This is an optimization exercise on Yosys and OpenROAD, whose aim is small area, not a production implementation.
Function was checked by simulation only, so behaviour that the tests miss may differ from the original.
The series may have gaps, and a smaller design here may also do less where the tests do not look.
The clock port is modelled as an ideal driver; clocking choices that lean on that would not hold on a real chip.

### flow/design.v
module display(clk,rst_n,rst_n1,hex1,hex2,hex3,hex4,hex5,hex6,add_in,sub_in,model_in);
	input clk;
	input rst_n;
	input rst_n1;
	output reg [6:0] hex1,hex2,hex3,hex4,hex5,hex6;
	input  add_in,sub_in,model_in;
	reg [3:0] out1,out2,out3,out4,out5,out6;
	reg [12:0] cnt;
	reg [3:0]temp1,temp2,temp3,temp4,temp5,temp6;
	reg model;
	always@(posedge clk or negedge rst_n)
	if(rst_n==1'b0)
		cnt<=13'd0;
	else if(cnt==13'd4_999)
		cnt<=13'd0;
	else
		cnt<=cnt+1'b1;
	reg[6:0] cnt1;
   always @(posedge clk or negedge rst_n)
   if(!rst_n) 
		cnt1 <= 7'd0;
	else if(cnt1== 7'd99)
		cnt1<=7'd0;
   else 
		cnt1 <= cnt1 + 1'b1;
	reg[5:0] cnt3;
   always @(posedge clk or negedge rst_n)
   if(!rst_n) 
		cnt3 <= 6'd0;
	else if(cnt3== 6'd4)
		cnt3<=6'd0;
   else 
		cnt3 <= cnt1 + 1'b1;
   reg[2:0] pin_status;
   always @(posedge clk or negedge rst_n)
   if(!rst_n) 
		pin_status <= 3'b111;
   else if(cnt1 == 7'd99) 
		pin_status <= {add_in,sub_in,model_in};
   reg[2:0] pin_status_r;
   always @(posedge clk or negedge rst_n)
   if(!rst_n) 
		pin_status_r <= 3'b111;
   else 
		pin_status_r <= pin_status;
   wire[2:0]  pin_status_ctrl;
   assign pin_status_ctrl = pin_status_r & (~pin_status);
	reg[1:0] Time_model;
	always @(posedge clk or negedge rst_n)
   if(!rst_n) 
		Time_model <= 2'b00;
   else if(pin_status_ctrl[0]) 
   begin
      if(Time_model == 2'b11)
          Time_model <= 2'b00;
      else
			 Time_model <= Time_model + 1'b1;
   end
	always @(posedge clk or negedge rst_n)
	if(!rst_n)
	begin
		out1<=4'b0000;
		out2<=4'b0000;
		out3<=4'b0000;
		out4<=4'b0000;
		out5<=4'b0000;
		out6<=4'b0000;
		temp1<=4'b0000;
		temp2<=4'b0000;
		temp3<=4'b0000;
		temp4<=4'b0000;
		temp5<=4'b0000;
		temp6<=4'b0000;
	end
	else
	begin
		case(Time_model)
			2'b00:
			begin
				model<=1'b1;
				if(cnt==13'd4_999)
				begin
					out1<=out1+1'b1;
					if(out1==4'b1001)
					begin
						out1<=4'b0000;
						out2<=out2+1'b1;
						if(out2==4'b0101)
						begin
							out2<=4'b0000;
							out3<=out3+4'b1;
							if(out3==4'b1001)
							begin
								out3<=4'b0000;
								out4<=out4+1'b1;
								if(out4==4'b0101)
								begin
									out4<=4'b0000;
									if(out6==4'b0010)
									begin
										if(out5==4'b0011)
										begin
											out5<=4'b0000;
											out6<=4'b0000;
										end
										else
										begin
											out5<=out5+1'b1;
										end
									end
									else
									begin
										out5<=out5+1'b1;
										if(out5==4'b1000)
										begin
											out5<=4'b0000;
											out6<=out6+1'b1;
										end
									end
								end
							end
						end
					end
				end
			end
			2'b01:
			begin
				model<=1'b1;
				out3<=out3;
				out4<=out4;
				if(pin_status_ctrl[2])
				begin
					out3<=out3+1'b1;
					if(out3==4'b1001)
					begin
						out4<=out4+1'b1;
						out3<=4'b0000;
						if(out4==4'b0101)
							out4<=4'b0000;
					end	
				end
				else if(pin_status_ctrl[1])
				begin
					out3<=out3-1'b1;
					if(out3==4'b0000)
					begin
						out3<=4'b1001;
						out4<=out4-1'b1;
						if(out4==4'b0000)
							out4<=4'b0101;
					end	
				end
			end
			2'b10:
			begin
			model<=1'b1;
			out5<=out5;
			out6<=out6;
			if(pin_status_ctrl[2])
				begin
					if(out6==4'b0010)
					begin
						if(out5==4'b0011)
						begin
							out6<=4'b0000;
							out5<=4'b0000;
						end
						else
							out5<=out5+1'b1;
					end
					else
					begin
						out5<=out5+1'b1;
						if(out5==4'b1001)
						begin
							out5<=4'b0000;
							out6<=out6+1'b1;
						end						
					end	
				end
				else if(pin_status_ctrl[1])
				begin
					if(out6==4'b0000)
					begin
						out5<=out5-1'b1;
						if(out5==4'b0000)
						begin
							out6<=4'b0010;
							out5<=4'b0011;
						end
					end
					else
					begin
						out5<=out5-1'b1;
						if(out5==4'b0000)
						begin
							out5<=4'b1001;
							out6<=out6-1'b1;
						end
					end
				end
		   end
			2'b11:
			begin
				model<=1'b0;
				if(cnt==13'd4_999)
				begin
					out1<=out1+1'b1;
					if(out1==4'b1001)
					begin
						out1<=4'b0000;
						out2<=out2+1'b1;
						if(out2==4'b0101)
						begin
							out2<=4'b0000;
							out3<=out3+4'b1;
							if(out3==4'b1001)
							begin
								out3<=4'b0000;
								out4<=out4+1'b1;
								if(out4==4'b0101)
								begin
									out4<=4'b0000;
									if(out6==4'b0010)
									begin
										if(out5==4'b0011)
										begin
											out5<=4'b0000;
											out6<=4'b0000;
										end
										else
										begin
											out5<=out5+1'b1;
										end
									end
									else
									begin
										out5<=out5+1'b1;
										if(out5==4'b1000)
										begin
											out5<=4'b0000;
											out6<=out6+1'b1;
										end
									end
								end
							end
						end
					end
				end
				if(!rst_n1)
				begin
					temp1<=temp1;
					temp2<=temp2;
				   temp3<=temp3;
					temp4<=temp4;
					temp5<=temp5;
					temp6<=temp6;
					if(pin_status_ctrl[2])
					begin
						temp1<=4'b0000;
					   temp2<=4'b0000;
						temp3<=4'b0000;
						temp4<=4'b0000;
						temp5<=4'b0000;
						temp6<=4'b0000;
					end
				end
				else
				begin
				if(cnt3== 6'd4)
				begin
					temp1<=temp1+1'b1;
					if(temp1==4'b1001)
					begin
						temp1<=4'b0000;
						temp2<=temp2+1'b1;
						if(temp2==4'b1001)
						begin
							temp2<=4'b0000;
							temp3<=temp3+1'b1;
							if(temp3==4'b1001)
							begin
								temp3<=4'b0000;
								temp4<=temp4+1'b1;
								if(temp4==4'b0101)
								begin
									temp4<=4'b0000;
									temp5<=temp5+1'b1;
									if(temp5==4'b1001)
									begin
										temp5<=4'b0000;
										temp6<=temp5+1'b1;
										if(temp6==4'b0101)
										begin
											out6<=4'b0000;
										end
									end
								end
							end
						end
					end
				end
			end
		end
		endcase
	end
   reg[3:0]tmp1,tmp2,tmp3,tmp4,tmp5,tmp6;	
	always@*
	begin
		if(model==1'b1)
		begin
			tmp1<=out1;
			tmp2<=out2;
			tmp3<=out3;
			tmp4<=out4;
			tmp5<=out5;
			tmp6<=out6;
		end
		else
		begin
			tmp1<=temp1;
			tmp2<=temp2;
			tmp3<=temp3;
			tmp4<=temp4;
			tmp5<=temp5;
			tmp6<=temp6;
		end
	end
	always@*
	begin
		case(tmp1)
			4'b0000: hex1[6:0]=7'b0000001;
			4'b0001: hex1[6:0]=7'b1001111;
			4'b0010: hex1[6:0]=7'b0010010;
			4'b0011: hex1[6:0]=7'b0000110;
			4'b0100: hex1[6:0]=7'b1001100;
			4'b0101: hex1[6:0]=7'b0100100;
			4'b0110: hex1[6:0]=7'b0100000;
			4'b0111: hex1[6:0]=7'b0001111;
			4'b1000: hex1[6:0]=7'b0000000;
			4'b1001: hex1[6:0]=7'b0000100;
			default: hex1[6:0]=7'b1111111;
		endcase
	end
	always@*
	begin
		case(tmp2)
			4'b0000: hex2[6:0]=7'b0000001;
			4'b0001: hex2[6:0]=7'b1001111;
			4'b0010: hex2[6:0]=7'b0010010;
			4'b0011: hex2[6:0]=7'b0000110;
			4'b0100: hex2[6:0]=7'b1001100;
			4'b0101: hex2[6:0]=7'b0100100;
			4'b0110: hex2[6:0]=7'b0100000;
			4'b0111: hex2[6:0]=7'b0001111;
			4'b1000: hex2[6:0]=7'b0000000;
			4'b1001: hex2[6:0]=7'b0000100;
			default: hex2[6:0]=7'b1111111;
		endcase
	end
	always@*
	begin
		case(tmp3)
			4'b0000: hex3[6:0]=7'b0000001;
			4'b0001: hex3[6:0]=7'b1001111;
			4'b0010: hex3[6:0]=7'b0010010;
			4'b0011: hex3[6:0]=7'b0000110;
			4'b0100: hex3[6:0]=7'b1001100;
			4'b0101: hex3[6:0]=7'b0100100;
			4'b0110: hex3[6:0]=7'b0100000;
			4'b0111: hex3[6:0]=7'b0001111;
			4'b1000: hex3[6:0]=7'b0000000;
			4'b1001: hex3[6:0]=7'b0000100;
			default: hex3[6:0]=7'b1111111;
		endcase
	end
	always@*
	begin
		case(tmp4)
			4'b0000: hex4[6:0]=7'b0000001;
			4'b0001: hex4[6:0]=7'b1001111;
			4'b0010: hex4[6:0]=7'b0010010;
			4'b0011: hex4[6:0]=7'b0000110;
			4'b0100: hex4[6:0]=7'b1001100;
			4'b0101: hex4[6:0]=7'b0100100;
			4'b0110: hex4[6:0]=7'b0100000;
			4'b0111: hex4[6:0]=7'b0001111;
			4'b1000: hex4[6:0]=7'b0000000;
			4'b1001: hex4[6:0]=7'b0000100;
			default: hex4[6:0]=7'b1111111;
		endcase
	end
	always@*
	begin
		case(tmp5)
			4'b0000: hex5[6:0]=7'b0000001;
			4'b0001: hex5[6:0]=7'b1001111;
			4'b0010: hex5[6:0]=7'b0010010;
			4'b0011: hex5[6:0]=7'b0000110;
			4'b0100: hex5[6:0]=7'b1001100;
			4'b0101: hex5[6:0]=7'b0100100;
			4'b0110: hex5[6:0]=7'b0100000;
			4'b0111: hex5[6:0]=7'b0001111;
			4'b1000: hex5[6:0]=7'b0000000;
			4'b1001: hex5[6:0]=7'b0000100;
			default: hex5[6:0]=7'b1111111;
		endcase
	end
	always@*
	begin
		case(tmp6)
			4'b0000: hex6[6:0]=7'b0000001;
			4'b0001: hex6[6:0]=7'b1001111;
			4'b0010: hex6[6:0]=7'b0010010;
			4'b0011: hex6[6:0]=7'b0000110;
			4'b0100: hex6[6:0]=7'b1001100;
			4'b0101: hex6[6:0]=7'b0100100;
			4'b0110: hex6[6:0]=7'b0100000;
			4'b0111: hex6[6:0]=7'b0001111;
			4'b1000: hex6[6:0]=7'b0000000;
			4'b1001: hex6[6:0]=7'b0000100;
			default: hex6[6:0]=7'b1111111;
		endcase
	end
endmodule 
### flow/run.sh
#!/bin/bash
# synth_recipe.tcl (not shown) runs the flow's synth.tcl, then flattens the netlist and writes it again
# the make line also repeats each setting of config.mk as NAME=value (left out here)
make -C /OpenROAD-flow-scripts/flow DESIGN_CONFIG=/design/flow/config.mk WORK_HOME=/design/flow/orfs CLKGATE_MAP_FILE= SYNTH_SCRIPT=/design/flow/synth_recipe.tcl finish
### flow/config.mk
export PLATFORM = sky130hd
export DESIGN_NAME = display
export DESIGN_NICKNAME = display
export VERILOG_FILES = /design/flow/design.v
export SDC_FILE = /design/flow/constraint.sdc
export NUM_CORES = 4
export LEC_CHECK = 0
export CAP_MARGIN = 20
export CORE_MARGIN = 2
export CORE_UTILIZATION = 40
export SLEW_MARGIN = 20
### flow/constraint.sdc
create_clock -name core_clock -period 20.0 [get_ports {clk}]
set_input_delay 4.0000 -clock core_clock [delete_from_list [all_inputs] [get_ports {clk}]]
set_output_delay 4.0000 -clock core_clock [all_outputs]
set_load 0.01 [all_outputs]
==> metrics list, run 1 <==
- The signal on the critical path passes through buf_4, mux2i_1, inv_1, ha_1, mux2_2, a21oi_1, clkdlybuf4s50_1.
- Entering global routing, the biggest net connects 44 pins.
- First-pass GRT wire length: 25.2 mm
- For the pin with the worst max-slew slack, the measured transition is 0.880 ns.
* Worst setup slack after placement: 13.12 ns
- Placeable Area: 15800 um2
- In the final layout, the share of cells above drive strength 1 is 0.0854.
* Vias post-DR: 5375
- The worst register-to-register path begins at out5[0].
* CTS Hold Bufs: 0
- Clk latency of the worst-skew pair: 0.35 ns
- Most used flip-flop cell after synthesis: dfrtp_1
* Most common library cell in the layout ignoring fill and taps: dfrtp_1
- After detailed routing, the number of remaining DRC violations is 0.
* Share of flip-flops with an asynchronous set or reset: 0.988
- The worst hold path begins at pin_status[0].
- For this design the top-level I/O count stands at 48.
- Endpoint of the lowest-slack register-to-register path: out6[2]
- Count of fill cells added during filler insertion: 1500
* Worst hold path class: register to register
- The flow ran to the end and the layout has no timing, DRC or antenna violations.
- Biggest registers after layout: cnt x13, cnt1 x7, cnt3 x6
* Arrival time at the worst endpoint: 3.26 ns
- Die Y-Extent: 131 um
- From synthesis to final layout, the design area changed by 14.7%.
* Endpoint, Worst Hold: pin_status_r[0]
* Max-slew violation total from the final report: 0
- Largest incremental delay on the critical path: 0.67 ns
- The mapped netlist covers 6440 um2.
- Detail-routed net length per standard cell: 15.2 um
- The worst setup path is launched from a register.
* Worst max-slew margin expressed relative to the limit: 0.409
- Via density: 5.43
* Number of max-cap violations: 0
* Instance count along the most critical hold path: 0
* Deepest clock path buffer count: 2
- STA classifies the critical path endpoint as an output port.
- For this run, the post-layout net count is 832.
* Total clock buffers created by CTS: 9
- After routing the design area is 7390 um2.
- Number of synthesized register bits: 83
* Final-report hold violation count: 0
* Clock skew after layout: 0.0135 ns
- Global routing usage summed across all routing layers: 0.184
* RSZ-0062 raised after global routing: false
- After legalization and detailed placement, the total HPWL measured 11.1 mm.
* Total length of routed wires: 15.0 mm
- The top cell types in the final layout, fill and taps aside, are dfrtp_1 (76), nand2_1 (64), ha_1 (58).
- Setup slack closes at 12.74 ns.
- Cell count after synthesis: 732
* Total placed cells including tap cells: 973
- Gr ovfl total: 0
- Cell variety after synth: 74
- Minimum clock period: 7.26 ns
* Initial Util: 0.407
* Maximum fanout encountered on the critical timing path: 17
* Post-CTS setup buffers: 0
- Port buffering added 47 buffers.
- In the final layout, flip-flops and latches occupy 2090 um2.
run 1: worst max-delay path: cells and delay by family, from the launching register on:
kind / cells / cell delay, ns
AOI/OAI and AO/OA: 1 / 0.15
adders and majority gates: 1 / 0.21
buffers and inverters: 3 / 1.11
DFF: 1 / 0.67
muxes: 2 / 0.75
run 1: stage by stage:
step                 util  hold WS [ns]
floorplan               -         0.358
global placement    0.447         0.366
detailed placement  0.447         0.367
CTS                 0.467         0.367
global route        0.467         0.370
finish              0.467         0.365
run 1: how the worst max path moves through the flow:
| stage | startpoint | end | cells after the start |
|---|---|---|---|
| 2_1_floorplan | model | hex3[2] | 7 |
| 3_3_place_gp | model | hex4[2] | 7 |
| 3_5_place_dp | model | hex1[2] | 7 |
| 4_1_cts | model | hex1[2] | 7 |
| 5_1_grt | model | hex3[2] | 7 |
| 6_report | model | hex4[2] | 7 |
run 1: synth_stat cells, drive strengths merged, types with 3 or more instances:
| cell type | number | area share |
|---|---|---|
| a211oi | 6 | 0.0078 |
| a21o | 5 | 0.0058 |
| a21oi | 52 | 0.040 |
| a22oi | 3 | 0.0035 |
| a31o | 3 | 0.0041 |
| a31oi | 4 | 0.0062 |
| a32oi | 3 | 0.0041 |
| and2 | 14 | 0.014 |
| and3 | 7 | 0.0068 |
| and4 | 7 | 0.0097 |
| buf | 9 | 0.0099 |
| clkbuf | 17 | 0.0099 |
| dfrtp | 76 | 0.30 |
| dfstp | 6 | 0.024 |
| ha | 58 | 0.11 |
| inv | 48 | 0.028 |
| mux2 | 15 | 0.026 |
| mux2i | 41 | 0.064 |
| nand2 | 64 | 0.037 |
| nand2b | 13 | 0.013 |
| nand3 | 32 | 0.026 |
| nand3b | 6 | 0.0070 |
| nand4 | 10 | 0.0097 |
| nor2 | 56 | 0.033 |
| nor2b | 6 | 0.0058 |
| nor3 | 11 | 0.0085 |
| nor3b | 4 | 0.0054 |
| nor4 | 3 | 0.0029 |
| nor4b | 6 | 0.014 |
| o211ai | 4 | 0.0047 |
| o21ai | 53 | 0.041 |
| o31ai | 15 | 0.017 |
| o41ai | 4 | 0.0054 |
| or2 | 3 | 0.0033 |
| or3 | 8 | 0.0080 |
| or3b | 3 | 0.0041 |
| xnor2 | 15 | 0.020 |
| xor2 | 9 | 0.012 |
run 1: area by class of cell:
| cell class | instances | area share |
|---|---|---|
| Clock buffer | 9 | 0.0305 |
| Tap cell | 216 | 0.0366 |
| Sequential cell | 83 | 0.283 |
| Multi-Input combinational cell | 575 | 0.547 |
| Timing Repair Buffer | 51 | 0.0674 |
| Inverter | 48 | 0.0244 |
| Clock inverter | 7 | 0.0112 |
run 1: kinds of logic (layout without fill, tap and decap cells):
family          Yosys count  count (layout)  share of synthesized area
simple gates            263             263                      0.222
compound gates          174             174                      0.170
flops                    83              83                      0.324
buf+inv                  74             115                     0.0478
fa+ha+maj                58              58                      0.113
mux                      56              56                     0.0900
xor+xnor                 24              24                     0.0326
run 1: routing by layer:
metal | track usage | up-vias | routed length (um)
met1 | 0.251 | 2576 | 7150
met2 | 0.303 | 102 | 7200
met4 | 0.0382 | 0 | 95
met3 | 0.0399 | 8 | 558
met5 | 0 | - | 0
li1 | - | 2689 | -
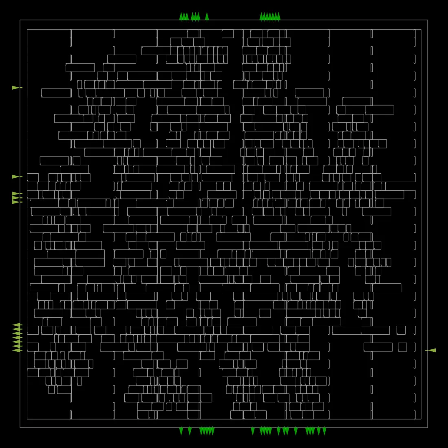
**Above:** run 1 (cell outlines without signal wires).
count of standard-cell rows: 46
sequential cell area share: 0.283

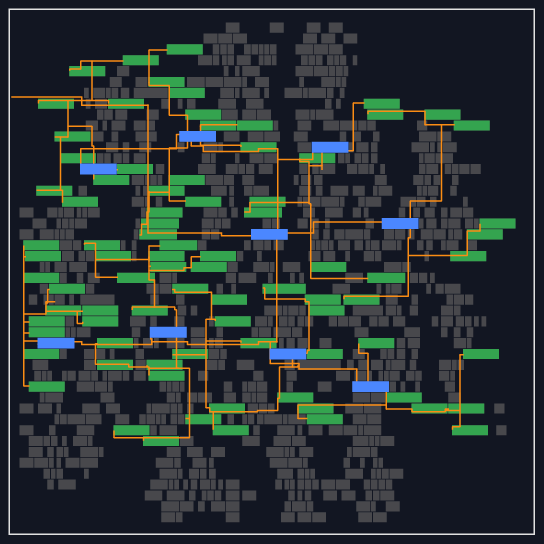
**Above:** run 1 (clock wires, drivers and flops).
Scale: 4 px per um.
- orange: clock wires (length 1240 um)
- blue: clock drivers (count 9)
- green: flip-flops (count 83)
- routed clock nets: 10

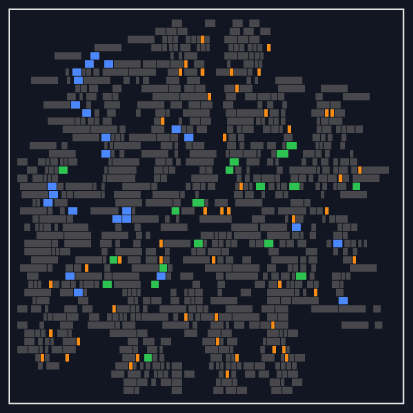
**Above:** run 1 (selected gate families).
Scale: 3 px per um.
- orange: inv cells (cells 48; most used inv_1; where spread over the die)
- green: non-inverting ao/oa cells (cells 18; most used a21o_1)
- blue: xor and xnor cells (cells 24; most used xnor2_1)

==> run 2: a larger rewrite; changed files in full <==
==> flow/design.v <==
module display(clk,rst_n,rst_n1,hex1,hex2,hex3,hex4,hex5,hex6,add_in,sub_in,model_in);
	input clk;
	input rst_n;
	input rst_n1;
	output reg [6:0] hex1,hex2,hex3,hex4,hex5,hex6;
	input  add_in,sub_in,model_in;
	reg [6:0] cnt1;
	reg [5:0] cnt2;
	wire t20 = cnt1[6] & cnt1[5] & cnt1[1] & cnt1[0];       
	wire t1s = t20 & cnt2[5] & cnt2[4] & cnt2[0];           
	wire tsw = ~cnt1[5] & ~cnt1[4] & ~cnt1[3] & cnt1[2] & ~cnt1[1] & ~cnt1[0];
	wire [6:0] a1;
	assign a1[0] = 1'b1;
	assign a1[1] = cnt1[0];
	assign a1[2] = cnt1[0] & cnt1[1];
	assign a1[3] = a1[2] & cnt1[2];
	assign a1[4] = a1[3] & cnt1[3];
	assign a1[5] = a1[4] & cnt1[4];
	assign a1[6] = a1[5] & cnt1[5];
	wire [6:0] tc1 = {a1[6] | t20, a1[5] | t20, a1[4], a1[3], a1[2] & ~(cnt1[6] & cnt1[5]), a1[1], a1[0]};
	always @(posedge clk or negedge rst_n)
	if (!rst_n)
		cnt1 <= 7'd0;
	else
		cnt1 <= cnt1 ^ tc1;
	wire [5:0] a2;
	assign a2[0] = t20;
	assign a2[1] = t20 & cnt2[0];
	assign a2[2] = a2[1] & cnt2[1];
	assign a2[3] = a2[2] & cnt2[2];
	assign a2[4] = a2[3] & cnt2[3];
	assign a2[5] = a2[4] & cnt2[4];
	wire [5:0] tc2 = {a2[5] | t1s, a2[4] | t1s, a2[3], a2[2], a2[1] & ~(cnt2[5] & cnt2[4]), a2[0]};
	always @(posedge clk or negedge rst_n)
	if (!rst_n)
		cnt2 <= 6'd0;
	else
		cnt2 <= cnt2 ^ tc2;
	reg [2:0] pin_status, pin_status_r;
	always @(posedge clk or negedge rst_n)
	if (!rst_n)
		pin_status <= 3'b111;
	else if (t20)
		pin_status <= {add_in,sub_in,model_in};
	always @(posedge clk)
		pin_status_r <= pin_status;
	wire [2:0] ev = pin_status_r & ~pin_status;
	wire ev_add = ev[2];
	wire ev_sub = ev[1] & ~ev[2];
	wire ev_mod = ev[0];
	reg [1:0] g;
	wire gx = g[1] ^ g[0];
	always @(posedge clk or negedge rst_n)
	if (!rst_n)
		g <= 2'd0;
	else
		g <= g ^ {ev_mod & gx, ev_mod & ~gx};
	wire md1 = g[0] & ~g[1];
	wire md2 = g[0] & g[1];
	wire md3 = ~g[0] & g[1];
	reg sw_sel;
	always @(posedge clk)
		sw_sel <= md3;
	reg [3:0] s1; reg [2:0] s2; reg [3:0] n1; reg [2:0] n2; reg [3:0] h1; reg [1:0] h2;
	wire es1 = t1s & ~g[0];                       
	wire as1 = es1 & s1[0];
	wire cs1 = as1 & s1[3];
	wire as2 = cs1 & s2[0];
	wire cs2 = as2 & s2[2];
	always @(posedge clk or negedge rst_n)
	if (!rst_n) begin
		s1 <= 4'd0; s2 <= 3'd0;
	end else begin
		s1 <= s1 ^ {as1 & (s1[3] | s1[1] & s1[2]), as1 & s1[1], as1 & ~s1[3], es1};
		s2 <= s2 ^ {as2 & (s2[1] | s2[2]), as2 & ~s2[2], cs1};
	end
	wire U = cs2 | (md1 & ev_add);
	wire D = md1 & ev_sub;
	wire [6:0] tn;
	assign tn[0] = U | D;
	assign tn[1] = (n1[0]&~n1[3]&U) | (~n1[0]&(n1[1]|n1[2]|n1[3])&D);
	assign tn[2] = (n1[0]&n1[1]&U) | (~n1[0]&~n1[1]&(n1[2]|n1[3])&D);
	assign tn[3] = (~n1[0]&~n1[1]&~n1[2]&D) | (n1[0]&(n1[3]|n1[1]&n1[2])&U);
	wire n1_9u = n1[0]&n1[3]&U;
	wire n1_0d = ~n1[0]&~n1[1]&~n1[2]&~n1[3]&D;
	assign tn[4] = n1_0d | n1_9u;
	assign tn[5] = (n1_0d & ~n2[0] & (n2[1] | n2[2])) | (n1_9u & n2[0] & ~n2[2]);
	assign tn[6] = (n1_0d & ~n2[0] & ~n2[1]) | (n1_9u & n2[0] & (n2[1] | n2[2]));
	always @(posedge clk or negedge rst_n)
	if (!rst_n) begin
		n1 <= 4'd0; n2 <= 3'd0;
	end else begin
		{n2, n1} <= {n2, n1} ^ tn;
	end
	wire A  = cs2 & n1[0] & n1[3] & n2[0] & n2[2];
	wire HU = md2 & ev_add;
	wire HD = md2 & ev_sub;
	wire [5:0] th;
	assign th[0] = ((~h1[3] | h1[0] | h1[1] | h1[2]) & A) | HU | HD;
	assign th[1] = (h1[0]&A) | (h1[0]&(~h1[3]|h1[1]|h1[2])&HU) | (~h1[0]&(h1[1]|h1[2]|h1[3]|(~h2[0]&~h2[1]))&HD);
	assign th[2] = (h1[0]&h1[1]&~h2[1]&(HU|A)) | (~h1[0]&~h1[1]&(h1[2]|h1[3])&HD);
	assign th[3] = (h1[0]&h1[1]&h1[2]&(HU|A)) | (~h1[0]&~h1[1]&h2[1]&HD) | (~h1[0]&~h1[1]&~h1[2]&h1[3]&(A|HD)) |
	               (~h1[0]&~h1[1]&~h1[2]&h2[0]&HD) | (h1[0]&~h1[1]&~h1[2]&h1[3]&HU);
	assign th[4] = (~h1[0]&~h1[1]&h2[1]&HD) | (~h1[0]&~h1[1]&~h1[2]&h1[3]&A) | (~h1[0]&~h1[1]&~h1[2]&~h1[3]&h2[0]&HD) | (h1[0]&~h1[1]&~h1[2]&h1[3]&HU);
	assign th[5] = (~h1[0]&~h1[1]&~h1[2]&~h1[3]&~h2[0]&HD) | (~h1[0]&~h1[1]&~h1[2]&h1[3]&h2[0]&A) | (h1[0]&~h1[1]&~h1[2]&h1[3]&h2[0]&HU) | (h1[0]&h1[1]&h2[1]&(A|HU));
	always @(posedge clk or negedge rst_n)
	if (!rst_n) begin
		h1 <= 4'd0; h2 <= 2'd0;
	end else begin
		{h2, h1} <= {h2, h1} ^ th;
	end
	reg [3:0] w1, w2, w3; reg [2:0] w4; reg [3:0] w5; reg w6;
	wire wclr = md3 & ~rst_n1 & ev_add;
	wire ew1 = md3 & rst_n1 & tsw;
	wire aw1 = ew1 & w1[0];
	wire ew2 = aw1 & w1[3];
	wire aw2 = ew2 & w2[0];
	wire ew3 = aw2 & w2[3];
	wire aw3 = ew3 & w3[0];
	wire ew4 = aw3 & w3[3];
	wire aw4 = ew4 & w4[0];
	wire ew5 = aw4 & w4[2];
	wire aw5 = ew5 & w5[0];
	wire ew6 = aw5 & w5[3];
	always @(posedge clk or negedge rst_n)
	if (!rst_n) begin
		w1 <= 4'd0; w2 <= 4'd0; w3 <= 4'd0; w4 <= 3'd0; w5 <= 4'd0; w6 <= 1'b0;
	end else if (wclr) begin
		w1 <= 4'd0; w2 <= 4'd0; w3 <= 4'd0; w4 <= 3'd0; w5 <= 4'd0; w6 <= 1'b0;
	end else begin
		w1 <= w1 ^ {aw1 & (w1[3] | w1[1] & w1[2]), aw1 & w1[1], aw1 & ~w1[3], ew1};
		w2 <= w2 ^ {aw2 & (w2[3] | w2[1] & w2[2]), aw2 & w2[1], aw2 & ~w2[3], ew2};
		w3 <= w3 ^ {aw3 & (w3[3] | w3[1] & w3[2]), aw3 & w3[1], aw3 & ~w3[3], ew3};
		w4 <= w4 ^ {aw4 & (w4[1] | w4[2]), aw4 & ~w4[2], ew4};
		w5 <= w5 ^ {aw5 & (w5[3] | w5[1] & w5[2]), aw5 & w5[1], aw5 & ~w5[3], ew5};
		w6 <= w6 | ew6;
	end
	wire [3:0] d1 = sw_sel ? w1 : s1;
	wire [3:0] d2 = sw_sel ? w2 : {1'b0, s2};
	wire [3:0] d3 = sw_sel ? w3 : n1;
	wire [2:0] d4 = sw_sel ? w4 : n2;
	wire [3:0] d5 = sw_sel ? w5 : h1;
	function [6:0] seg9;
		input [3:0] d;
		begin
			seg9[6] = ~d[3] & ~d[1] & (d[0] ^ d[2]);
			seg9[5] = d[2] & (d[0] ^ d[1]);
			seg9[4] = ~d[0] & d[1] & ~d[2];
			seg9[3] = (d[0]&~d[1]&~d[2]&~d[3]) | (d[2] & ~(d[0] ^ d[1]));
			seg9[2] = d[0] | (~d[1] & d[2]);
			seg9[1] = (d[0]&~d[2]&~d[3]) | (d[1]&~d[2]) | (d[0]&d[1]);
			seg9[0] = (~d[1]&~d[2]&~d[3]) | (d[0]&d[1]&d[2]);
		end
	endfunction
	function [6:0] seg5;
		input [2:0] d;
		begin
			seg5[6] = ~d[1] & (d[0] ^ d[2]);
			seg5[5] = d[0] & d[2];
			seg5[4] = ~d[0] & d[1];
			seg5[3] = ~d[1] & (d[0] ^ d[2]);
			seg5[2] = d[0] | d[2];
			seg5[1] = (d[0] & ~d[2]) | d[1];
			seg5[0] = ~d[1] & ~d[2];
		end
	endfunction
	function [6:0] seg15;
		input [3:0] d;
		case (d)
			4'd0: seg15 = 7'b0000001;
			4'd1: seg15 = 7'b1001111;
			4'd2: seg15 = 7'b0010010;
			4'd3: seg15 = 7'b0000110;
			4'd4: seg15 = 7'b1001100;
			4'd5: seg15 = 7'b0100100;
			4'd6: seg15 = 7'b0100000;
			4'd7: seg15 = 7'b0001111;
			4'd8: seg15 = 7'b0000000;
			4'd9: seg15 = 7'b0000100;
			default: seg15 = 7'b1111111;
		endcase
	endfunction
	always @* begin
		hex1 = seg9(d1);
		hex2 = seg9(d2);
		hex3 = seg9(d3);
		hex4 = seg5(d4);
		hex5 = seg15(d5);
		if (sw_sel)
			hex6 = w6 ? 7'b1111111 : 7'b0000001;
		else
			hex6 = {h2[0], 1'b0, h2[1], h2[0], h2[0], h2[0] | h2[1], ~h2[1]};
	end
endmodule
==> flow/config.mk <==
export PLATFORM = sky130hd
export DESIGN_NAME = display
export DESIGN_NICKNAME = display
export VERILOG_FILES = /design/flow/design.v
export SDC_FILE = /design/flow/constraint.sdc
export NUM_CORES = 4
export LEC_CHECK = 0
export CAP_MARGIN = 20
export CORE_MARGIN = 2
export CORE_UTILIZATION = 70
export CTS_BUF_LIST = sky130_fd_sc_hd__clkbuf_4
export SLEW_MARGIN = 20
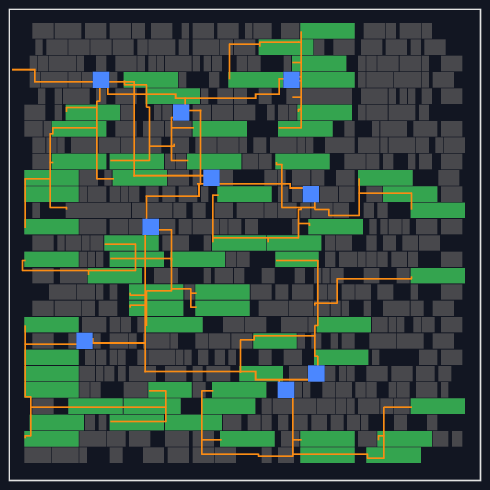
**Above:** run 2 (clock wires, drivers and flops).
Scale: 6 px per um.
clock skew after layout: 0.0133 ns
clk latency of the worst-skew pair: 0.41 ns

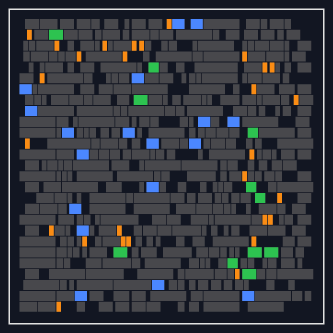
**Above:** run 2 (selected gate families).
Scale: 4 px per um.
- blue: xor and xnor cells (cells 18; most used xnor2_1)
- green: non-inverting ao/oa cells (cells 11)
- orange: inv cells (cells 28; most used inv_1; where spread over the die)

==> metrics list, run 2 <==
- The cell sitting at the root of the clock tree is a clkbuf_4.
* Max-slew violation total from the final report: 0 (unchanged)
- Total number of yosys warnings: 1
- Sequential share of the synthesized area: 0.397
- First-pass GRT wire length: 13.3 mm (-47%)
- Mapped cell area: 3860 um2 (-40%)
- Worst Max-Slew Pin Slew: 0.719 ns (-0.161 ns)
- The fraction of final layout cells sized beyond drive strength 1 was 0.0815 (-0.00388).
- By instance count, the leading cell after synthesis is dfrtp_1.
* H-tree lvl count: 3
* HPWL after detailed placement: 5.58 mm (-50%)
- Routability-driven placement finished with a final weighted congestion of 0.837.
- The vias per cell came to 5.81 (+6.9%).
* Net count, final: 489 (-41%)
- Floorplan die area: 6130 um2
- Drc violations: 0 (unchanged)
- The final design area excluding fillers is 4480 um2 (-39%).
- Detailed-routing iteration count for the pre-antenna-repair pass: 6
* Most frequent cells in the layout: dfrtp_1 (55), clkdlybuf4s50_1 (46), nand2_1 (34), ha_1 (34), nor2_1 (31)
- Setup violations remaining at the end of the flow were counted as 0.
- The data arrival time at the worst-slack endpoint was 3.16 ns (-0.10 ns).
* Post-CTS setup buffers: 0 (unchanged)
- The worst max-slew margin expressed relative to the limit came to 0.520 (+0.111).
- Placeable Area: 5410 um2 (-66%)
- Worst path bufs/invs: 3 (unchanged)
- Number of enable-type register cells in the synthesized netlist: 0
* Maximum fanout encountered on the critical timing path: 15 (-2)
- The max capacitance violation total was 0 (unchanged).
- CTS clk-pin slew, worst paths: 0.11 ns
* Number of clock sinks: 62
- Most used flip-flop cell after synthesis: dfrtp_1
- Ranked by total cell area, the synthesized netlist is headed by dfrtp_1 (36%), ha_1 (11%), mux2i_1 (4.9%).
* Status: timing/DRC/antenna clean
- Compared with the post-synthesis result, the final layout area differs by 15.9%.
- Num ports: 48 (unchanged)
- Detail-routed net length per standard cell: 14.7 um (-2.9%)
* Number of global-route vias before repair: 2985
* Largest incremental delay on the critical path: 0.62 ns (-0.05 ns)
- Post-Syn Area per Cell: 9.51 um2
* Flip-flop count of the largest register after layout: 7
* Die width: 78.3 um
* Number of antenna violations at the first check in global routing: 0
* Cell count after synthesis: 406 (-45%)
- Number of buffer cells added on primary ports: 47 (unchanged)
* Cell variety after synth: 61 (-18%)
- Pin count of the biggest net entering global routing: 59 (+34%)
- The remaining global-route overflow was 0 (unchanged).
- Crit Path Class: register to output port
* Top cell type's share of synthesized area: 0.356 (+0.0610)
* Top cell type by total area after synthesis: dfrtp_1
* RSZ-0062 raised after global routing: false
- Total length of routed wires: 7.75 mm (-48%)
* Minimum clock period: 7.16 ns (-0.0963 ns)
* Worst hold path class: register to register
- The height of the die was 78.3 um (-40%).
- Number of nets still failing antenna checks after routing: 0
- The total number of vias was 3057 (-43%).
- Once the clock tree was built, the resizer swapped 0 gates to a different size.
* Cell family contributing the most delay on the critical path: buffers and inverters
* Slowest cell on the critical path: dfxtp_1
* Commonest cells in the netlist: dfrtp_1 (55), ha_1 (34), nand2_1 (34), nor2_1 (31), inv_1 (28)
- Mapped Nets: 446
- Based on the critical path, the design can be clocked at up to 140 MHz.
- The hold buffer count at CTS is 0 (unchanged).
* Worst EP required: 16.00 ns
- Register ranked first by flip-flop count: cnt1
* Global routing usage summed across all routing layers: 0.275 (+0.0910)
- The clock buffer count from CTS was 9 (unchanged).
- Iteration-0 DRC count of the detailed router: 130
* Most common library cell in the layout ignoring fill and taps: dfrtp_1
- Critical Path Start Type: register
- Placed inst area: 4320 um2
* Initial Util: 0.715 (+0.308)
- TritonCTS built the clock tree.
* Final-report hold violation count: 0 (unchanged)
- 0 antenna diodes ended up in the layout.
- Cell-by-cell listing of the critical path: buf_4, mux2i_1, inv_1, ha_1, mux2_2, a21oi_1, clkdlybuf4s50_1
- Final cycle utilization of the critical path: 0.358
* CP Capture Type: output port
* Deepest clock path buffer count: 2 (unchanged)
- The total of fill cells in the finished design was 345 (-77%).
- Number of synthesized register bits: 62 (-25%)
- Count of standard-cell rows: 27 (-41%)
* Setup TNS: 0 ns
- Biggest registers after layout: cnt1 x7, cnt2 x6
* Share of flip-flops with an asynchronous set or reset: 0.935 (-0.0525)
==> run 2: cell types whose count changed after synthesis, moves of 20 or more <==
| cell | previous run | this run |
|---|---|---|
| dfrtp_1 | 76 | 55 |
| a21oi_1 | 52 | 18 |
| nor2_1 | 56 | 31 |
| inv_1 | 48 | 28 |
| mux2i_1 | 41 | 19 |
| nand2_1 | 64 | 34 |
| o21ai_0 | 52 | 24 |
| ha_1 | 58 | 34 |
==> run 2: per-stage QoR <==
step                      cells  hold WS [ns]  setup WS (ns)   util
after floorplan             406         0.398          13.93      -
after global placement      510         0.403          13.42  0.798
after detailed placement    510         0.405          13.30  0.798
after CTS                   526         0.419          12.83  0.828
after global routing        526         0.431          12.61  0.828
final                       526         0.418          12.84  0.828
==> run 2: cells by family after synthesis <==
family                     synth area share
muxes                                0.0732
DFF                                   0.397
and+or+nand+nor                       0.208
buffers and inverters                0.0596
adders and majority gates             0.110
xor gates and xnor gates             0.0408
AOI/OAI and AO/OA                     0.111
==> run 2: worst paths after layout <==
path | from | endpoint | slack (ns) | cells past startpoint
worst max-delay path | sw_sel | hex5[2] | 12.84 | 7
worst min-delay path | pin_status[0] | pin_status_r[0] | 0.42 | 0
worst max register to register | cnt1[5] | n2[1] | 16.48 | 12
worst min register to register | pin_status[0] | pin_status_r[0] | 0.42 | 0
max in group asynchronous | rst_n | w1[2] | 15.79 | 2
min in group asynchronous | rst_n | n1[3] | 3.72 | 2
==> run 2: layout make-up <==
class / count / area, um2 / share of cell area
clock inverters: 6 / 86.3 / 0.0193
inverters: 28 / 105 / 0.0235
well taps: 72 / 90.1 / 0.0201
multi-input cells: 298 / 2100 / 0.468
repair buffers: 50 / 488 / 0.109
flip-flops and latches: 62 / 1540 / 0.343
clock buffers: 10 / 75.1 / 0.0168
==> run 2: per-layer routing <==
| metal | share of wire | vias up | GRT usage |
|---|---|---|---|
| met5 | 0 | - | 0 |
| met4 | 0.017 | 0 | 0.0754 |
| met3 | 0.039 | 17 | 0.0713 |
| met2 | 0.51 | 72 | 0.481 |
| met1 | 0.44 | 1486 | 0.339 |
| li1 | - | 1482 | - |
==> run 2: worst reg2reg max path: cells and delay by family (launching register included) <==
family                     cells  cell delay [ns]
AOI/OAI and AO/OA              2             0.50
DFF                            1             0.41
and+or+nand+nor                8             2.00
adders and majority gates      2             0.49
--- run 3 (diff from run 2) ---
==> flow/flow/run.sh (new file) <==
#!/bin/bash
set -euo pipefail
HERE=$(pwd)
export BUFFER_PORTS_ARGS="-buffer_cell sky130_fd_sc_hd__buf_1"
export CTS_ARGS="-sink_clustering_enable -repair_clock_nets -buf_list sky130_fd_sc_hd__clkbuf_4 -dont_use_dummy_load"
export PRE_RESIZE_TCL=$HERE/flow/downsize.tcl
bash standard.sh synth > $HERE/synth.log 2>&1
bash standard.sh > $HERE/layout.log 2>&1
==> flow/flow/downsize.tcl (new file) <==
# Swap every standard cell for the smallest cell of the same function
# (same name apart from the drive-strength suffix). repair_design, which
# runs right after this hook, upsizes again where slew or load need it.
set db [ord::get_db]
set block [ord::get_db_block]
set dont_use [split $::env(DONT_USE_CELLS)]
array set best {}
array set bestA {}
foreach lib [$db getLibs] {
  foreach m [$lib getMasters] {
    set n [$m getName]
    if {[lsearch -exact $dont_use $n] >= 0} continue
    if {![regexp {^(sky130_fd_sc_hd__[a-z0-9]+)_([0-9]+)$} $n -> base drv]} continue
    set a [expr {[$m getWidth] * [$m getHeight]}]
    if {![info exists bestA($base)] || $a < $bestA($base)} {
      set bestA($base) $a
      set best($base) $n
    }
  }
}
set count 0
foreach inst [$block getInsts] {
  set n [[$inst getMaster] getName]
  if {![regexp {^(sky130_fd_sc_hd__[a-z0-9]+)_([0-9]+)$} $n -> base drv]} continue
  if {[string match "*tapvpwrvgnd*" $base] || [string match "*fill*" $base] || [string match "*decap*" $base]} continue
  if {![info exists best($base)]} continue
  set a [expr {[[$inst getMaster] getWidth] * [[$inst getMaster] getHeight]}]
  if {$best($base) ne $n && $bestA($base) < $a} {
    replace_cell [$inst getName] $best($base)
    incr count
  }
}
puts "downsize.tcl: replaced $count cells"
==> flow/standard.sh (new file) <==
#!/bin/bash
# synth_recipe.tcl (not shown) runs the flow's synth.tcl, then flattens the netlist and writes it again
# the make line also repeats each setting of config.mk as NAME=value (left out here)
make -C /OpenROAD-flow-scripts/flow DESIGN_CONFIG=/design/flow/config.mk WORK_HOME=/design/flow/orfs CLKGATE_MAP_FILE= SYNTH_SCRIPT=/design/flow/synth_recipe.tcl "${@:-finish}"
removed: flow/run.sh
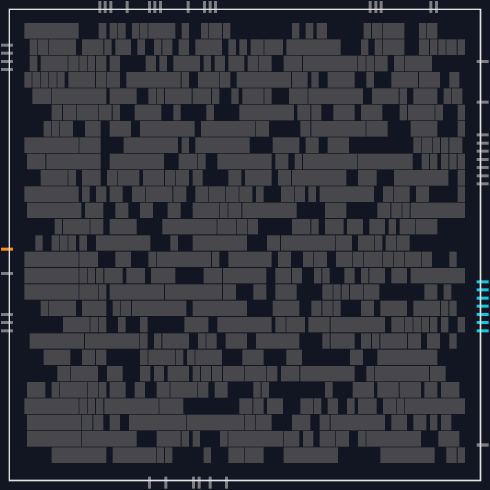
**Above:** run 3 (I/O pins on the die edge).
Scale: 6 px per um. Pins as bars across the die edge, other pins in grey.
- orange: rst_n1 (pins 1; direction input; edge left)
- cyan: hex4 (pins 7; direction output; edge right)
- all pins by edge: 17 right, 16 top, 9 left, 6 bottom

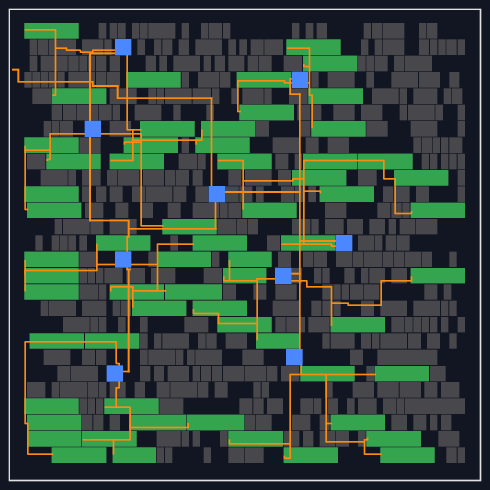
**Above:** run 3 (clock wires, drivers and flops).
Scale: 6 px per um.
- orange: clock wires (length 738 um)
- green: flip-flops (count 62)
- blue: clock drivers (count 9)
- routed clock nets: 10
- flops lie: spread over the die

==> metrics list, run 3 <==
- Global routing usage summed across all routing layers: 0.248 (-0.0275)
- Register ranked first by flip-flop count: cnt1
- The final critical path time including I/O delays and setup came to 7.23 ns (+0.0719 ns).
- The share of flip-flops with an asynchronous set or reset after synthesis was 0.935 (unchanged).
* Total length of routed wires: 6.98 mm (-9.9%)
- The largest total area in the synthesized netlist belongs to dfrtp_1.
- The run finished with no timing, DRC or antenna violations.
- The largest registers in the layout are cnt1 x7, cnt2 x6.
* Slowest cell on the critical path: mux2i_1
* Floorplan die area: 6130 um2 (unchanged)
- Crit Path Class: register to output port
- RSZ-0062 raised after global routing: false
- The remaining global-route overflow is 0 (unchanged).
- CTS Hold Bufs: 0 (unchanged)
- Count of standard-cell rows: 27 (unchanged)
- Most common library cell in the layout ignoring fill and taps: dfrtp_1
- CTS clk-pin slew, worst paths: 0.10 ns (about the same)
- Clock tree from TritonCTS: built
- Commonest cells in the netlist: dfrtp_1 (55), ha_1 (34), nand2_1 (34), nor2_1 (31), inv_1 (28)
- Maximum fanout encountered on the critical timing path: 16 (+1)
- The top cell types in the final layout, fill and taps aside, are dfrtp_1 (55), buf_1 (48), nand2_1 (34), ha_1 (34), nor2_1 (31).
- HPWL after detailed placement: 5.27 mm (-5.6%)
- Met2 routing resource usage after global routing: 0.414 (-0.0672)
* Sequential cell area: 1540 um2 (unchanged)
* Post-CTS setup buffers: 0 (unchanged)
- Diodes inserted: 0 (unchanged)
- met2 is the most crowded layer.
- The post-synthesis cell type count came to 61 (unchanged).
- Cell-by-cell listing of the critical path: buf_1, mux2i_1, mux2_2, a21oi_1, buf_1
- The net count of the mapped netlist was 446 (unchanged).
* Clk latency of the worst-skew pair: 0.41 ns (about the same)
- GRT met1 Usage: 0.317 (-0.0222)
- Most used flip-flop cell after synthesis: dfrtp_1
- Number of clock sinks: 62 (unchanged)
- Layout cell share with drive strength beyond 1: 0.0535 (-0.0280)
- The initial core utilization came to 0.715 (unchanged).
* Worst Max-Slew Pin Slew: 0.955 ns (+0.235 ns)
* Cell family contributing the most delay on the critical path: multiplexers
- Yosys instantiated no cell more often than dfrtp_1.
- Critical Path Start Type: register
- The maximum level of the CTS H-tree was 3 (unchanged).
* Worst EP required: 16.00 ns (about the same)
* Routing usage on met3: 0.0483 (-0.0230)
- Arrival time at the worst endpoint: 3.23 ns (+0.07 ns)
- The initial antenna violation count was 0 (unchanged).
* Max-slew violation total from the final report: 0 (unchanged)
* Via density: 5.66 (-2.7%)
- The clock buffer count from CTS came to 9 (unchanged).
* Number of enable-type register cells in the synthesized netlist: 0 (unchanged)
- The global-route wire length before repair came to 12.0 mm (-9.5%).
- Deepest clock path buffer count: 2 (unchanged)
* Die width: 78.3 um (unchanged)
* Pin count of the biggest net entering global routing: 23 (-61%)
* Post-Syn Area per Cell: 9.51 um2 (unchanged)
- Flip-flop count of the largest register after layout: 7 (unchanged)
* Count of endpoints failing setup in the final report: 0 (unchanged)
- The part of the Yosys area used for sequential elements came to 0.397 (unchanged).
* Mapped cell area: 3860 um2 (unchanged)
- Layout overhead on the synthesized area: 6.41%
* Max Freq: 138 MHz (-0.99%)
- The total of fill cells in the finished design was 409 (+19%).
-- run 3: cell types whose count changed in the layout (fill, tap and decap cells not counted), sizes merged --
cell,previous run,this run
buf,4,51
clkinv,3,0
clkdlybuf4s50,46,0
clkinvlp,1,0
bufinv,2,0
-- run 3: cell families (layout without fill, tap and decap cells) --
group / Yosys count / count (layout) / synth area share
AND/OR/NAND/NOR: 150 / 150 / 0.208
AO/OA/AOI/OAI: 69 / 69 / 0.111
flip-flops: 62 / 62 / 0.397
buffers and inverters: 46 / 89 / 0.0596
adder cells (fa/ha/maj): 34 / 34 / 0.110
multiplexers: 27 / 27 / 0.0732
XOR/XNOR: 18 / 18 / 0.0408
-- run 3: layer usage --
layer  part of all wire  wire [um]
met5                  0          0
met4              0.018        127
met3              0.037        257
met2               0.49       3390
met1               0.46       3210
-- run 3: per-stage QoR --
stage	worst slack, ns	utilization	area [um2]	instances
global placement	13.76	0.745	4030	510
finish	12.77	0.760	4110	521
floorplan	13.93	-	3860	406
global route	12.50	0.760	4110	521
CTS	12.76	0.760	4110	521
detailed placement	13.21	0.748	4040	512
-- run 3: cell type report --
type | count | share of cell area
well taps | 72 | 0.0219
clock buffers | 9 | 0.0164
repair buffers | 52 | 0.0594
flip-flops and latches | 62 | 0.374
inverters | 28 | 0.0256
multi-input cells | 298 | 0.503
-- run 3: path summary, 6_finish.rpt --
check / endpoint / slack [ns]
max: hex5[2] / 12.77
min: pin_status_r[0] / 0.42
max reg2reg: n2[1] / 16.34
min reg2reg: pin_status_r[0] / 0.42
max in group asynchronous: pin_status[2] / 15.84
min in group asynchronous: h2[1] / 3.62
**Run 3: selected gate families**

Scale: 4 px per um.
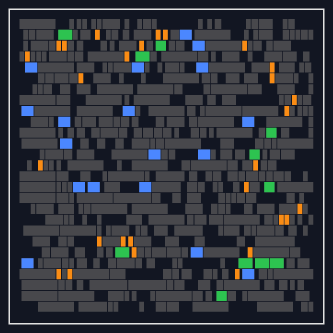

--- run 4 (diff from run 3) ---
--- a/flow/design.v
+++ b/flow/design.v
@@ -145,6 +145,6 @@
 		begin
-			seg9[6] = ~d[3] & ~d[1] & (d[0] ^ d[2]);
-			seg9[5] = d[2] & (d[0] ^ d[1]);
+			seg9[6] = (d[0]&~d[1]&~d[2]&~d[3]) | (~d[0]&~d[1]&d[2]);
+			seg9[5] = (d[0]&~d[1]&d[2]) | (~d[0]&d[1]&d[2]);
 			seg9[4] = ~d[0] & d[1] & ~d[2];
-			seg9[3] = (d[0]&~d[1]&~d[2]&~d[3]) | (d[2] & ~(d[0] ^ d[1]));
+			seg9[3] = (d[0]&~d[1]&~d[2]&~d[3]) | (~d[0]&~d[1]&d[2]) | (d[0]&d[1]&d[2]);
 			seg9[2] = d[0] | (~d[1] & d[2]);
@@ -157,6 +157,6 @@
 		begin
-			seg5[6] = ~d[1] & (d[0] ^ d[2]);
+			seg5[6] = (d[0]&~d[1]&~d[2]) | (~d[0]&d[2]);
 			seg5[5] = d[0] & d[2];
 			seg5[4] = ~d[0] & d[1];
-			seg5[3] = ~d[1] & (d[0] ^ d[2]);
+			seg5[3] = (d[0]&~d[1]&~d[2]) | (~d[0]&d[2]);
 			seg5[2] = d[0] | d[2];
@@ -168,15 +168,11 @@
 		input [3:0] d;
-		case (d)
-			4'd0: seg15 = 7'b0000001;
-			4'd1: seg15 = 7'b1001111;
-			4'd2: seg15 = 7'b0010010;
-			4'd3: seg15 = 7'b0000110;
-			4'd4: seg15 = 7'b1001100;
-			4'd5: seg15 = 7'b0100100;
-			4'd6: seg15 = 7'b0100000;
-			4'd7: seg15 = 7'b0001111;
-			4'd8: seg15 = 7'b0000000;
-			4'd9: seg15 = 7'b0000100;
-			default: seg15 = 7'b1111111;
-		endcase
+		begin
+			seg15[6] = (d[0]&~d[1]&~d[2]&~d[3]) | (~d[0]&~d[1]&d[2]) | (d[1]&d[3]) | (d[2]&d[3]);
+			seg15[5] = (d[0]&~d[1]&d[2]) | (~d[0]&d[1]&d[2]) | (d[1]&d[3]) | (d[2]&d[3]);
+			seg15[4] = (~d[0]&d[1]&~d[2]) | (d[1]&d[3]) | (d[2]&d[3]);
+			seg15[3] = (d[0]&~d[1]&~d[2]&~d[3]) | (~d[0]&~d[1]&d[2]) | (d[0]&d[1]&d[2]) | (d[1]&d[3]) | (d[2]&d[3]);
+			seg15[2] = d[0] | (d[1]&d[3]) | (~d[1]&d[2]);
+			seg15[1] = (d[0]&~d[2]&~d[3]) | (d[1]&~d[2]) | (d[0]&d[1]) | (d[2]&d[3]);
+			seg15[0] = (~d[1]&~d[2]&~d[3]) | (d[0]&d[1]&d[2]) | (d[1]&d[3]) | (d[2]&d[3]);
+		end
 	endfunction
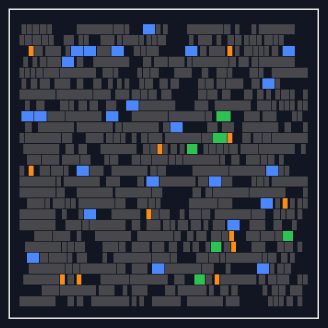
**Above:** run 4 (selected gate families).
Scale: 4 px per um.
- blue: xor and xnor cells (cells 23; most used xnor2_1; where spread over the die)
- green: non-inverting ao/oa cells (cells 6; most used a21o_1)
- orange: inv cells (cells 12; most used inv_1; where spread over the die)

==> metrics list, run 4 <==
- Final worst slack: 13.20 ns (+0.432 ns)
- The routed wire length came to 7.07 mm (+1.3%).
* Setup TNS: 0 ns
- Mapped cell area: 3720 um2 (-3.7%)
- The maximum level of the CTS H-tree was 3 (unchanged).
- Worst setup slack after placement: 13.63 ns (+0.418 ns)
- Post-CTS setup buffers: 0 (unchanged)
- The clock latency of the later-clocked register in the worst-skew pair was 0.40 ns (about the same).
- In the final layout, the registers with the most flip-flops are cnt1 x7, cnt2 x6.
- Clock tree synthesis selected as its root buffer the cell clkbuf_4.
* Worst hold path class: register to register
- Number of buffer cells added on primary ports: 47
- Maximum fanout encountered on the critical timing path: 34 (+18)
* CP Capture Type: output port
* Pin count of the biggest net entering global routing: 35 (+52%)
- Via density: 5.89 (+4.2%)
* Top cell type by total area after synthesis: dfrtp_1
- The worst reg-to-reg setup slack came to 16.70 ns (+0.36 ns).
- The number of pins with negative max-slew slack in the final report is 0 (unchanged).
- RSZ-0062 raised after global routing: false
- Detailed-routing iteration count for the pre-antenna-repair pass: 4
- The global-route wire length before repair was 12.3 mm (+2.3%).
- Max-cap violations in this run came to 0.
- The final route contains 2965 vias.
- The maximum clock insertion buffer count was 2 (unchanged).
* Num ports: 48
* Final-report hold violation count: 0
- The full die area was 5910 um2 (-3.5%).
- The core occupancy in the finished layout came to 0.768 (+0.00759).
- The number of setup violations in the final report is 0 (unchanged).
* CTS Hold Bufs: 0 (unchanged)
- Detail-routed net length per standard cell: 14.1 um
- The number of flip-flops under the largest register name is 7 (unchanged).
- Global routing usage summed across all routing layers: 0.258 (+0.0104)
- The number of clock sinks is 62 (unchanged).
* Most frequent cells in the layout: dfrtp_1 (55), buf_1 (47), nor2_1 (37)
* Drc violations: 0
- The congestion estimate from routability-driven global placement came to 0.819.
* Max Freq: 147 MHz (+6.4%)
- Worst EP required: 16.00 ns (about the same)
- Dominant cells by area after synthesis: dfrtp_1 (37%), ha_1 (4.4%), mux2i_1 (4.0%)
- The remaining global-route overflow was 0 (unchanged).
* Total number of yosys warnings: 1
- Sequential share of the synthesized area: 0.413 (+0.0152)
* Register ranked first by flip-flop count: cnt1
* Final cycle utilization of the critical path: 0.340
- The commonest cells after synthesis are dfrtp_1 (55), nor2_1 (36), nand2_1 (31), o21ai_0 (23), a21oi_1 (22).
- Cell count after synthesis: 392
- The final critical path time including I/O delays and setup is 6.80 ns (-0.432 ns).
- Layout cell share with drive strength beyond 1: 0.0647 (+0.0112)
- The die extent in x was 76.9 um (-1.8%).
* Number of synthesized register bits: 62
- The data arrival time at the worst-slack endpoint is 2.80 ns (-0.43 ns).
* Cell variety after synth: 62 (+1.6%)
* Worst Max-Slew Pin Slew: 0.934 ns (-0.0204 ns)
* Mapped Nets: 411 (-7.8%)
* CTS clk-pin slew, worst paths: 0.11 ns (about the same)
* Net count, final: 454
- After floorplanning, the core was sized to cover 5110 um2.
- Count of standard-cell rows: 26 (-3.7%)
- Once the clock tree was built, the resizer swapped 0 gates to a different size.
* HPWL after detailed placement: 5.13 mm (-2.5%)
- The initial core utilization was 0.728 (+0.0137).
* Number of antenna violations at the first check in global routing: 0 (unchanged)
- The most used flip-flop cell after synthesis is dfrtp_1.
* Post-Syn Area per Cell: 9.49 um2 (-0.25%)
- Status: timing/DRC/antenna clean
* Number of global-route vias before repair: 2795
- The clock buffer count from CTS is 9 (unchanged).
- The count of flip-flops with a built-in enable after synthesis is 0 (unchanged).
- The number of inserted diodes came to 0 (unchanged).
* Most used standard cell by instance count after synthesis: dfrtp_1
* Layout overhead on the synthesized area: 5.45%
- Crit Path Class: register to output port
- Top cell type's share of synthesized area: 0.370
- The share of flip-flops with an asynchronous set or reset after synthesis was 0.935 (unchanged).
- Measured against its own limit, the worst slew margin works out to 0.377.
- In this run the remaining antenna-violating nets after routing total 0.
- Iteration-0 DRC count of the detailed router: 242
- Clock tree from TritonCTS: built
* Critical Path Start Type: register
- Clock skew after layout: 0.0275 ns
* Die Y-Extent: 76.9 um
- Leaving out fill and tap cells, the most frequent cell in the layout is dfrtp_1.
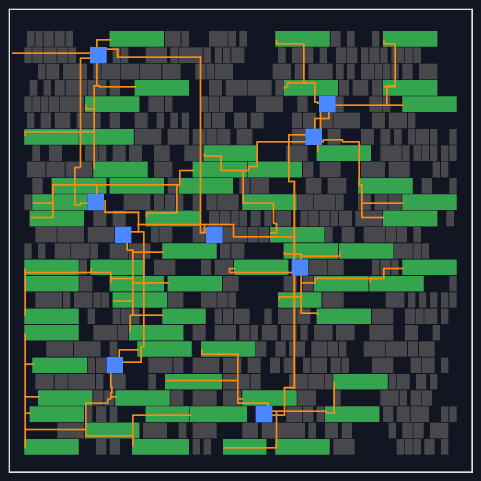
**Above:** run 4 (clock wires, drivers and flops).
Scale: 6 px per um.
- green: flip-flops (count 62)
- blue: clock drivers (count 9)
- orange: clock wires (length 739 um)
- flops lie: spread over the die
- routed clock nets: 10

run 4: cell count changes after synthesis, sizes merged, moves of 3 or more:
cell and delta:
o31ai +3, xor2 +6, nand2 -3, inv -16, buf +4, a21oi +4, o21ai +5, clkbuf -3
a221o -3, mux2 +7, nor2 +6, nor4 -3, ha -21, nand3 -3
run 4: metrics by stage:
step                      hold WS, ns  std cells  area (um2)
after global placement          0.402        493        3910
after detailed placement        0.405        494        3850
after floorplan                 0.398        392        3720
after global routing            0.429        503        3920
final                           0.420        503        3920
after CTS                       0.423        503        3920
run 4: cell type report:
cell class	count	area, um2
multi-input cells	299	1980
flip-flops and latches	62	1540
fillers	399	1180
repair buffers	51	210
well taps	70	87.6
clock buffers	9	67.6
inverters	12	45.0
run 4: layer usage:
metal / track usage / share of wire
met5: 0 / 0
met4: 0.113 / 0.014
met3: 0.0376 / 0.033
met2: 0.454 / 0.51
met1: 0.315 / 0.44
run 4: worst paths after layout:
path / start / to / cells past startpoint
worst max-delay path: sw_sel / hex5[6] / 6
worst min-delay path: pin_status[0] / pin_status_r[0] / 0
worst max register to register: cnt1[5] / n2[1] / 12
worst min register to register: pin_status[0] / pin_status_r[0] / 0
max in group asynchronous: rst_n / pin_status[2] / 3
min in group asynchronous: rst_n / n2[2] / 2
run 4: critical path, cell delays in order (launching register included):
cell      delay [ns]
dfxtp_1         0.32
buf_2           0.61
mux2i_1         0.70
nand2_1         0.17
or3_1           0.36
o221ai_1        0.08
buf_1           0.17
run 4: kinds of logic (layout without fill, tap and decap cells):
family | count (synthesis) | count (layout) | synth area share
flops | 62 | 62 | 0.413
buf+inv | 31 | 72 | 0.0394
simple gates | 146 | 146 | 0.206
fa+ha+maj | 13 | 13 | 0.0437
xor+xnor | 23 | 23 | 0.0542
compound gates | 83 | 83 | 0.139
mux | 34 | 34 | 0.105
--- run 5 (diff from run 4) ---
==> flow/flow/run.sh (replaced) <==
#!/bin/bash
# Layout flow:
#  2. the same synthesis again without adder extraction and with an
#     area-oriented ABC script; used only if its registers (names and cell
#     types) are exactly those of the standard synthesis
#  3. the standard layout steps, with port buffers of the smallest buffer
#     (buf_1), CTS with clkbuf_4 and no dummy loads, and every cell swapped to
#     its smallest drive strength just before placement repair.
set -euo pipefail
HERE=$(pwd)
FLOWDIR=$HERE/flow
RES=$HERE/orfs/results/$FLOW_PLATFORM/display/base

bash standard.sh synth > $HERE/synth_standard.log 2>&1
cp $RES/1_2_yosys.v $HERE/standard_netlist.v
python3 $FLOWDIR/regs.py $HERE/standard_netlist.v > $HERE/regs_standard.txt

python3 $FLOWDIR/own_synth.py $HERE $FLOWDIR $FLOW_HOME
MAKECMD=$(grep '^make -C' standard.sh | sed -e "s#SYNTH_SCRIPT=[^ ]*#SYNTH_SCRIPT=$HERE/own_synth.tcl#" -e 's#"${@:-finish}"#synth#')
rm -f $RES/1_2_yosys.v $RES/1_2_yosys.sdc $RES/1_synth.odb $RES/1_synth.sdc
if bash -c "set -euo pipefail; $MAKECMD" > $HERE/synth_own.log 2>&1 \
   && python3 $FLOWDIR/regs.py $RES/1_2_yosys.v > $HERE/regs_own.txt \
   && cmp -s $HERE/regs_standard.txt $HERE/regs_own.txt; then
  echo "own synthesis used" > $HERE/synth_choice.log
else
  echo "own synthesis refused, standard synthesis used" > $HERE/synth_choice.log
  rm -f $RES/1_2_yosys.v $RES/1_2_yosys.sdc $RES/1_synth.odb $RES/1_synth.sdc
  bash standard.sh synth > $HERE/synth_standard2.log 2>&1
fi

export BUFFER_PORTS_ARGS="-buffer_cell sky130_fd_sc_hd__buf_1"
export CTS_ARGS="-sink_clustering_enable -repair_clock_nets -buf_list sky130_fd_sc_hd__clkbuf_4 -dont_use_dummy_load"
export PRE_RESIZE_TCL=$FLOWDIR/downsize.tcl
bash standard.sh > $HERE/layout.log 2>&1
==> flow/flow/area.abc (new file) <==
strash
&get -n
&deepsyn -T 30
&put
dch -f
amap
==> flow/flow/own_synth.py (new file) <==
# Writes own_synth.tcl and synth_mod.tcl into the work folder: the standard flow's synthesis
# script with two changes in ORFS's synth.tcl: no half/full-adder extraction,
# and ABC run with an area-oriented script (flow/area.abc) instead of the
# delay-oriented one. Everything before ABC (and so every register) is unchanged.
import os, sys
here, flowdir, flow_home = sys.argv[1:4]
s = open(os.path.join(flow_home, 'scripts', 'synth.tcl')).read()
a = "  [env_var_exists_and_non_empty ADDER_MAP_FILE] &&"
assert s.count(a) == 1
s = s.replace(a, "  0 && [env_var_exists_and_non_empty ADDER_MAP_FILE] &&")
b = "  log_cmd abc {*}$abc_args"
assert s.count(b) == 1
s = s.replace(b, "  set abc_args [lreplace $abc_args 1 1 {%s}]\n%s" % (os.path.join(flowdir, 'area.abc'), b))
open(os.path.join(here, 'synth_mod.tcl'), 'w').write(s)
t = open(os.path.join(here, 'synth_recipe.tcl')).read()
c = "source $::env(SCRIPTS_DIR)/synth.tcl"
assert t.count(c) == 1
t = t.replace(c, "source {%s}" % os.path.join(here, 'synth_mod.tcl'))
open(os.path.join(here, 'own_synth.tcl'), 'w').write(t)
==> flow/flow/regs.py (new file) <==
# Prints the registers (cell type and instance name) of a Yosys netlist, sorted.
import re, sys
txt = open(sys.argv[1]).read()
regs = sorted(set(re.findall(r'^\s*(sky130_fd_sc_hd__(?:df|edf|sdf|dl)\w*)\s+(\S+)\s*\(', txt, re.M)))
for t, n in regs:
    print(t, n)
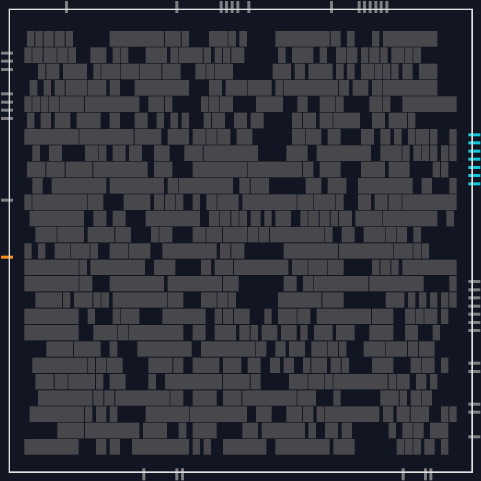
**Above:** run 5 (I/O pins on the die edge).
Scale: 6 px per um. Pins as bars across the die edge, other pins in grey.
number of buffer cells added on primary ports: 47
die width: 76.9 um
Die Y-Extent: 76.9 um

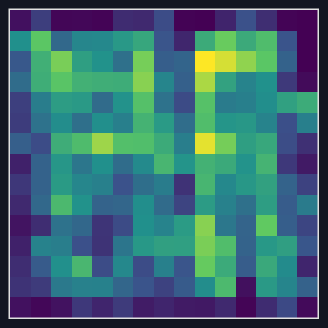
**Above:** run 5 (wiring heat map).
Scale: 4 px per um. The die is cut into 15 by 15 equal tiles; dark purple is low, yellow is high, scaled to the fullest tile. Values are wire area over tile area, all layers added.
- tiles over half the peak: 35%
- emptiest ninth of the die: lower left
- mean over tiles: 0.19
- fullest tile: 0.47
- nearly empty tiles: 4.9%
- densest ninth of the die: centre

==> metrics list, run 5 <==
- Final cycle utilization of the critical path: 0.340 (unchanged)
- The total core area came to 5110 um2 (unchanged).
* Global routing usage summed across all routing layers: 0.258 (unchanged)
* Most common library cell in the layout ignoring fill and taps: dfrtp_1
- In this run the critical register-to-register path is launched from cnt1[5].
* First-pass GRT wire length: 12.3 mm (unchanged)
- Ranked by total cell area, the synthesized netlist is headed by dfrtp_1 (37%), ha_1 (4.4%), mux2i_1 (4.0%).
* Most used flip-flop cell after synthesis: dfrtp_1
- Register ranked first by flip-flop count: cnt1
- Deepest clock path buffer count: 2 (unchanged)
* Via density: 5.89 (unchanged)
- Status: timing/DRC/antenna clean
- The placement row count is 26 (unchanged).
* HPWL after detailed placement: 5.13 mm (unchanged)
- Num ports: 48 (unchanged)
* Most used standard cell by instance count after synthesis: dfrtp_1
- Mapped cell area: 3720 um2 (unchanged)
- RSZ-0062 raised after global routing: false
- Clock skew after layout: 0.0275 ns (unchanged)
- Commonest cells in the netlist: dfrtp_1 (55), nor2_1 (36), nand2_1 (31), o21ai_0 (23), a21oi_1 (22)
- Number of clock sinks: 62 (unchanged)
- Of all cell types, the one taking the most synthesized area is dfrtp_1.
* Uppermost metal layer occupied by signal nets: met4
* Met2 Wirelength: 3.62 mm (unchanged)
- The net count of the mapped netlist came to 411 (unchanged).
- In the final layout, the registers with the most flip-flops are cnt1 x7, cnt2 x6.
* Layout cell share with drive strength beyond 1: 0.0647 (unchanged)
- The depth of the worst register-to-register path is 12 (unchanged).
* Max Freq: 147 MHz (unchanged)
* Number of antenna violations at the first check in global routing: 0 (unchanged)
- Maximum fanout encountered on the critical timing path: 34 (unchanged)
* Clk latency of the worst-skew pair: 0.40 ns (about the same)
- The final hold violation count was 0 (unchanged).
- Number of synthesized register bits: 62 (unchanged)
- Final weighted congestion in routability-driven placement: 0.819 (unchanged)
- The final critical path time including I/O delays and setup came to 6.80 ns (unchanged).
- Termination of the worst setup path: hex5[6]
- The aggregate negative setup slack came to 0 ns (unchanged).
- Total number of yosys warnings: 1 (unchanged)
* Number of global-route vias before repair: 2795 (unchanged)
- Cell count after synthesis: 392 (unchanged)
- The worst register-to-register path ends at n2[1].
- The worst setup path is launched from a register.
* Flip-flop count of the largest register after layout: 7 (unchanged)
* Number of nets still failing antenna checks after routing: 0 (unchanged)
- The post-synthesis average cell area was 9.49 um2 (unchanged).
- Top cell type's share of synthesized area: 0.370 (unchanged)
- The net count reported at finish is 454 (unchanged).
* Pin count of the biggest net entering global routing: 35 (unchanged)
- Detail-routed net length per standard cell: 14.1 um (unchanged)
- The transition at the pin with the smallest max-transition slack came to 0.934 ns (unchanged).
* Layout overhead on the synthesized area: 5.45% (unchanged)
- Worst max-slew margin expressed relative to the limit: 0.377 (unchanged)
* Critical Path Start: sw_sel
## run 5: cell counts in the layout (fill, tap and decap cells not counted)
Identical to the previous run, type by type.
## run 5: metrics by stage
step                std cells  setup slack (ns)  cell area (um2)  hold WS (ns)
finish                    503             13.20             3920         0.420
global route              503             12.96             3920         0.429
CTS                       503             13.19             3920         0.423
detailed placement        494             13.63             3850         0.405
global placement          493             13.69             3910         0.402
floorplan                 392             13.91             3720         0.398
## run 5: metal layers
metal  vias to the layer above  global-route usage
met4                         0               0.113
met2                        67               0.454
met3                        10              0.0376
li1                       1463                   -
met5                         -                   0
met1                      1425               0.315
## run 5: kinds of logic (layout without fill, tap and decap cells)
kind of cell	count (synthesis)	after routing	synth area share
and+or+nand+nor	146	146	0.206
xor gates and xnor gates	23	23	0.0542
buffers and inverters	31	72	0.0394
muxes	34	34	0.105
adders and majority gates	13	13	0.0437
AOI/OAI and AO/OA	83	83	0.139
DFF	62	62	0.413
## run 5: worst min path at each step
| stage | start | endpoint | slack [ns] | cells past startpoint |
|---|---|---|---|---|
| after detailed placement | pin_status[1] | pin_status_r[1] | 0.40 | 0 |
| after global routing | pin_status[0] | pin_status_r[0] | 0.43 | 0 |
| final | pin_status[0] | pin_status_r[0] | 0.42 | 0 |
| after global placement | pin_status[1] | pin_status_r[1] | 0.40 | 0 |
| after CTS | pin_status[0] | pin_status_r[0] | 0.42 | 0 |
| after floorplan | pin_status[0] | pin_status_r[0] | 0.40 | 0 |
## run 5: area by class of cell
cell class	instances	area, um2	share of cell area
multi-input combinational	299	1980	0.504
timing repair buffer	51	210	0.0536
tap	70	87.6	0.0223
clock buffer	9	67.6	0.0172
sequential	62	1540	0.391
inverter	12	45.0	0.0115
## run 5: worst max-delay path, stage by stage, from the launching register on
cell	delay [ns]
dfxtp_1	0.32
buf_2	0.61
mux2i_1	0.70
nand2_1	0.17
or3_1	0.36
o221ai_1	0.08
buf_1	0.17
--- run 6 (diff from run 5) ---
--- a/flow/design.v
+++ b/flow/design.v
@@ -8,19 +8,10 @@
 	reg [5:0] cnt2;
-	wire t20 = cnt1[6] & cnt1[5] & cnt1[1] & cnt1[0];       
+	wire t20 = (cnt1[5:0] == 6'b110001);                    
 	wire t1s = t20 & cnt2[5] & cnt2[4] & cnt2[0];           
-	wire tsw = ~cnt1[5] & ~cnt1[4] & ~cnt1[3] & cnt1[2] & ~cnt1[1] & ~cnt1[0];
-	wire [6:0] a1;
-	assign a1[0] = 1'b1;
-	assign a1[1] = cnt1[0];
-	assign a1[2] = cnt1[0] & cnt1[1];
-	assign a1[3] = a1[2] & cnt1[2];
-	assign a1[4] = a1[3] & cnt1[3];
-	assign a1[5] = a1[4] & cnt1[4];
-	assign a1[6] = a1[5] & cnt1[5];
-	wire [6:0] tc1 = {a1[6] | t20, a1[5] | t20, a1[4], a1[3], a1[2] & ~(cnt1[6] & cnt1[5]), a1[1], a1[0]};
+	wire tsw = ((cnt1 & 7'b1101101) == 7'b0100100) | (cnt1[5:0] == 6'b100010);
 	always @(posedge clk or negedge rst_n)
 	if (!rst_n)
-		cnt1 <= 7'd0;
+		cnt1 <= 7'b1100011;
 	else
-		cnt1 <= cnt1 ^ tc1;
+		cnt1 <= {cnt1[5:0], cnt1[6] ^ (cnt1[5] & ~t20)};
 	wire [5:0] a2;
@@ -51,3 +42,2 @@
 	reg [1:0] g;
-	wire gx = g[1] ^ g[0];
 	always @(posedge clk or negedge rst_n)
@@ -55,4 +45,4 @@
 		g <= 2'd0;
-	else
-		g <= g ^ {ev_mod & gx, ev_mod & ~gx};
+	else if (ev_mod)
+		g <= {g[0], ~g[1]};
 	wire md1 = g[0] & ~g[1];
--- a/flow/config.mk
+++ b/flow/config.mk
@@ -7,3 +7,3 @@
 export LEC_CHECK = 0
-export CAP_MARGIN = 20
+export CAP_MARGIN = 0
 export CORE_MARGIN = 2
@@ -11,2 +11,2 @@
 export CTS_BUF_LIST = sky130_fd_sc_hd__clkbuf_4
-export SLEW_MARGIN = 20
+export SLEW_MARGIN = 0
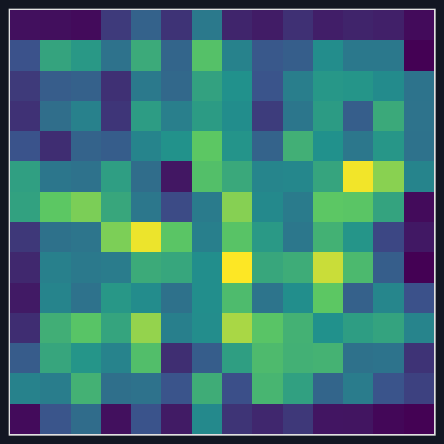
**Above:** run 6 (wiring heat map).
Scale: 6 px per um. The die is cut into 14 by 14 equal tiles; dark purple is low, yellow is high, scaled to the fullest tile. Values are wire area over tile area, all layers added.
vias post-DR: 2790
global routing usage summed across all routing layers: 0.278
total length of routed wires: 6.22 mm
detail-routed net length per standard cell: 12.6 um

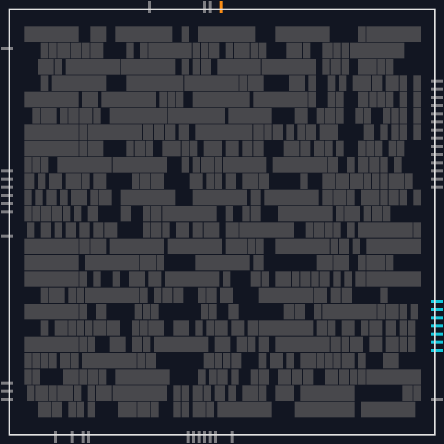
**Above:** run 6 (I/O pins on the die edge).
Scale: 6 px per um. Pins as bars across the die edge, other pins in grey.
- orange: rst_n1 (pins 1; direction input; edge top)
- cyan: hex4 (pins 7; direction output; edge right)
- all pins by edge: 22 right, 11 left, 11 bottom, 4 top

==> metrics list, run 6 <==
- Status: timing/DRC/antenna clean
- CP most frequent cell: clkinv_1
- RSZ-0062 raised after global routing: false
* Largest incremental delay on the critical path: 0.84 ns (+0.14 ns)
- Max Freq: 124 MHz (-16%)
- The area share of the leading cell type in the synthesized netlist came to 0.410 (+0.0401).
* Post-route non-filler standard cell count: 493 (-2.0%)
- Worst path bufs/invs: 5 (+3)
- The top-level I/O count was 48 (unchanged).
- Sequential cell area: 1540 um2 (+0.33%)
- The net count reported at finish was 449 (-1.1%).
- Instance count along the most critical hold path: 0 (unchanged)
- Number of clock sinks: 62 (unchanged)
* Worst max-slew margin expressed relative to the limit: 0.335 (-0.0418)
- Mapped Nets: 391 (-4.9%)
- Maximum fanout encountered on the critical timing path: 23 (-32%)
* Cell count after synthesis: 385 (-1.8%)
- Total placed cells including tap cells: 484 (-2.0%)
- The share of the clock period used by the worst path after layout was 0.402 (+0.0624).
- The final weighted congestion of routability-driven global placement is 0.787 (-4.0%).
* Post-Syn Area per Cell: 8.08 um2 (-15%)
* Deepest clock path buffer count: 2 (unchanged)
- The aggregate negative setup slack is 0 ns (unchanged).
* Placed inst area: 3370 um2 (-13%)
- The fraction of final layout cells sized beyond drive strength 1 is 0.0408 (-0.0238).
- The post-route antenna net violation count is 0 (unchanged).
- The number of warnings printed during yosys synthesis came to 1 (unchanged).
* Final worst slack: 11.95 ns (-1.25 ns)
- The height of the die was 70.7 um (-8.1%).
- The final hold violation count came to 0 (unchanged).
- Relative to the synthesized area, the layout overhead comes to 10.4%.
* Number of global-route vias before repair: 2636 (-5.7%)
* Worst hold slack: 0.348 ns (-0.0722 ns)
- Dominant cells by area after synthesis: dfrtp_1 (41%), nor2_1 (7.8%), clkinv_1 (7.6%)
* Placeable Area: 4320 um2 (-15%)
- Cell family contributing the most delay on the critical path: buffers and inverters
* Worst setup slack after placement: 12.44 ns (-1.19 ns)
* Multi-input logic area: 1310 um2 (-34%)
- Commonest cells in the netlist: nor2_1 (65), clkinv_1 (63), dfrtp_1 (51), o21ai_0 (35), nand2_1 (34)
* Via density: 5.66 (-4.0%)
- Minimum clock period: 8.05 ns (+1.25 ns)
* Number of buffer cells added on primary ports: 47 (unchanged)
- The worst clock skew was 0.0351 ns (+0.00764 ns).
- Number of synthesized register bits: 62 (unchanged)
- The clock latency of the later-clocked register in the worst-skew pair came to 0.42 ns (+0.02 ns).
## run 6: worst reg2reg max path, cell delays in order, from the launching register on
cell and delay (ns):
dfstp_2 0.54, clkinv_1 0.08, nor2_1 0.13, nand3_1 0.09
nor3_1 0.76, nand4_1 0.23, nor2_1 0.27, nand3_1 0.18
nor2_1 0.22, clkinv_1 0.12, nor2_1 0.26, o21ai_0 0.33
o21ai_0 0.31, nand2_1 0.10, a21oi_1 0.21, nand2_1 0.09
o311ai_0 0.30
## run 6: stage by stage
step                       util
after floorplan               -
after global placement    0.775
after detailed placement  0.779
after CTS                 0.794
after global routing      0.794
final                     0.794
## run 6: area by class of cell
type | count | share of cell area
Sequential cell | 62 | 0.448
Multi-Input combinational cell | 257 | 0.382
Inverter | 63 | 0.0689
Timing Repair Buffer | 50 | 0.0619
Clock buffer | 9 | 0.0197
Tap cell | 52 | 0.0189
## run 6: routing by layer
layer,wire [um],GRT usage,share of wire,up-vias
met2,3010,0.471,0.48,64
li1,-,-,-,1425
met3,276,0.0570,0.044,11
met5,0,0,0,-
met1,2790,0.343,0.45,1290
met4,143,0.132,0.023,0
## run 6: path summary, 6_finish.rpt
| check | startpoint | to | slack, ns |
|---|---|---|---|
| max in group asynchronous | rst_n | cnt1[0] | 15.55 |
| worst min register to register | cnt1[5] | cnt1[6] | 0.35 |
| worst min-delay path | cnt1[5] | cnt1[6] | 0.35 |
| worst max-delay path | sw_sel | hex5[1] | 11.95 |
| worst max register to register | cnt1[5] | n1[3] | 15.67 |
| min in group asynchronous | rst_n | h2[1] | 3.75 |
## run 6: cells by family after synthesis
group | synth area share
simple gates | 0.206
compound gates | 0.216
buf+inv | 0.0832
flops | 0.495
--- run 7 (diff from run 6) ---
--- a/flow/config.mk
+++ b/flow/config.mk
@@ -7,3 +7,3 @@
 export LEC_CHECK = 0
-export CAP_MARGIN = 0
+export CAP_MARGIN = 20
 export CORE_MARGIN = 2
@@ -11,2 +11,2 @@
 export CTS_BUF_LIST = sky130_fd_sc_hd__clkbuf_4
-export SLEW_MARGIN = 0
+export SLEW_MARGIN = 20
==> metrics list, run 7 <==
- The number of global-route vias before repair is 2647 (+0.42%).
- The routed wire length came to 6.25 mm (+0.39%).
- Critical Path Start Type: register
* Vias post-DR: 2795 (+0.18%)
* Num ports: 48 (unchanged)
- TritonCTS built the clock tree.
- Post-CTS timing repair inserted 0 buffers for setup.
- Register ranked first by flip-flop count: cnt1
* Commonest cells in the netlist: nor2_1 (65), clkinv_1 (63), dfrtp_1 (51), o21ai_0 (35), nand2_1 (34)
- The vias per cell was 5.65 (-0.23%).
* Total clock buffers created by CTS: 9
- The final hold violation count was 0 (unchanged).
* RSZ-0062 raised after global routing: false
- Number of synthesized register bits: 62 (unchanged)
* Final cycle utilization of the critical path: 0.400 (-0.00206)
* Layout cell share with drive strength beyond 1: 0.0451 (+0.00433)
- The highest attainable clock frequency came to 125 MHz (+0.52%).
- Status: timing/DRC/antenna clean
- The library cell used most frequently in the layout, excluding fill and tap cells, is nor2_1.
* Top cell type's share of synthesized area: 0.410 (unchanged)
* H-tree lvl count: 3
- The final critical path time including I/O delays and setup was 8.01 ns (-0.0413 ns).
- The clock latency of the later-clocked register in the worst-skew pair is 0.40 ns (-0.02 ns).
- Largest incremental delay on the critical path: 0.85 ns (about the same)
* Number of clock sinks: 62 (unchanged)
- Final worst slack: 11.99 ns (+0.0413 ns)
- Total number of yosys warnings: 1 (unchanged)
- For this run, design rule violations remaining after detail routing come to 0.
- By area the synthesized netlist is led by dfrtp_1 (41%), nor2_1 (7.8%), clkinv_1 (7.6%).
* Number of buffer cells added on primary ports: 47 (unchanged)
- The aggregate negative setup slack is 0 ns (unchanged).
- CTS Hold Bufs: 0
- At the worst endpoint, the arrival time is 4.01 ns.
- Final weighted congestion in routability-driven placement: 0.787 (unchanged)
- Post-Syn Area per Cell: 8.08 um2 (unchanged)
- Counting flops with a built-in enable in the synthesized netlist gives 0.
- The largest fanout of any net on the critical path was 23 (unchanged).
- Root buffer cell: clkbuf_4
- Detailed-routing iteration count for the pre-antenna-repair pass: 4
* Number of nets still failing antenna checks after routing: 0 (unchanged)
* Cell count after synthesis: 385 (unchanged)
* Diodes inserted: 0
* Worst setup slack after placement: 12.44 ns (+0.00810 ns)
- The net count reported at finish was 451 (+0.45%).
* Placeable Area: 4320 um2 (unchanged)
* Slowest cell on the critical path: dfxtp_1
- Mapped Nets: 391 (unchanged)
- Summed over all instances, the cell type with the most area after synthesis is dfrtp_1.
- The worst max-slew margin expressed relative to the limit came to 0.465 (+0.129).
- Die width: 70.7 um
- Biggest registers after layout: cnt1 x7, cnt2 x6
- Die Y-Extent: 70.7 um (unchanged)
- Final core utilization: 0.800 (+0.00579)
* Most frequent cells in the layout: nor2_1 (65), clkinv_1 (63), dfrtp_1 (51)
- Layout overhead on the synthesized area: 11.2%
- The share of the Yosys chip area taken by registers is 0.495.
- Flip-flop count of the largest register after layout: 7
- The maximum clock insertion buffer count came to 2 (unchanged).
- Initial Util: 0.720
* Max-slew violation total from the final report: 0
* Pin count of the biggest net entering global routing: 30
- Among the stages of the critical path, the cell type that occurs most often is clkinv_1.
* Share of flip-flops with an asynchronous set or reset: 0.935
* Clock skew after layout: 0.0338 ns (-0.00129 ns)
* CTS clk-pin slew, worst paths: 0.11 ns
-- run 7: logic make-up after synthesis --
family,count (synthesis),share of synthesized area
buf+inv,66,0.0832
simple gates,147,0.206
compound gates,110,0.216
flops,62,0.495
-- run 7: path summary, 6_finish.rpt --
check	from	endpoint	slack (ns)	depth (start not counted)
worst max-delay path	sw_sel	hex5[1]	11.99	14
worst min-delay path	cnt1[5]	cnt1[6]	0.35	0
worst max register to register	cnt1[5]	n1[3]	16.12	16
worst min register to register	cnt1[5]	cnt1[6]	0.35	0
max in group asynchronous	rst_n	cnt1[0]	15.81	4
min in group asynchronous	rst_n	h2[0]	3.49	2
-- run 7: critical path, delay by kind of cell (launching register included) --
family          cells  cell delay (ns)
simple gates        4             0.42
compound gates      5             1.16
buf+inv             5             1.18
flops               1             0.85
-- run 7: per-stage QoR --
stage	instances	instance area [um2]	hold WS, ns
2_1_floorplan	385	3110	0.354
3_3_place_gp	483	3350	0.357
3_5_place_dp	485	3390	0.359
4_1_cts	494	3450	0.350
5_1_grt	495	3460	0.354
6_report	495	3460	0.351
-- run 7: routing by layer --
metal | GRT usage | vias to the layer above | wire (um)
li1 | - | 1445 | -
met1 | 0.332 | 1282 | 2840
met2 | 0.471 | 64 | 3070
met3 | 0.0755 | 4 | 287
met4 | 0.0922 | 0 | 46
met5 | 0 | - | 0
-- run 7: cell type report --
type	count	area, um2	area share
Clock buffer	9	67.6	0.0195
Sequential cell	62	1540	0.445
Multi-Input combinational cell	257	1310	0.379
Inverter	63	236	0.0684
Tap cell	52	65.1	0.0188
Timing Repair Buffer	52	238	0.0687
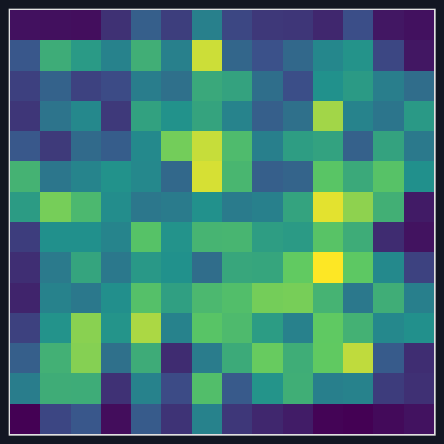
**Above:** run 7 (wiring heat map).
Scale: 6 px per um. The die is cut into 14 by 14 equal tiles; dark purple is low, yellow is high, scaled to the fullest tile. Values are wire area over tile area, all layers added.
global routing usage summed across all routing layers: 0.272
detail-routed net length per standard cell: 12.6 um

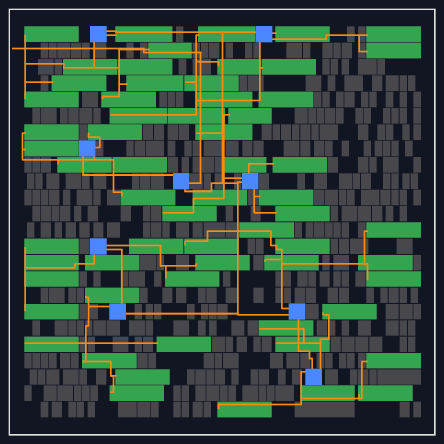
**Above:** run 7 (clock wires, drivers and flops).
Scale: 6 px per um.
- green: flip-flops (count 62)
- orange: clock wires (length 683 um)
- blue: clock drivers (count 9)
- routed clock nets: 10
- flops lie: spread over the die

--- run 8 (diff from run 7) ---
--- a/flow/flow/run.sh
+++ b/flow/flow/run.sh
@@ -31,3 +31,3 @@
 export BUFFER_PORTS_ARGS="-buffer_cell sky130_fd_sc_hd__buf_1"
-export CTS_ARGS="-sink_clustering_enable -repair_clock_nets -buf_list sky130_fd_sc_hd__clkbuf_4 -dont_use_dummy_load"
+export CTS_ARGS="-sink_clustering_enable -repair_clock_nets -buf_list sky130_fd_sc_hd__clkbuf_4 -dont_use_dummy_load -sink_clustering_size 30 -sink_clustering_max_diameter 80"
 export PRE_RESIZE_TCL=$FLOWDIR/downsize.tcl
==> metrics list, run 8 <==
- Setup TNS: 0 ns (unchanged)
- Uppermost metal layer occupied by signal nets: met4
- Via density: 5.65 (unchanged)
- The part of the Yosys area used for sequential elements is 0.495 (unchanged).
* Register ranked first by flip-flop count: cnt1
* Number of synthesized register bits: 62 (unchanged)
- The share of the clock period used by the worst path after layout is 0.400 (unchanged).
* Post-route non-filler standard cell count: 495 (unchanged)
* Most frequent cells in the layout: nor2_1 (65), clkinv_1 (63), dfrtp_1 (51)
- The total overflow left after global routing is 0.
- The number of global-route vias before repair came to 2647 (unchanged).
- Die width: 70.7 um (unchanged)
- Global routing usage summed across all routing layers: 0.272 (unchanged)
- Endpoint, Worst Hold: cnt1[6]
- Top cell type's share of synthesized area: 0.410 (unchanged)
- Total number of yosys warnings: 1 (unchanged)
* Flip-flop count of the largest register after layout: 7 (unchanged)
* HPWL after detailed placement: 4.79 mm
- Detailed-routing iteration count for the pre-antenna-repair pass: 4 (unchanged)
* Iteration-0 DRC count of the detailed router: 128
- Crit Path Class: register to output port
* Share of flip-flops with an asynchronous set or reset: 0.935 (unchanged)
* Instance count along the most critical hold path: 0 (unchanged)
- Post-CTS setup buffers: 0 (unchanged)
- Number of nets still failing antenna checks after routing: 0 (unchanged)
- Status: timing/DRC/antenna clean
- The initial core utilization was 0.720 (unchanged).
- The largest fanout of any net on the critical path is 23 (unchanged).
* Worst EP required: 16.00 ns
* Worst hold path class: register to register
- Max-slew violation total from the final report: 0 (unchanged)
- The worst setup margin is 11.99 ns (unchanged).
- The most used flip-flop cell after synthesis is dfrtp_1.
- Final-report hold violation count: 0 (unchanged)
- Total clock buffers created by CTS: 9 (unchanged)
- The post-route met1 wirelength came to 2.84 mm (unchanged).
* Mapped cell area: 3110 um2
- In this run the most critical hold path is launched from cnt1[5].
* Num ports: 48 (unchanged)
* Met2 Wirelength: 3.07 mm (unchanged)
- The largest registers in the layout are cnt1 x7, cnt2 x6.
- H-tree lvl count: 3 (unchanged)
* Detail Route met3 WL: 287 um (unchanged)
* Critical Path Start Type: register
* First-pass GRT wire length: 10.8 mm
- Setup repair after global routing left no endpoint under its margin.
* Number of enable-type register cells in the synthesized netlist: 0 (unchanged)
* Floorplan die area: 4990 um2
- The worst register-to-register path begins at cnt1[5].
* Root buffer cell: clkbuf_4
- The most common cell in the synthesized netlist is nor2_1.
- The net count of the mapped netlist came to 391 (unchanged).
- Endpoint of the lowest-slack register-to-register path: n1[3]
- Register-to-register setup slack: 16.12 ns (about the same)
* Number of clock sinks: 62 (unchanged)
- Worst Max-Slew Pin Slew: 0.802 ns
- The initialized floorplan defines 24 standard-cell rows.
- The final weighted congestion of routability-driven global placement was 0.787 (unchanged).
* CTS Hold Bufs: 0 (unchanged)
* Commonest cells in the netlist: nor2_1 (65), clkinv_1 (63), dfrtp_1 (51), o21ai_0 (35), nand2_1 (34)
- The height of the die is 70.7 um (unchanged).
* Layout overhead on the synthesized area: 11.2% (unchanged)
- Number of max-cap violations: 0
- Max Freq: 125 MHz (unchanged)
* Pin count of the biggest net entering global routing: 30 (unchanged)
- Drc violations: 0 (unchanged)
- The maximum clock insertion buffer count was 2 (unchanged).
* Count of cells along the worst register-to-register path: 16 (unchanged)
* CTS clk-pin slew, worst paths: 0.11 ns (about the same)
* Clock skew after layout: 0.0338 ns (unchanged)
* Arrival time at the worst endpoint: 4.01 ns (about the same)
- CP Capture Type: output port
- Count of endpoints failing setup in the final report: 0
- The routed length per placed instance was 12.6 um (unchanged).
- Cell variety after synth: 36
- Dominant cells by area after synthesis: dfrtp_1 (41%), nor2_1 (7.8%), clkinv_1 (7.6%)
- The number of inserted diodes came to 0 (unchanged).
* Minimum clock period: 8.01 ns (unchanged)
- The setup slack after placement was 12.44 ns (unchanged).
* Most common library cell in the layout ignoring fill and taps: nor2_1
- The fraction of final layout cells sized beyond drive strength 1 is 0.0451 (unchanged).
- The initial antenna violation count came to 0.
- Net count, final: 451 (unchanged)
- The biggest area contributor in the post-synthesis netlist is dfrtp_1.
- Post-Syn Area per Cell: 8.08 um2 (unchanged)
- The routed wire length came to 6.25 mm (unchanged).
- The count of input and output buffers was 47 (unchanged).
- Cell count after synthesis: 385 (unchanged)
- Post-cts repair resize count: 0
- Vias post-DR: 2795 (unchanged)
* Worst max-slew margin expressed relative to the limit: 0.465 (unchanged)
- Clk latency of the worst-skew pair: 0.40 ns (about the same)
* Clock tree from TritonCTS: built
* Total placed cells including tap cells: 485 (unchanged)
## run 8: cell counts in the layout (fill, tap and decap cells not counted)
Identical to the previous run, type by type.
## run 8: routing by layer
metal	track usage	up-vias
met1	0.332	1282
li1	-	1445
met5	0	-
met3	0.0755	4
met4	0.0922	0
met2	0.471	64
## run 8: worst max-delay path by stage
stage,from,endpoint,slack [ns]
floorplan,sw_sel,hex5[1],13.15
global placement,sw_sel,hex5[1],12.72
detailed placement,sw_sel,hex5[1],12.44
CTS,sw_sel,hex5[1],12.00
global route,sw_sel,hex5[1],11.51
finish,sw_sel,hex5[1],11.99
## run 8: cells by family after synthesis
group | Yosys count | share of synthesized area
DFF | 62 | 0.495
buffers and inverters | 66 | 0.0832
AOI/OAI and AO/OA | 110 | 0.216
and+or+nand+nor | 147 | 0.206
## run 8: layout make-up
| type | count | area (um2) |
|---|---|---|
| tap | 52 | 65.1 |
| sequential | 62 | 1540 |
| multi-input combinational | 257 | 1310 |
| timing repair buffer | 52 | 238 |
| inverter | 63 | 236 |
| fill | 317 | 865 |
| clock buffer | 9 | 67.6 |
## run 8: stage by stage
| stage | area, um2 | hold slack (ns) |
|---|---|---|
| 2_1_floorplan | 3110 | 0.354 |
| 3_3_place_gp | 3350 | 0.357 |
| 3_5_place_dp | 3390 | 0.359 |
| 4_1_cts | 3450 | 0.350 |
| 5_1_grt | 3460 | 0.354 |
| 6_report | 3460 | 0.351 |
## run 8: critical path, cell delays in order, from the launching register on
cell	delay, ns
dfxtp_1	0.85
clkinv_1	0.67
o22ai_1	0.49
clkinv_1	0.15
nor2_1	0.15
clkinv_1	0.10
nand2_1	0.11
o21ai_0	0.10
a31o_1	0.21
o21ai_0	0.23
clkinv_1	0.14
nor2_1	0.11
o21a_1	0.13
nand2_1	0.05
buf_1	0.12
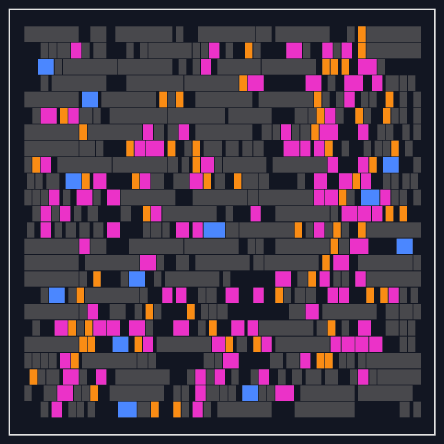
**Above:** run 8 (selected gate families).
Scale: 6 px per um.
- blue: non-inverting ao/oa cells (cells 12; most used o21a_1; where spread over the die)
- magenta: aoi and oai cells (cells 98; most used o21ai_0; where spread over the die)
- orange: inv cells (cells 63; most used clkinv_1; where spread over the die)

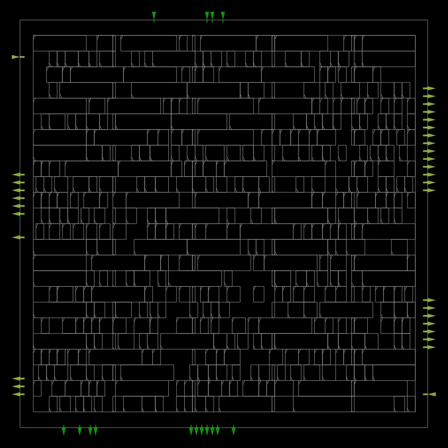
**Above:** run 8 (cell outlines without signal wires).
final core utilization: 0.800
count of fill cells added during filler insertion: 317
Placeable Area: 4320 um2

--- run 9 (diff from run 8) ---
==> flow/flow/run.sh (replaced) <==
#!/bin/bash
# Layout flow:
#  2. the same synthesis again, without adder extraction and with an
#     area-oriented ABC script, for several ABC random seeds; the smallest
#     netlist whose registers (names and cell types) are exactly those of the
#     standard synthesis replaces the standard one (if none, the standard
#     synthesis is kept)
#  3. the standard layout steps, with port buffers of the smallest buffer
#     (buf_1), CTS with clkbuf_4 and no dummy loads, and every cell swapped to
#     its smallest drive strength just before placement repair.
# Each tool's output goes to a log file in this folder (and ORFS's own logs).
set -euo pipefail
HERE=$(pwd)
FLOWDIR=$HERE/flow
RES=$HERE/orfs/results/$FLOW_PLATFORM/display/base

bash standard.sh synth > $HERE/synth_standard.log 2>&1
cp $RES/1_2_yosys.v $HERE/standard_netlist.v
python3 $FLOWDIR/regs.py $HERE/standard_netlist.v > $HERE/regs_standard.txt

SEEDS="0 1 2 3 4 5 6 7"
run_seed() {
  local S=$1
  python3 $FLOWDIR/own_synth.py $HERE $FLOWDIR $FLOW_HOME $S
  local CMD
  CMD=$(grep '^make -C' standard.sh | sed -e "s#SYNTH_SCRIPT=[^ ]*#SYNTH_SCRIPT=$HERE/own_synth_$S.tcl#" \
        -e "s#WORK_HOME=[^ ]*#WORK_HOME=$HERE/syn_$S#" -e 's#"${@:-finish}"#synth#')
  bash -c "set -euo pipefail; $CMD" > $HERE/synth_own_$S.log 2>&1 || true
}
for S in $SEEDS; do
  run_seed $S &
  while [ $(jobs -rp | wc -l) -ge 4 ]; do sleep 1; done
done
wait

BEST=""; BESTA=""
for S in $SEEDS; do
  R=$HERE/syn_$S/results/$FLOW_PLATFORM/display/base
  STAT=$HERE/syn_$S/reports/$FLOW_PLATFORM/display/base/synth_stat.txt
  [ -f $R/1_synth.odb ] && [ -f $STAT ] || continue
  python3 $FLOWDIR/regs.py $R/1_2_yosys.v > $HERE/regs_own_$S.txt
  cmp -s $HERE/regs_standard.txt $HERE/regs_own_$S.txt || continue
  A=$(grep "Chip area for module" $STAT | head -1 | awk '{print $NF}')
  echo "seed $S area $A" >> $HERE/synth_choice.log
  if [ -z "$BEST" ] || python3 -c "import sys; sys.exit(0 if float('$A') < float('$BESTA') else 1)"; then
    BEST=$S; BESTA=$A
  fi
done

if [ -n "$BEST" ]; then
  R=$HERE/syn_$BEST/results/$FLOW_PLATFORM/display/base
  for f in 1_2_yosys.v 1_2_yosys.sdc 1_synth.odb 1_synth.sdc; do
    cp $R/$f $RES/$f
    sleep 1
  done
  echo "own synthesis used: seed $BEST area $BESTA" >> $HERE/synth_choice.log
else
  echo "own synthesis refused, standard synthesis used" >> $HERE/synth_choice.log
fi
rm -rf $HERE/syn_*/objects

export BUFFER_PORTS_ARGS="-buffer_cell sky130_fd_sc_hd__buf_1"
export CTS_ARGS="-sink_clustering_enable -repair_clock_nets -buf_list sky130_fd_sc_hd__clkbuf_4 -dont_use_dummy_load"
export PRE_RESIZE_TCL=$FLOWDIR/downsize.tcl
bash standard.sh > $HERE/layout.log 2>&1
==> flow/flow/area.abc (replaced) <==
strash
&get -n
&deepsyn -J 200 -T 120 -S @SEED@
&put
dch -f
amap -m
==> flow/flow/own_synth.py (replaced) <==
# Writes own_synth_<seed>.tcl and synth_mod_<seed>.tcl (plus area_<seed>.abc)
# into the work folder: the standard flow's synthesis script with two changes in ORFS's
# synth.tcl: no half/full-adder extraction, and ABC run with an
# area-oriented script (flow/area.abc, random seed <seed>) instead of the
# delay-oriented one. Everything before ABC (so every register) is unchanged.
import os, sys
here, flowdir, flow_home, seed = sys.argv[1:5]
abc = open(os.path.join(flowdir, 'area.abc')).read().replace('@SEED@', seed)
abc_path = os.path.join(here, 'area_%s.abc' % seed)
open(abc_path, 'w').write(abc)
s = open(os.path.join(flow_home, 'scripts', 'synth.tcl')).read()
a = "  [env_var_exists_and_non_empty ADDER_MAP_FILE] &&"
assert s.count(a) == 1
s = s.replace(a, "  0 && [env_var_exists_and_non_empty ADDER_MAP_FILE] &&")
b = "  log_cmd abc {*}$abc_args"
assert s.count(b) == 1
s = s.replace(b, "  set abc_args [lreplace $abc_args 1 1 {%s}]\n%s" % (abc_path, b))
mod = os.path.join(here, 'synth_mod_%s.tcl' % seed)
open(mod, 'w').write(s)
t = open(os.path.join(here, 'synth_recipe.tcl')).read()
c = "source $::env(SCRIPTS_DIR)/synth.tcl"
assert t.count(c) == 1
t = t.replace(c, "source {%s}" % mod)
open(os.path.join(here, 'own_synth_%s.tcl' % seed), 'w').write(t)
--- a/flow/config.mk
+++ b/flow/config.mk
@@ -7,6 +7,7 @@
 export LEC_CHECK = 0
-export CAP_MARGIN = 20
+export CAP_MARGIN = 0
 export CORE_MARGIN = 2
-export CORE_UTILIZATION = 70
+export CORE_UTILIZATION = 85
 export CTS_BUF_LIST = sky130_fd_sc_hd__clkbuf_4
-export SLEW_MARGIN = 20
+export PLACE_DENSITY = 0.9
+export SLEW_MARGIN = 0
==> metrics list, run 9 <==
* Mapped Nets: 379 (-3.1%)
- Post-Syn Area per Cell: 8.23 um2 (+1.8%)
- First error in the log: [ERROR GPL-0301] Utilization 102.569 % exceeds 100%.
* Status: stopped before the end
- The placement row count is 21 (-13%).
* Die width: 64.1 um (-9.3%)
* Initial Util: 0.899 (+0.179)
* Stage where the flow stopped: 3_1_place_gp_skip_io
- Cell count after synthesis: 373 (-3.1%)
- The total standard cell area after synthesis came to 3070 um2 (-1.3%).
- Total number of yosys warnings: 1 (unchanged)
- The height of the die was 64.1 um (-9.3%).
--- run 10 (diff from run 9) ---
--- a/flow/config.mk
+++ b/flow/config.mk
@@ -9,5 +9,4 @@
 export CORE_MARGIN = 2
-export CORE_UTILIZATION = 85
+export CORE_UTILIZATION = 70
 export CTS_BUF_LIST = sky130_fd_sc_hd__clkbuf_4
-export PLACE_DENSITY = 0.9
 export SLEW_MARGIN = 0
==> metrics list, run 10 <==
- The final hold violation count came to 0.
- The total standard cell area after synthesis was 3070 um2 (unchanged).
* Worst setup slack after placement: 13.07 ns
- Detailed-routing iteration count for the pre-antenna-repair pass: 4
- Worst max-slew margin expressed relative to the limit: 0.452
- Clock tree from TritonCTS: built
- The die covers 4930 um2.
* Slowest cell on the critical path: dfxtp_1
* Largest incremental delay on the critical path: 0.80 ns
- RSZ-0062 raised after global routing: false
- Static timing analysis puts the maximum clock frequency at 135 MHz.
- The worst setup path is of the register to output port kind.
- The library cells used most frequently in the layout, excluding fill and tap cells, are nor2_1 (70), clkinv_1 (52), dfrtp_1 (51).
- Number of global-route vias before repair: 2688
* Post-route cell area: 3390 um2
- Biggest registers after layout: cnt1 x7, cnt2 x6
- Via density: 5.89
* Total clock buffers created by CTS: 9
* Cell-by-cell listing of the critical path: clkinv_1, o22ai_1, nor2b_1, a211oi_1, a21oi_1, o21ai_0, clkinv_1, buf_1
* Number of max-cap violations: 0
- Initial Util: 0.715 (-0.184)
* Num ports: 48
* Number of buffer cells added on primary ports: 47
- Cell count after synthesis: 373 (unchanged)
* Critical Path Start Type: register
- After the last flow step, the layout net total stands at 437.
* Clock skew after layout: 0.0318 ns
- For this block, the initial DRC count from the detailed router was 244.
- Worst EP required: 16.00 ns
* Setup TNS: 0 ns
- Arrival time at the worst endpoint: 3.40 ns
- H-tree lvl count: 3
- The HPWL after detailed placement is 4.90 mm.
* Clk latency of the worst-skew pair: 0.40 ns
- After floorplanning, the core was sized to cover 4290 um2.
- The worst path meets setup with 12.60 ns of slack.
- Entering global routing, the biggest net connects 43 pins.
- Gr ovfl total: 0
- Max-slew violation total from the final report: 0
- The net count of the mapped netlist is 379 (unchanged).
* Worst Max-Slew Pin Slew: 0.816 ns
- CP Capture Type: output port
- For this design, the sink count on the clock tree is 62.
* Count of standard-cell rows: 24 (+14%)
* Deepest clock path buffer count: 2
* Count of endpoints failing setup in the final report: 0
* First-pass GRT wire length: 11.4 mm
- Post-CTS repair changed the size of 0 cells.
- For this run, the total global-route usage over all layers was measured as 0.290.
- At the end of routability-driven placement, the weighted congestion stood at 0.846.
- Vias post-DR: 2834
- For this block, the routed nets add up to 6.55 mm of wire.
- Counting flops per register, the top entry is cnt1.
- Detail-routed net length per standard cell: 13.6 um
- The library cell used most frequently in the layout, excluding fill and tap cells, is nor2_1.
- In this design, the critical path's most frequently occurring cell is clkinv_1.
* Final cycle utilization of the critical path: 0.370
- Status: timing/DRC/antenna clean
- In this run the remaining antenna-violating nets after routing total 0.
- Total number of yosys warnings: 1 (unchanged)
- In the routed design, unresolved DRC markers number 0.
- Maximum fanout encountered on the critical timing path: 20
- Layout overhead on the synthesized area: 10.3%
- The placed instances occupy a cell area of 3320 um2.
- CTS clk-pin slew, worst paths: 0.10 ns
* Root buffer cell: clkbuf_4
* Diodes inserted: 0
- Hold repair after CTS inserted 0 buffers.
* Die width: 70.2 um (+9.6%)
- The worst hold path belongs to the class register to register.
- After layout, the minimum clock period comes to 7.40 ns.
- The height of the die was 70.2 um (+9.6%).
* Post-Syn Area per Cell: 8.23 um2 (unchanged)
- The number of setup buffers added after CTS is 0.
- Layout cell share with drive strength beyond 1: 0.0420
- The initial antenna violation count is 0.
- The register with the most flip-flops in the layout has 7 of them.
## run 10: path summary, 6_finish.rpt
kind / slack, ns / endpoint / cells past startpoint / startpoint
setup / recovery: 12.60 / hex3[3] / 8 / sw_sel
hold / removal: 0.38 / cnt1[6] / 0 / cnt1[5]
setup reg to reg: 16.17 / h1[3] / 18 / cnt1[5]
hold reg to reg: 0.38 / cnt1[6] / 0 / cnt1[5]
max in group asynchronous: 15.80 / cnt1[5] / 3 / rst_n
min in group asynchronous: 3.59 / n2[1] / 2 / rst_n
## run 10: final cells by class
class / instances / area (um2)
well taps: 52 / 65.1
multi-input cells: 256 / 1310
flip-flops and latches: 62 / 1540
fillers: 331 / 908
clock buffers: 9 / 67.6
inverters: 52 / 195
repair buffers: 50 / 205
## run 10: metal layers
layer  part of all wire  up-vias  track usage
met3              0.049       10       0.0678
met4              0.013        0       0.0962
met1               0.45     1320        0.379
met5                  0        -            0
met2               0.49       87        0.480
li1                   -     1417            -
## run 10: through the flow
| step | hold WS (ns) | std cells | util |
|---|---|---|---|
| detailed placement | 0.359 | 472 | 0.773 |
| CTS | 0.374 | 481 | 0.788 |
| finish | 0.375 | 481 | 0.788 |
| floorplan | 0.354 | 373 | - |
| global route | 0.379 | 481 | 0.788 |
| global placement | 0.357 | 471 | 0.771 |
## run 10: worst max-delay path: cells and delay by family, from the launching register on
kind / cells / cell delay, ns
flip-flops: 1 / 0.80
AO/OA/AOI/OAI: 4 / 1.14
buffers and inverters: 3 / 0.94
AND/OR/NAND/NOR: 1 / 0.11
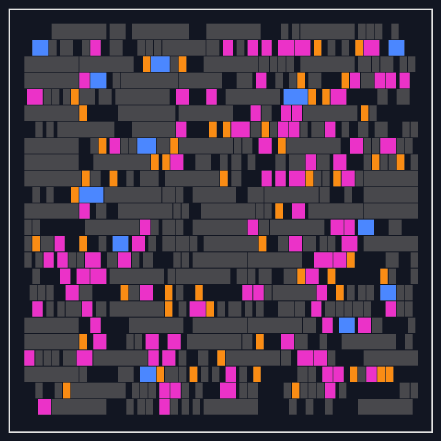
**Above:** run 10 (selected gate families).
Scale: 6 px per um.
- orange: inv cells (cells 52; most used clkinv_1; where spread over the die)
- blue: non-inverting ao/oa cells (cells 12; most used o21a_1; where spread over the die)
- magenta: aoi and oai cells (cells 89; most used o21ai_0; where spread over the die)

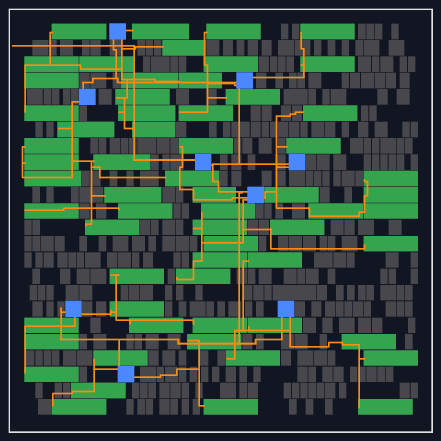
**Above:** run 10 (clock wires, drivers and flops).
Scale: 6 px per um.
- blue: clock drivers (count 9)
- orange: clock wires (length 695 um)
- green: flip-flops (count 62)
- flops lie: spread over the die

**Run 10: cell outlines without signal wires**

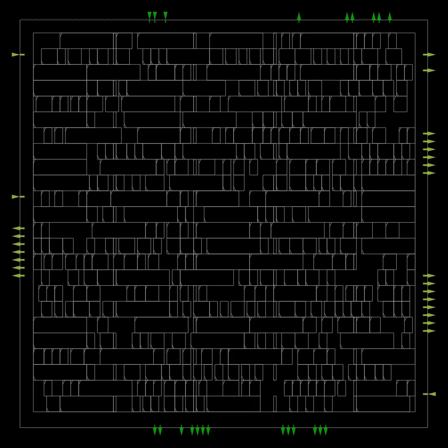

--- run 11 (diff from run 10) ---
--- a/flow/flow/run.sh
+++ b/flow/flow/run.sh
@@ -8,4 +8,8 @@
 #  3. the standard layout steps, with port buffers of the smallest buffer
-#     (buf_1), CTS with clkbuf_4 and no dummy loads, and every cell swapped to
-#     its smallest drive strength just before placement repair.
+#     (buf_1); every cell swapped to its smallest drive strength and the
+#     reset pins driven by one buffer at their centre, just before placement
+#     repair; and, instead of TritonCTS's H-tree, a clock tree of four
+#     clkbuf_8, one per quarter of the flip-flops, each driven by the clock
+#     port (CTS is pointed at the port's own net, which then has no register
+#     sinks, so it adds nothing).
 # Each tool's output goes to a log file in this folder (and ORFS's own logs).
@@ -62,4 +66,5 @@
 export BUFFER_PORTS_ARGS="-buffer_cell sky130_fd_sc_hd__buf_1"
-export CTS_ARGS="-sink_clustering_enable -repair_clock_nets -buf_list sky130_fd_sc_hd__clkbuf_4 -dont_use_dummy_load"
-export PRE_RESIZE_TCL=$FLOWDIR/downsize.tcl
+export CTS_ARGS="-clk_nets clk -buf_list sky130_fd_sc_hd__clkbuf_4 -dont_use_dummy_load"
+export PRE_CTS_TCL=$FLOWDIR/clkbuf.tcl
+export PRE_RESIZE_TCL=$FLOWDIR/pre_resize.tcl
 bash standard.sh > $HERE/layout.log 2>&1
==> flow/flow/clkbuf.tcl (new file) <==
# Split the flip-flops into NX x NY groups by position; each group gets its
# own clock buffer at the centre of its flip-flops, driven by the clock port.
set block [ord::get_db_block]
set clknet [$block findNet clk]
set master [[ord::get_db] findMaster sky130_fd_sc_hd__clkbuf_8]
set nx 2; set ny 2
set pins {}
set xs {}; set ys {}
foreach it [$clknet getITerms] {
  if {[[$it getMTerm] getName] eq "CLK"} {
    set box [[$it getInst] getBBox]
    lappend pins [list $it [$box xMin] [$box yMin]]
  }
}
# split by x into nx columns (equal counts), then each column by y into ny rows
set pins [lsort -integer -index 1 $pins]
set n [llength $pins]
set k 0
for {set i 0} {$i < $nx} {incr i} {
  set col [lrange $pins [expr {$i * $n / $nx}] [expr {($i + 1) * $n / $nx - 1}]]
  set col [lsort -integer -index 2 $col]
  set m [llength $col]
  for {set j 0} {$j < $ny} {incr j} {
    set grp [lrange $col [expr {$j * $m / $ny}] [expr {($j + 1) * $m / $ny - 1}]]
    set net [odb::dbNet_create $block clk_leaf_$k]
    $net setSigType CLOCK
    set buf [odb::dbInst_create $block $master clk_leaf_buf_$k]
    set sx 0; set sy 0
    foreach p $grp {
      lassign $p it x y
      $it disconnect
      $it connect $net
      set sx [expr {$sx + $x}]; set sy [expr {$sy + $y}]
    }
    [$buf findITerm A] connect $clknet
    [$buf findITerm X] connect $net
    $buf setLocation [expr {$sx / [llength $grp]}] [expr {$sy / [llength $grp]}]
    $buf setPlacementStatus PLACED
    incr k
  }
}
puts "clkbuf.tcl: $n clock pins on $k buffers"
==> flow/flow/pre_resize.tcl (new file) <==
# Hook run before placement repair: smallest cell sizes, then one reset buffer.
source [file join [file dirname [info script]] downsize.tcl]
source [file join [file dirname [info script]] rstbuf.tcl]
==> flow/flow/rstbuf.tcl (new file) <==
# Reset net: one buffer (buf_4) at the centre of the flip-flops' reset pins drives
# them all; the reset port's input buffer then drives only that buffer.
proc my_split_net {netname cell bufname} {
  set block [ord::get_db_block]
  set net [$block findNet $netname]
  if {$net eq "NULL" || $net eq ""} { puts "rstbuf: no net $netname"; return }
  set drv ""
  set sinks {}
  foreach it [$net getITerms] {
    if {[$it getIoType] eq "OUTPUT"} { set drv $it } else { lappend sinks $it }
  }
  if {[llength $sinks] < 8} { return }
  set master [[ord::get_db] findMaster $cell]
  set newnet [odb::dbNet_create $block ${netname}_buf]
  set buf [odb::dbInst_create $block $master $bufname]
  set sx 0; set sy 0
  foreach it $sinks {
    set box [[$it getInst] getBBox]
    set sx [expr {$sx + [$box xMin]}]; set sy [expr {$sy + [$box yMin]}]
    $it disconnect
    $it connect $newnet
  }
  [$buf findITerm A] connect $net
  [$buf findITerm X] connect $newnet
  $buf setLocation [expr {$sx / [llength $sinks]}] [expr {$sy / [llength $sinks]}]
  $buf setPlacementStatus PLACED
  puts "rstbuf: [llength $sinks] sinks of $netname moved to $bufname ($cell)"
}
# the net that drives the flip-flops' asynchronous reset/set pins
set block [ord::get_db_block]
foreach net [$block getNets] {
  set k 0
  foreach it [$net getITerms] {
    set mt [[$it getMTerm] getName]
    if {$mt eq "RESET_B" || $mt eq "SET_B"} { incr k }
  }
  if {$k >= 8} { my_split_net [$net getName] sky130_fd_sc_hd__buf_4 rst_tree_buf; break }
}
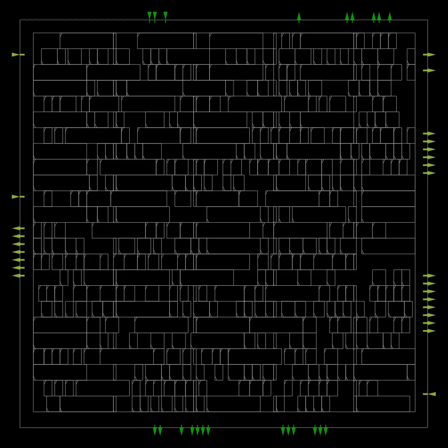
**Above:** run 11 (cell outlines without signal wires).
final core utilization: 0.788
count of standard-cell rows: 24
count of fill cells added during filler insertion: 320
Placeable Area: 4290 um2

==> metrics list, run 11 <==
- Status: timing/DRC/antenna clean
- The total standard cell area after synthesis is 3070 um2 (unchanged).
- The worst path required time was 16.00 ns (about the same).
- The die extent in x is 70.2 um (unchanged).
* Via density: 5.98 (+1.6%)
- The final non-filler cell total was 479 (-0.42%).
- Pin count of the biggest net entering global routing: 59 (+37%)
* Worst Max-Slew Pin Slew: 0.833 ns (+0.0167 ns)
* Global routing usage summed across all routing layers: 0.282 (-0.00829)
* Die Y-Extent: 70.2 um (unchanged)
- The worst clock skew was 0.0260 ns (-0.00578 ns).
- The remaining global-route overflow came to 0 (unchanged).
* Drc violations: 0 (unchanged)
- Number of buffer cells added on primary ports: 47 (unchanged)
- Number of max-cap violations: 0 (unchanged)
- The share of the clock period used by the worst path after layout is 0.374 (+0.00402).
- The gate count of the mapped netlist was 373 (unchanged).
- Minimum clock period: 7.48 ns (+0.0805 ns)
* Worst setup slack after placement: 13.06 ns (-0.00560 ns)
* Routed length on met1: 2.93 mm (-0.61%)
- Final worst slack: 12.52 ns (-0.0805 ns)
- Total length of routed wires: 6.67 mm (+1.9%)
* Final-report hold violation count: 0 (unchanged)
* Arrival time at the worst endpoint: 3.48 ns (+0.08 ns)
- Critical Path Start Type: register
- Num ports: 48 (unchanged)
* Worst hold path class: register to register
- Mapped Nets: 379 (unchanged)
- The number of setup violations in the final report is 0 (unchanged).
- Clk latency of the worst-skew pair: 0.45 ns (+0.05 ns)
* Number of antenna violations at the first check in global routing: 0 (unchanged)
- The final weighted congestion of routability-driven global placement is 0.846 (unchanged).
* First-pass GRT wire length: 11.4 mm (-0.60%)
- Maximum fanout encountered on the critical timing path: 20 (unchanged)
* CTS clk-pin slew, worst paths: 0.10 ns (about the same)
- The fraction of final layout cells sized beyond drive strength 1 came to 0.0351 (-0.00683).
* Number of global-route vias before repair: 2649 (-1.5%)
- Total clock buffers created by CTS: 3 (-6)
- The number of pins with negative max-slew slack in the final report was 0 (unchanged).
* Most frequent cells in the layout: nor2_1 (70), clkinv_1 (52), dfrtp_1 (51)
- Max Freq: 134 MHz (-1.1%)
* Instance count along the most critical hold path: 0 (unchanged)
* Register ranked first by flip-flop count: cnt1
- The largest individual stage delay along the critical path comes from the cell dfxtp_1.
- Total placed cells including tap cells: 472 (unchanged)
- Biggest registers after layout: cnt1 x7, cnt2 x6
- Total number of yosys warnings: 1 (unchanged)
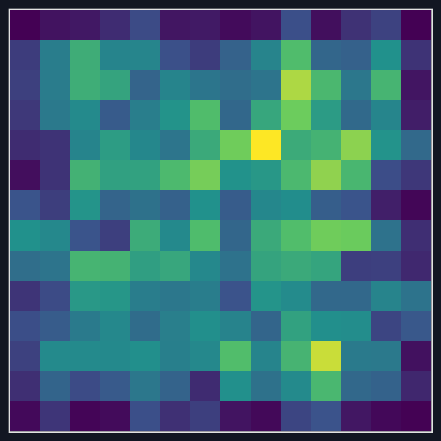
**Above:** run 11 (wiring heat map).
Scale: 6 px per um. The die is cut into 14 by 14 equal tiles; dark purple is low, yellow is high, scaled to the fullest tile. Values are wire area over tile area, all layers added.
- fullest tile: 0.56
- nearly empty tiles: 2.6%
- tiles over half the peak: 28%
- densest ninth of the die: centre

==> run 11: metrics by stage <==
stage | utilization | hold slack (ns)
finish | 0.788 | 0.372
global route | 0.788 | 0.376
CTS | 0.788 | 0.373
detailed placement | 0.770 | 0.360
global placement | 0.771 | 0.357
floorplan | - | 0.354
==> run 11: path summary, 6_finish.rpt <==
kind | startpoint | endpoint | slack, ns
hold reg to reg | cnt1[5] | cnt1[6] | 0.37
hold / removal | cnt1[5] | cnt1[6] | 0.37
max in group asynchronous | rst_n | s1[0] | 15.66
setup reg to reg | cnt1[5] | h1[3] | 16.11
setup / recovery | sw_sel | hex3[3] | 12.52
min in group asynchronous | rst_n | n2[1] | 3.86
==> run 11: final cells by class, clock buffers not listed <==
type / instances / share of cell area
Timing Repair Buffer: 49 / 0.0544
Inverter: 52 / 0.0577
Tap cell: 52 / 0.0192
Sequential cell: 62 / 0.455
Multi-Input combinational cell: 256 / 0.388
Buffer: 5 / 0.0185
==> run 11: critical path, delay by kind of cell, from the launching register on <==
kind / cells / cell delay [ns]
buffers and inverters: 3 / 0.94
AND/OR/NAND/NOR: 1 / 0.12
AO/OA/AOI/OAI: 4 / 1.18
flip-flops: 1 / 0.79
==> run 11: per-layer routing <==
layer	track usage	vias to the layer above
met1	0.384	1356
met3	0.0289	4
li1	-	1400
met5	0	-
met4	0.0684	0
met2	0.488	106

==> gallery <==
I/O pins on the die edge.
Plate I
Scale: 6 px per um. Pins as bars across the die edge, other pins in grey.
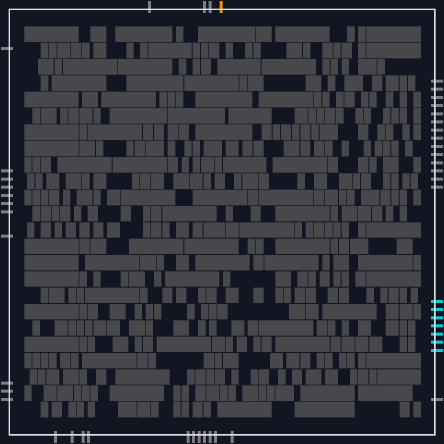
Plate II
Scale: 6 px per um. Pins as bars across the die edge, other pins in grey.
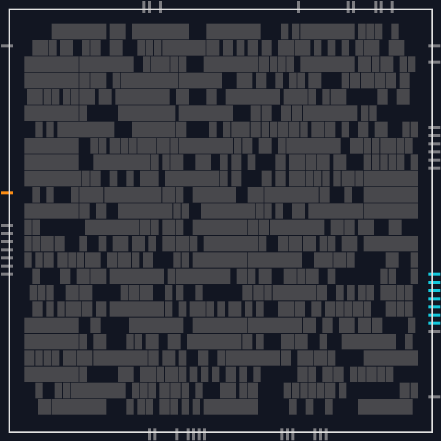
Plate III
Scale: 6 px per um. Pins as bars across the die edge, other pins in grey.
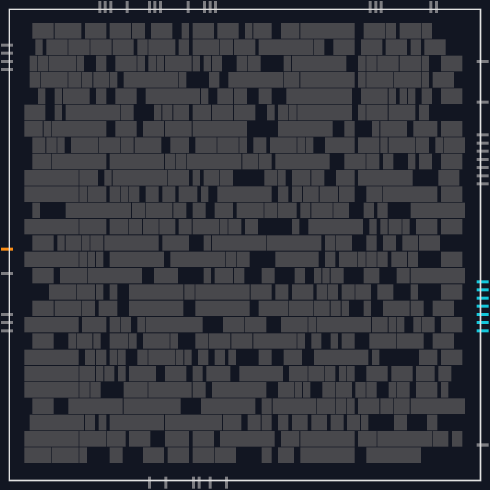
Plate IV
Scale: 4 px per um. Pins as bars across the die edge, other pins in grey.
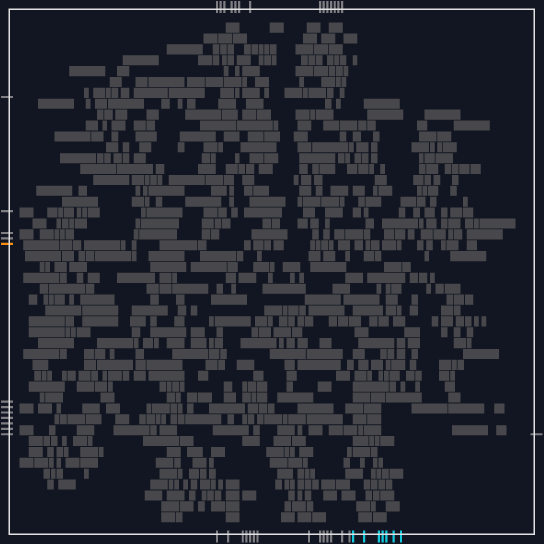
| picture | from |
|---|---|
| Plate III | run 2 |
| Plate I | run 8 |
| Plate II | run 10 |
| Plate IV | run 1 |
Of these, largest die: Plate IV

Key to Plate II:
- orange: rst_n1 (pins 1; direction input; edge left)
- cyan: hex4 (pins 7; direction output; edge right)
- all pins by edge: 17 right, 13 bottom, 9 top, 9 left


==> layout pictures side by side <==
Wiring heat map.
image #1
Scale: 6 px per um. The die is cut into 14 by 14 equal tiles; dark purple is low, yellow is high, scaled to the fullest tile. Values are wire area over tile area, all layers added.
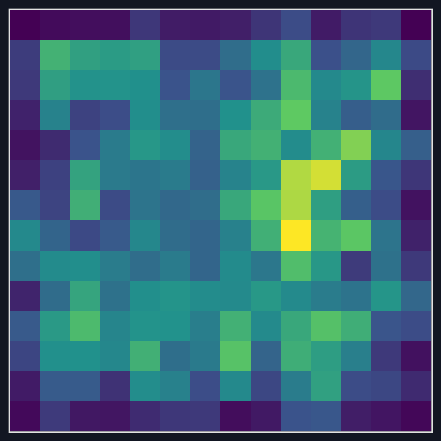
image #2
Scale: 4 px per um. The die is cut into 16 by 16 equal tiles; dark purple is low, yellow is high, scaled to the fullest tile. Values are wire area over tile area, all layers added.
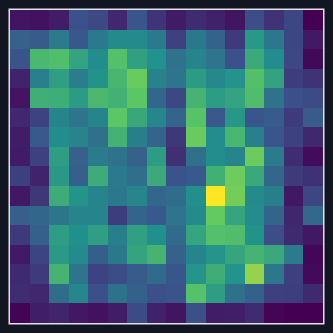
image #3
Scale: 3 px per um. The die is cut into 26 by 26 equal tiles; dark purple is low, yellow is high, scaled to the fullest tile. Values are wire area over tile area, all layers added.
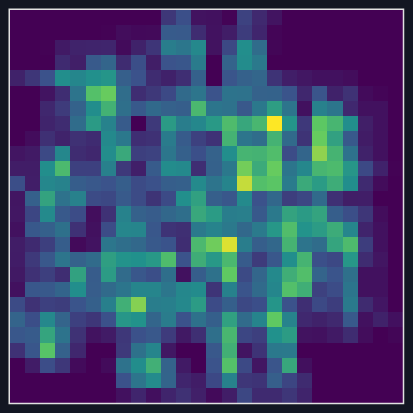
run 2: image #2
run 10: image #1
run 1: image #3
- largest die: image #3

==> re-timing with driven ports <==
In the flow no input, the clock included, has a driving cell. The finished layouts below were timed again as built, in two steps.
Step 1 (the two cells are an assumption about what drives the block):
set clk [get_ports {clk}]
set_driving_cell -lib_cell sky130_fd_sc_hd__clkbuf_16 $clk
set_driving_cell -lib_cell sky130_fd_sc_hd__buf_2 [delete_from_list [all_inputs] $clk]
Step 2 moves the port delays by t, midway between the first and last clock arrival at a register: inputs arrive t later, outputs are due t later. That takes back most of the time a late clock gives input paths.
Three values: ideal, step 1, step 2; two values: the first two.
run | t, ns | setup WS [ns] | worst register clock-pin slew, ns
run 1 | 0.387 | 12.743 / 12.704 / 13.091 | 0.07 / 0.07
run 2 | 0.424 | 12.840 / 12.815 / 13.240 | 0.11 / 0.11
run 3 | 0.415 | 12.768 / 12.744 / 13.159 | 0.10 / 0.10
run 4 | 0.418 | 13.199 / 13.172 / 13.590 | 0.11 / 0.11
run 5 | 0.418 | 13.199 / 13.172 / 13.590 | 0.11 / 0.11
run 6 | 0.425 | 11.951 / 11.925 / 12.350 | 0.11 / 0.11
run 7 | 0.411 | 11.992 / 11.967 / 12.379 | 0.11 / 0.11
run 8 | 0.411 | 11.992 / 11.967 / 12.379 | 0.11 / 0.11
run 10 | 0.411 | 12.596 / 12.572 / 12.983 | 0.11 / 0.11
run 11 | 0.459 | 12.516 / 12.492 / 12.951 | 0.10 / 0.10
After both steps every run listed still meets setup and hold.
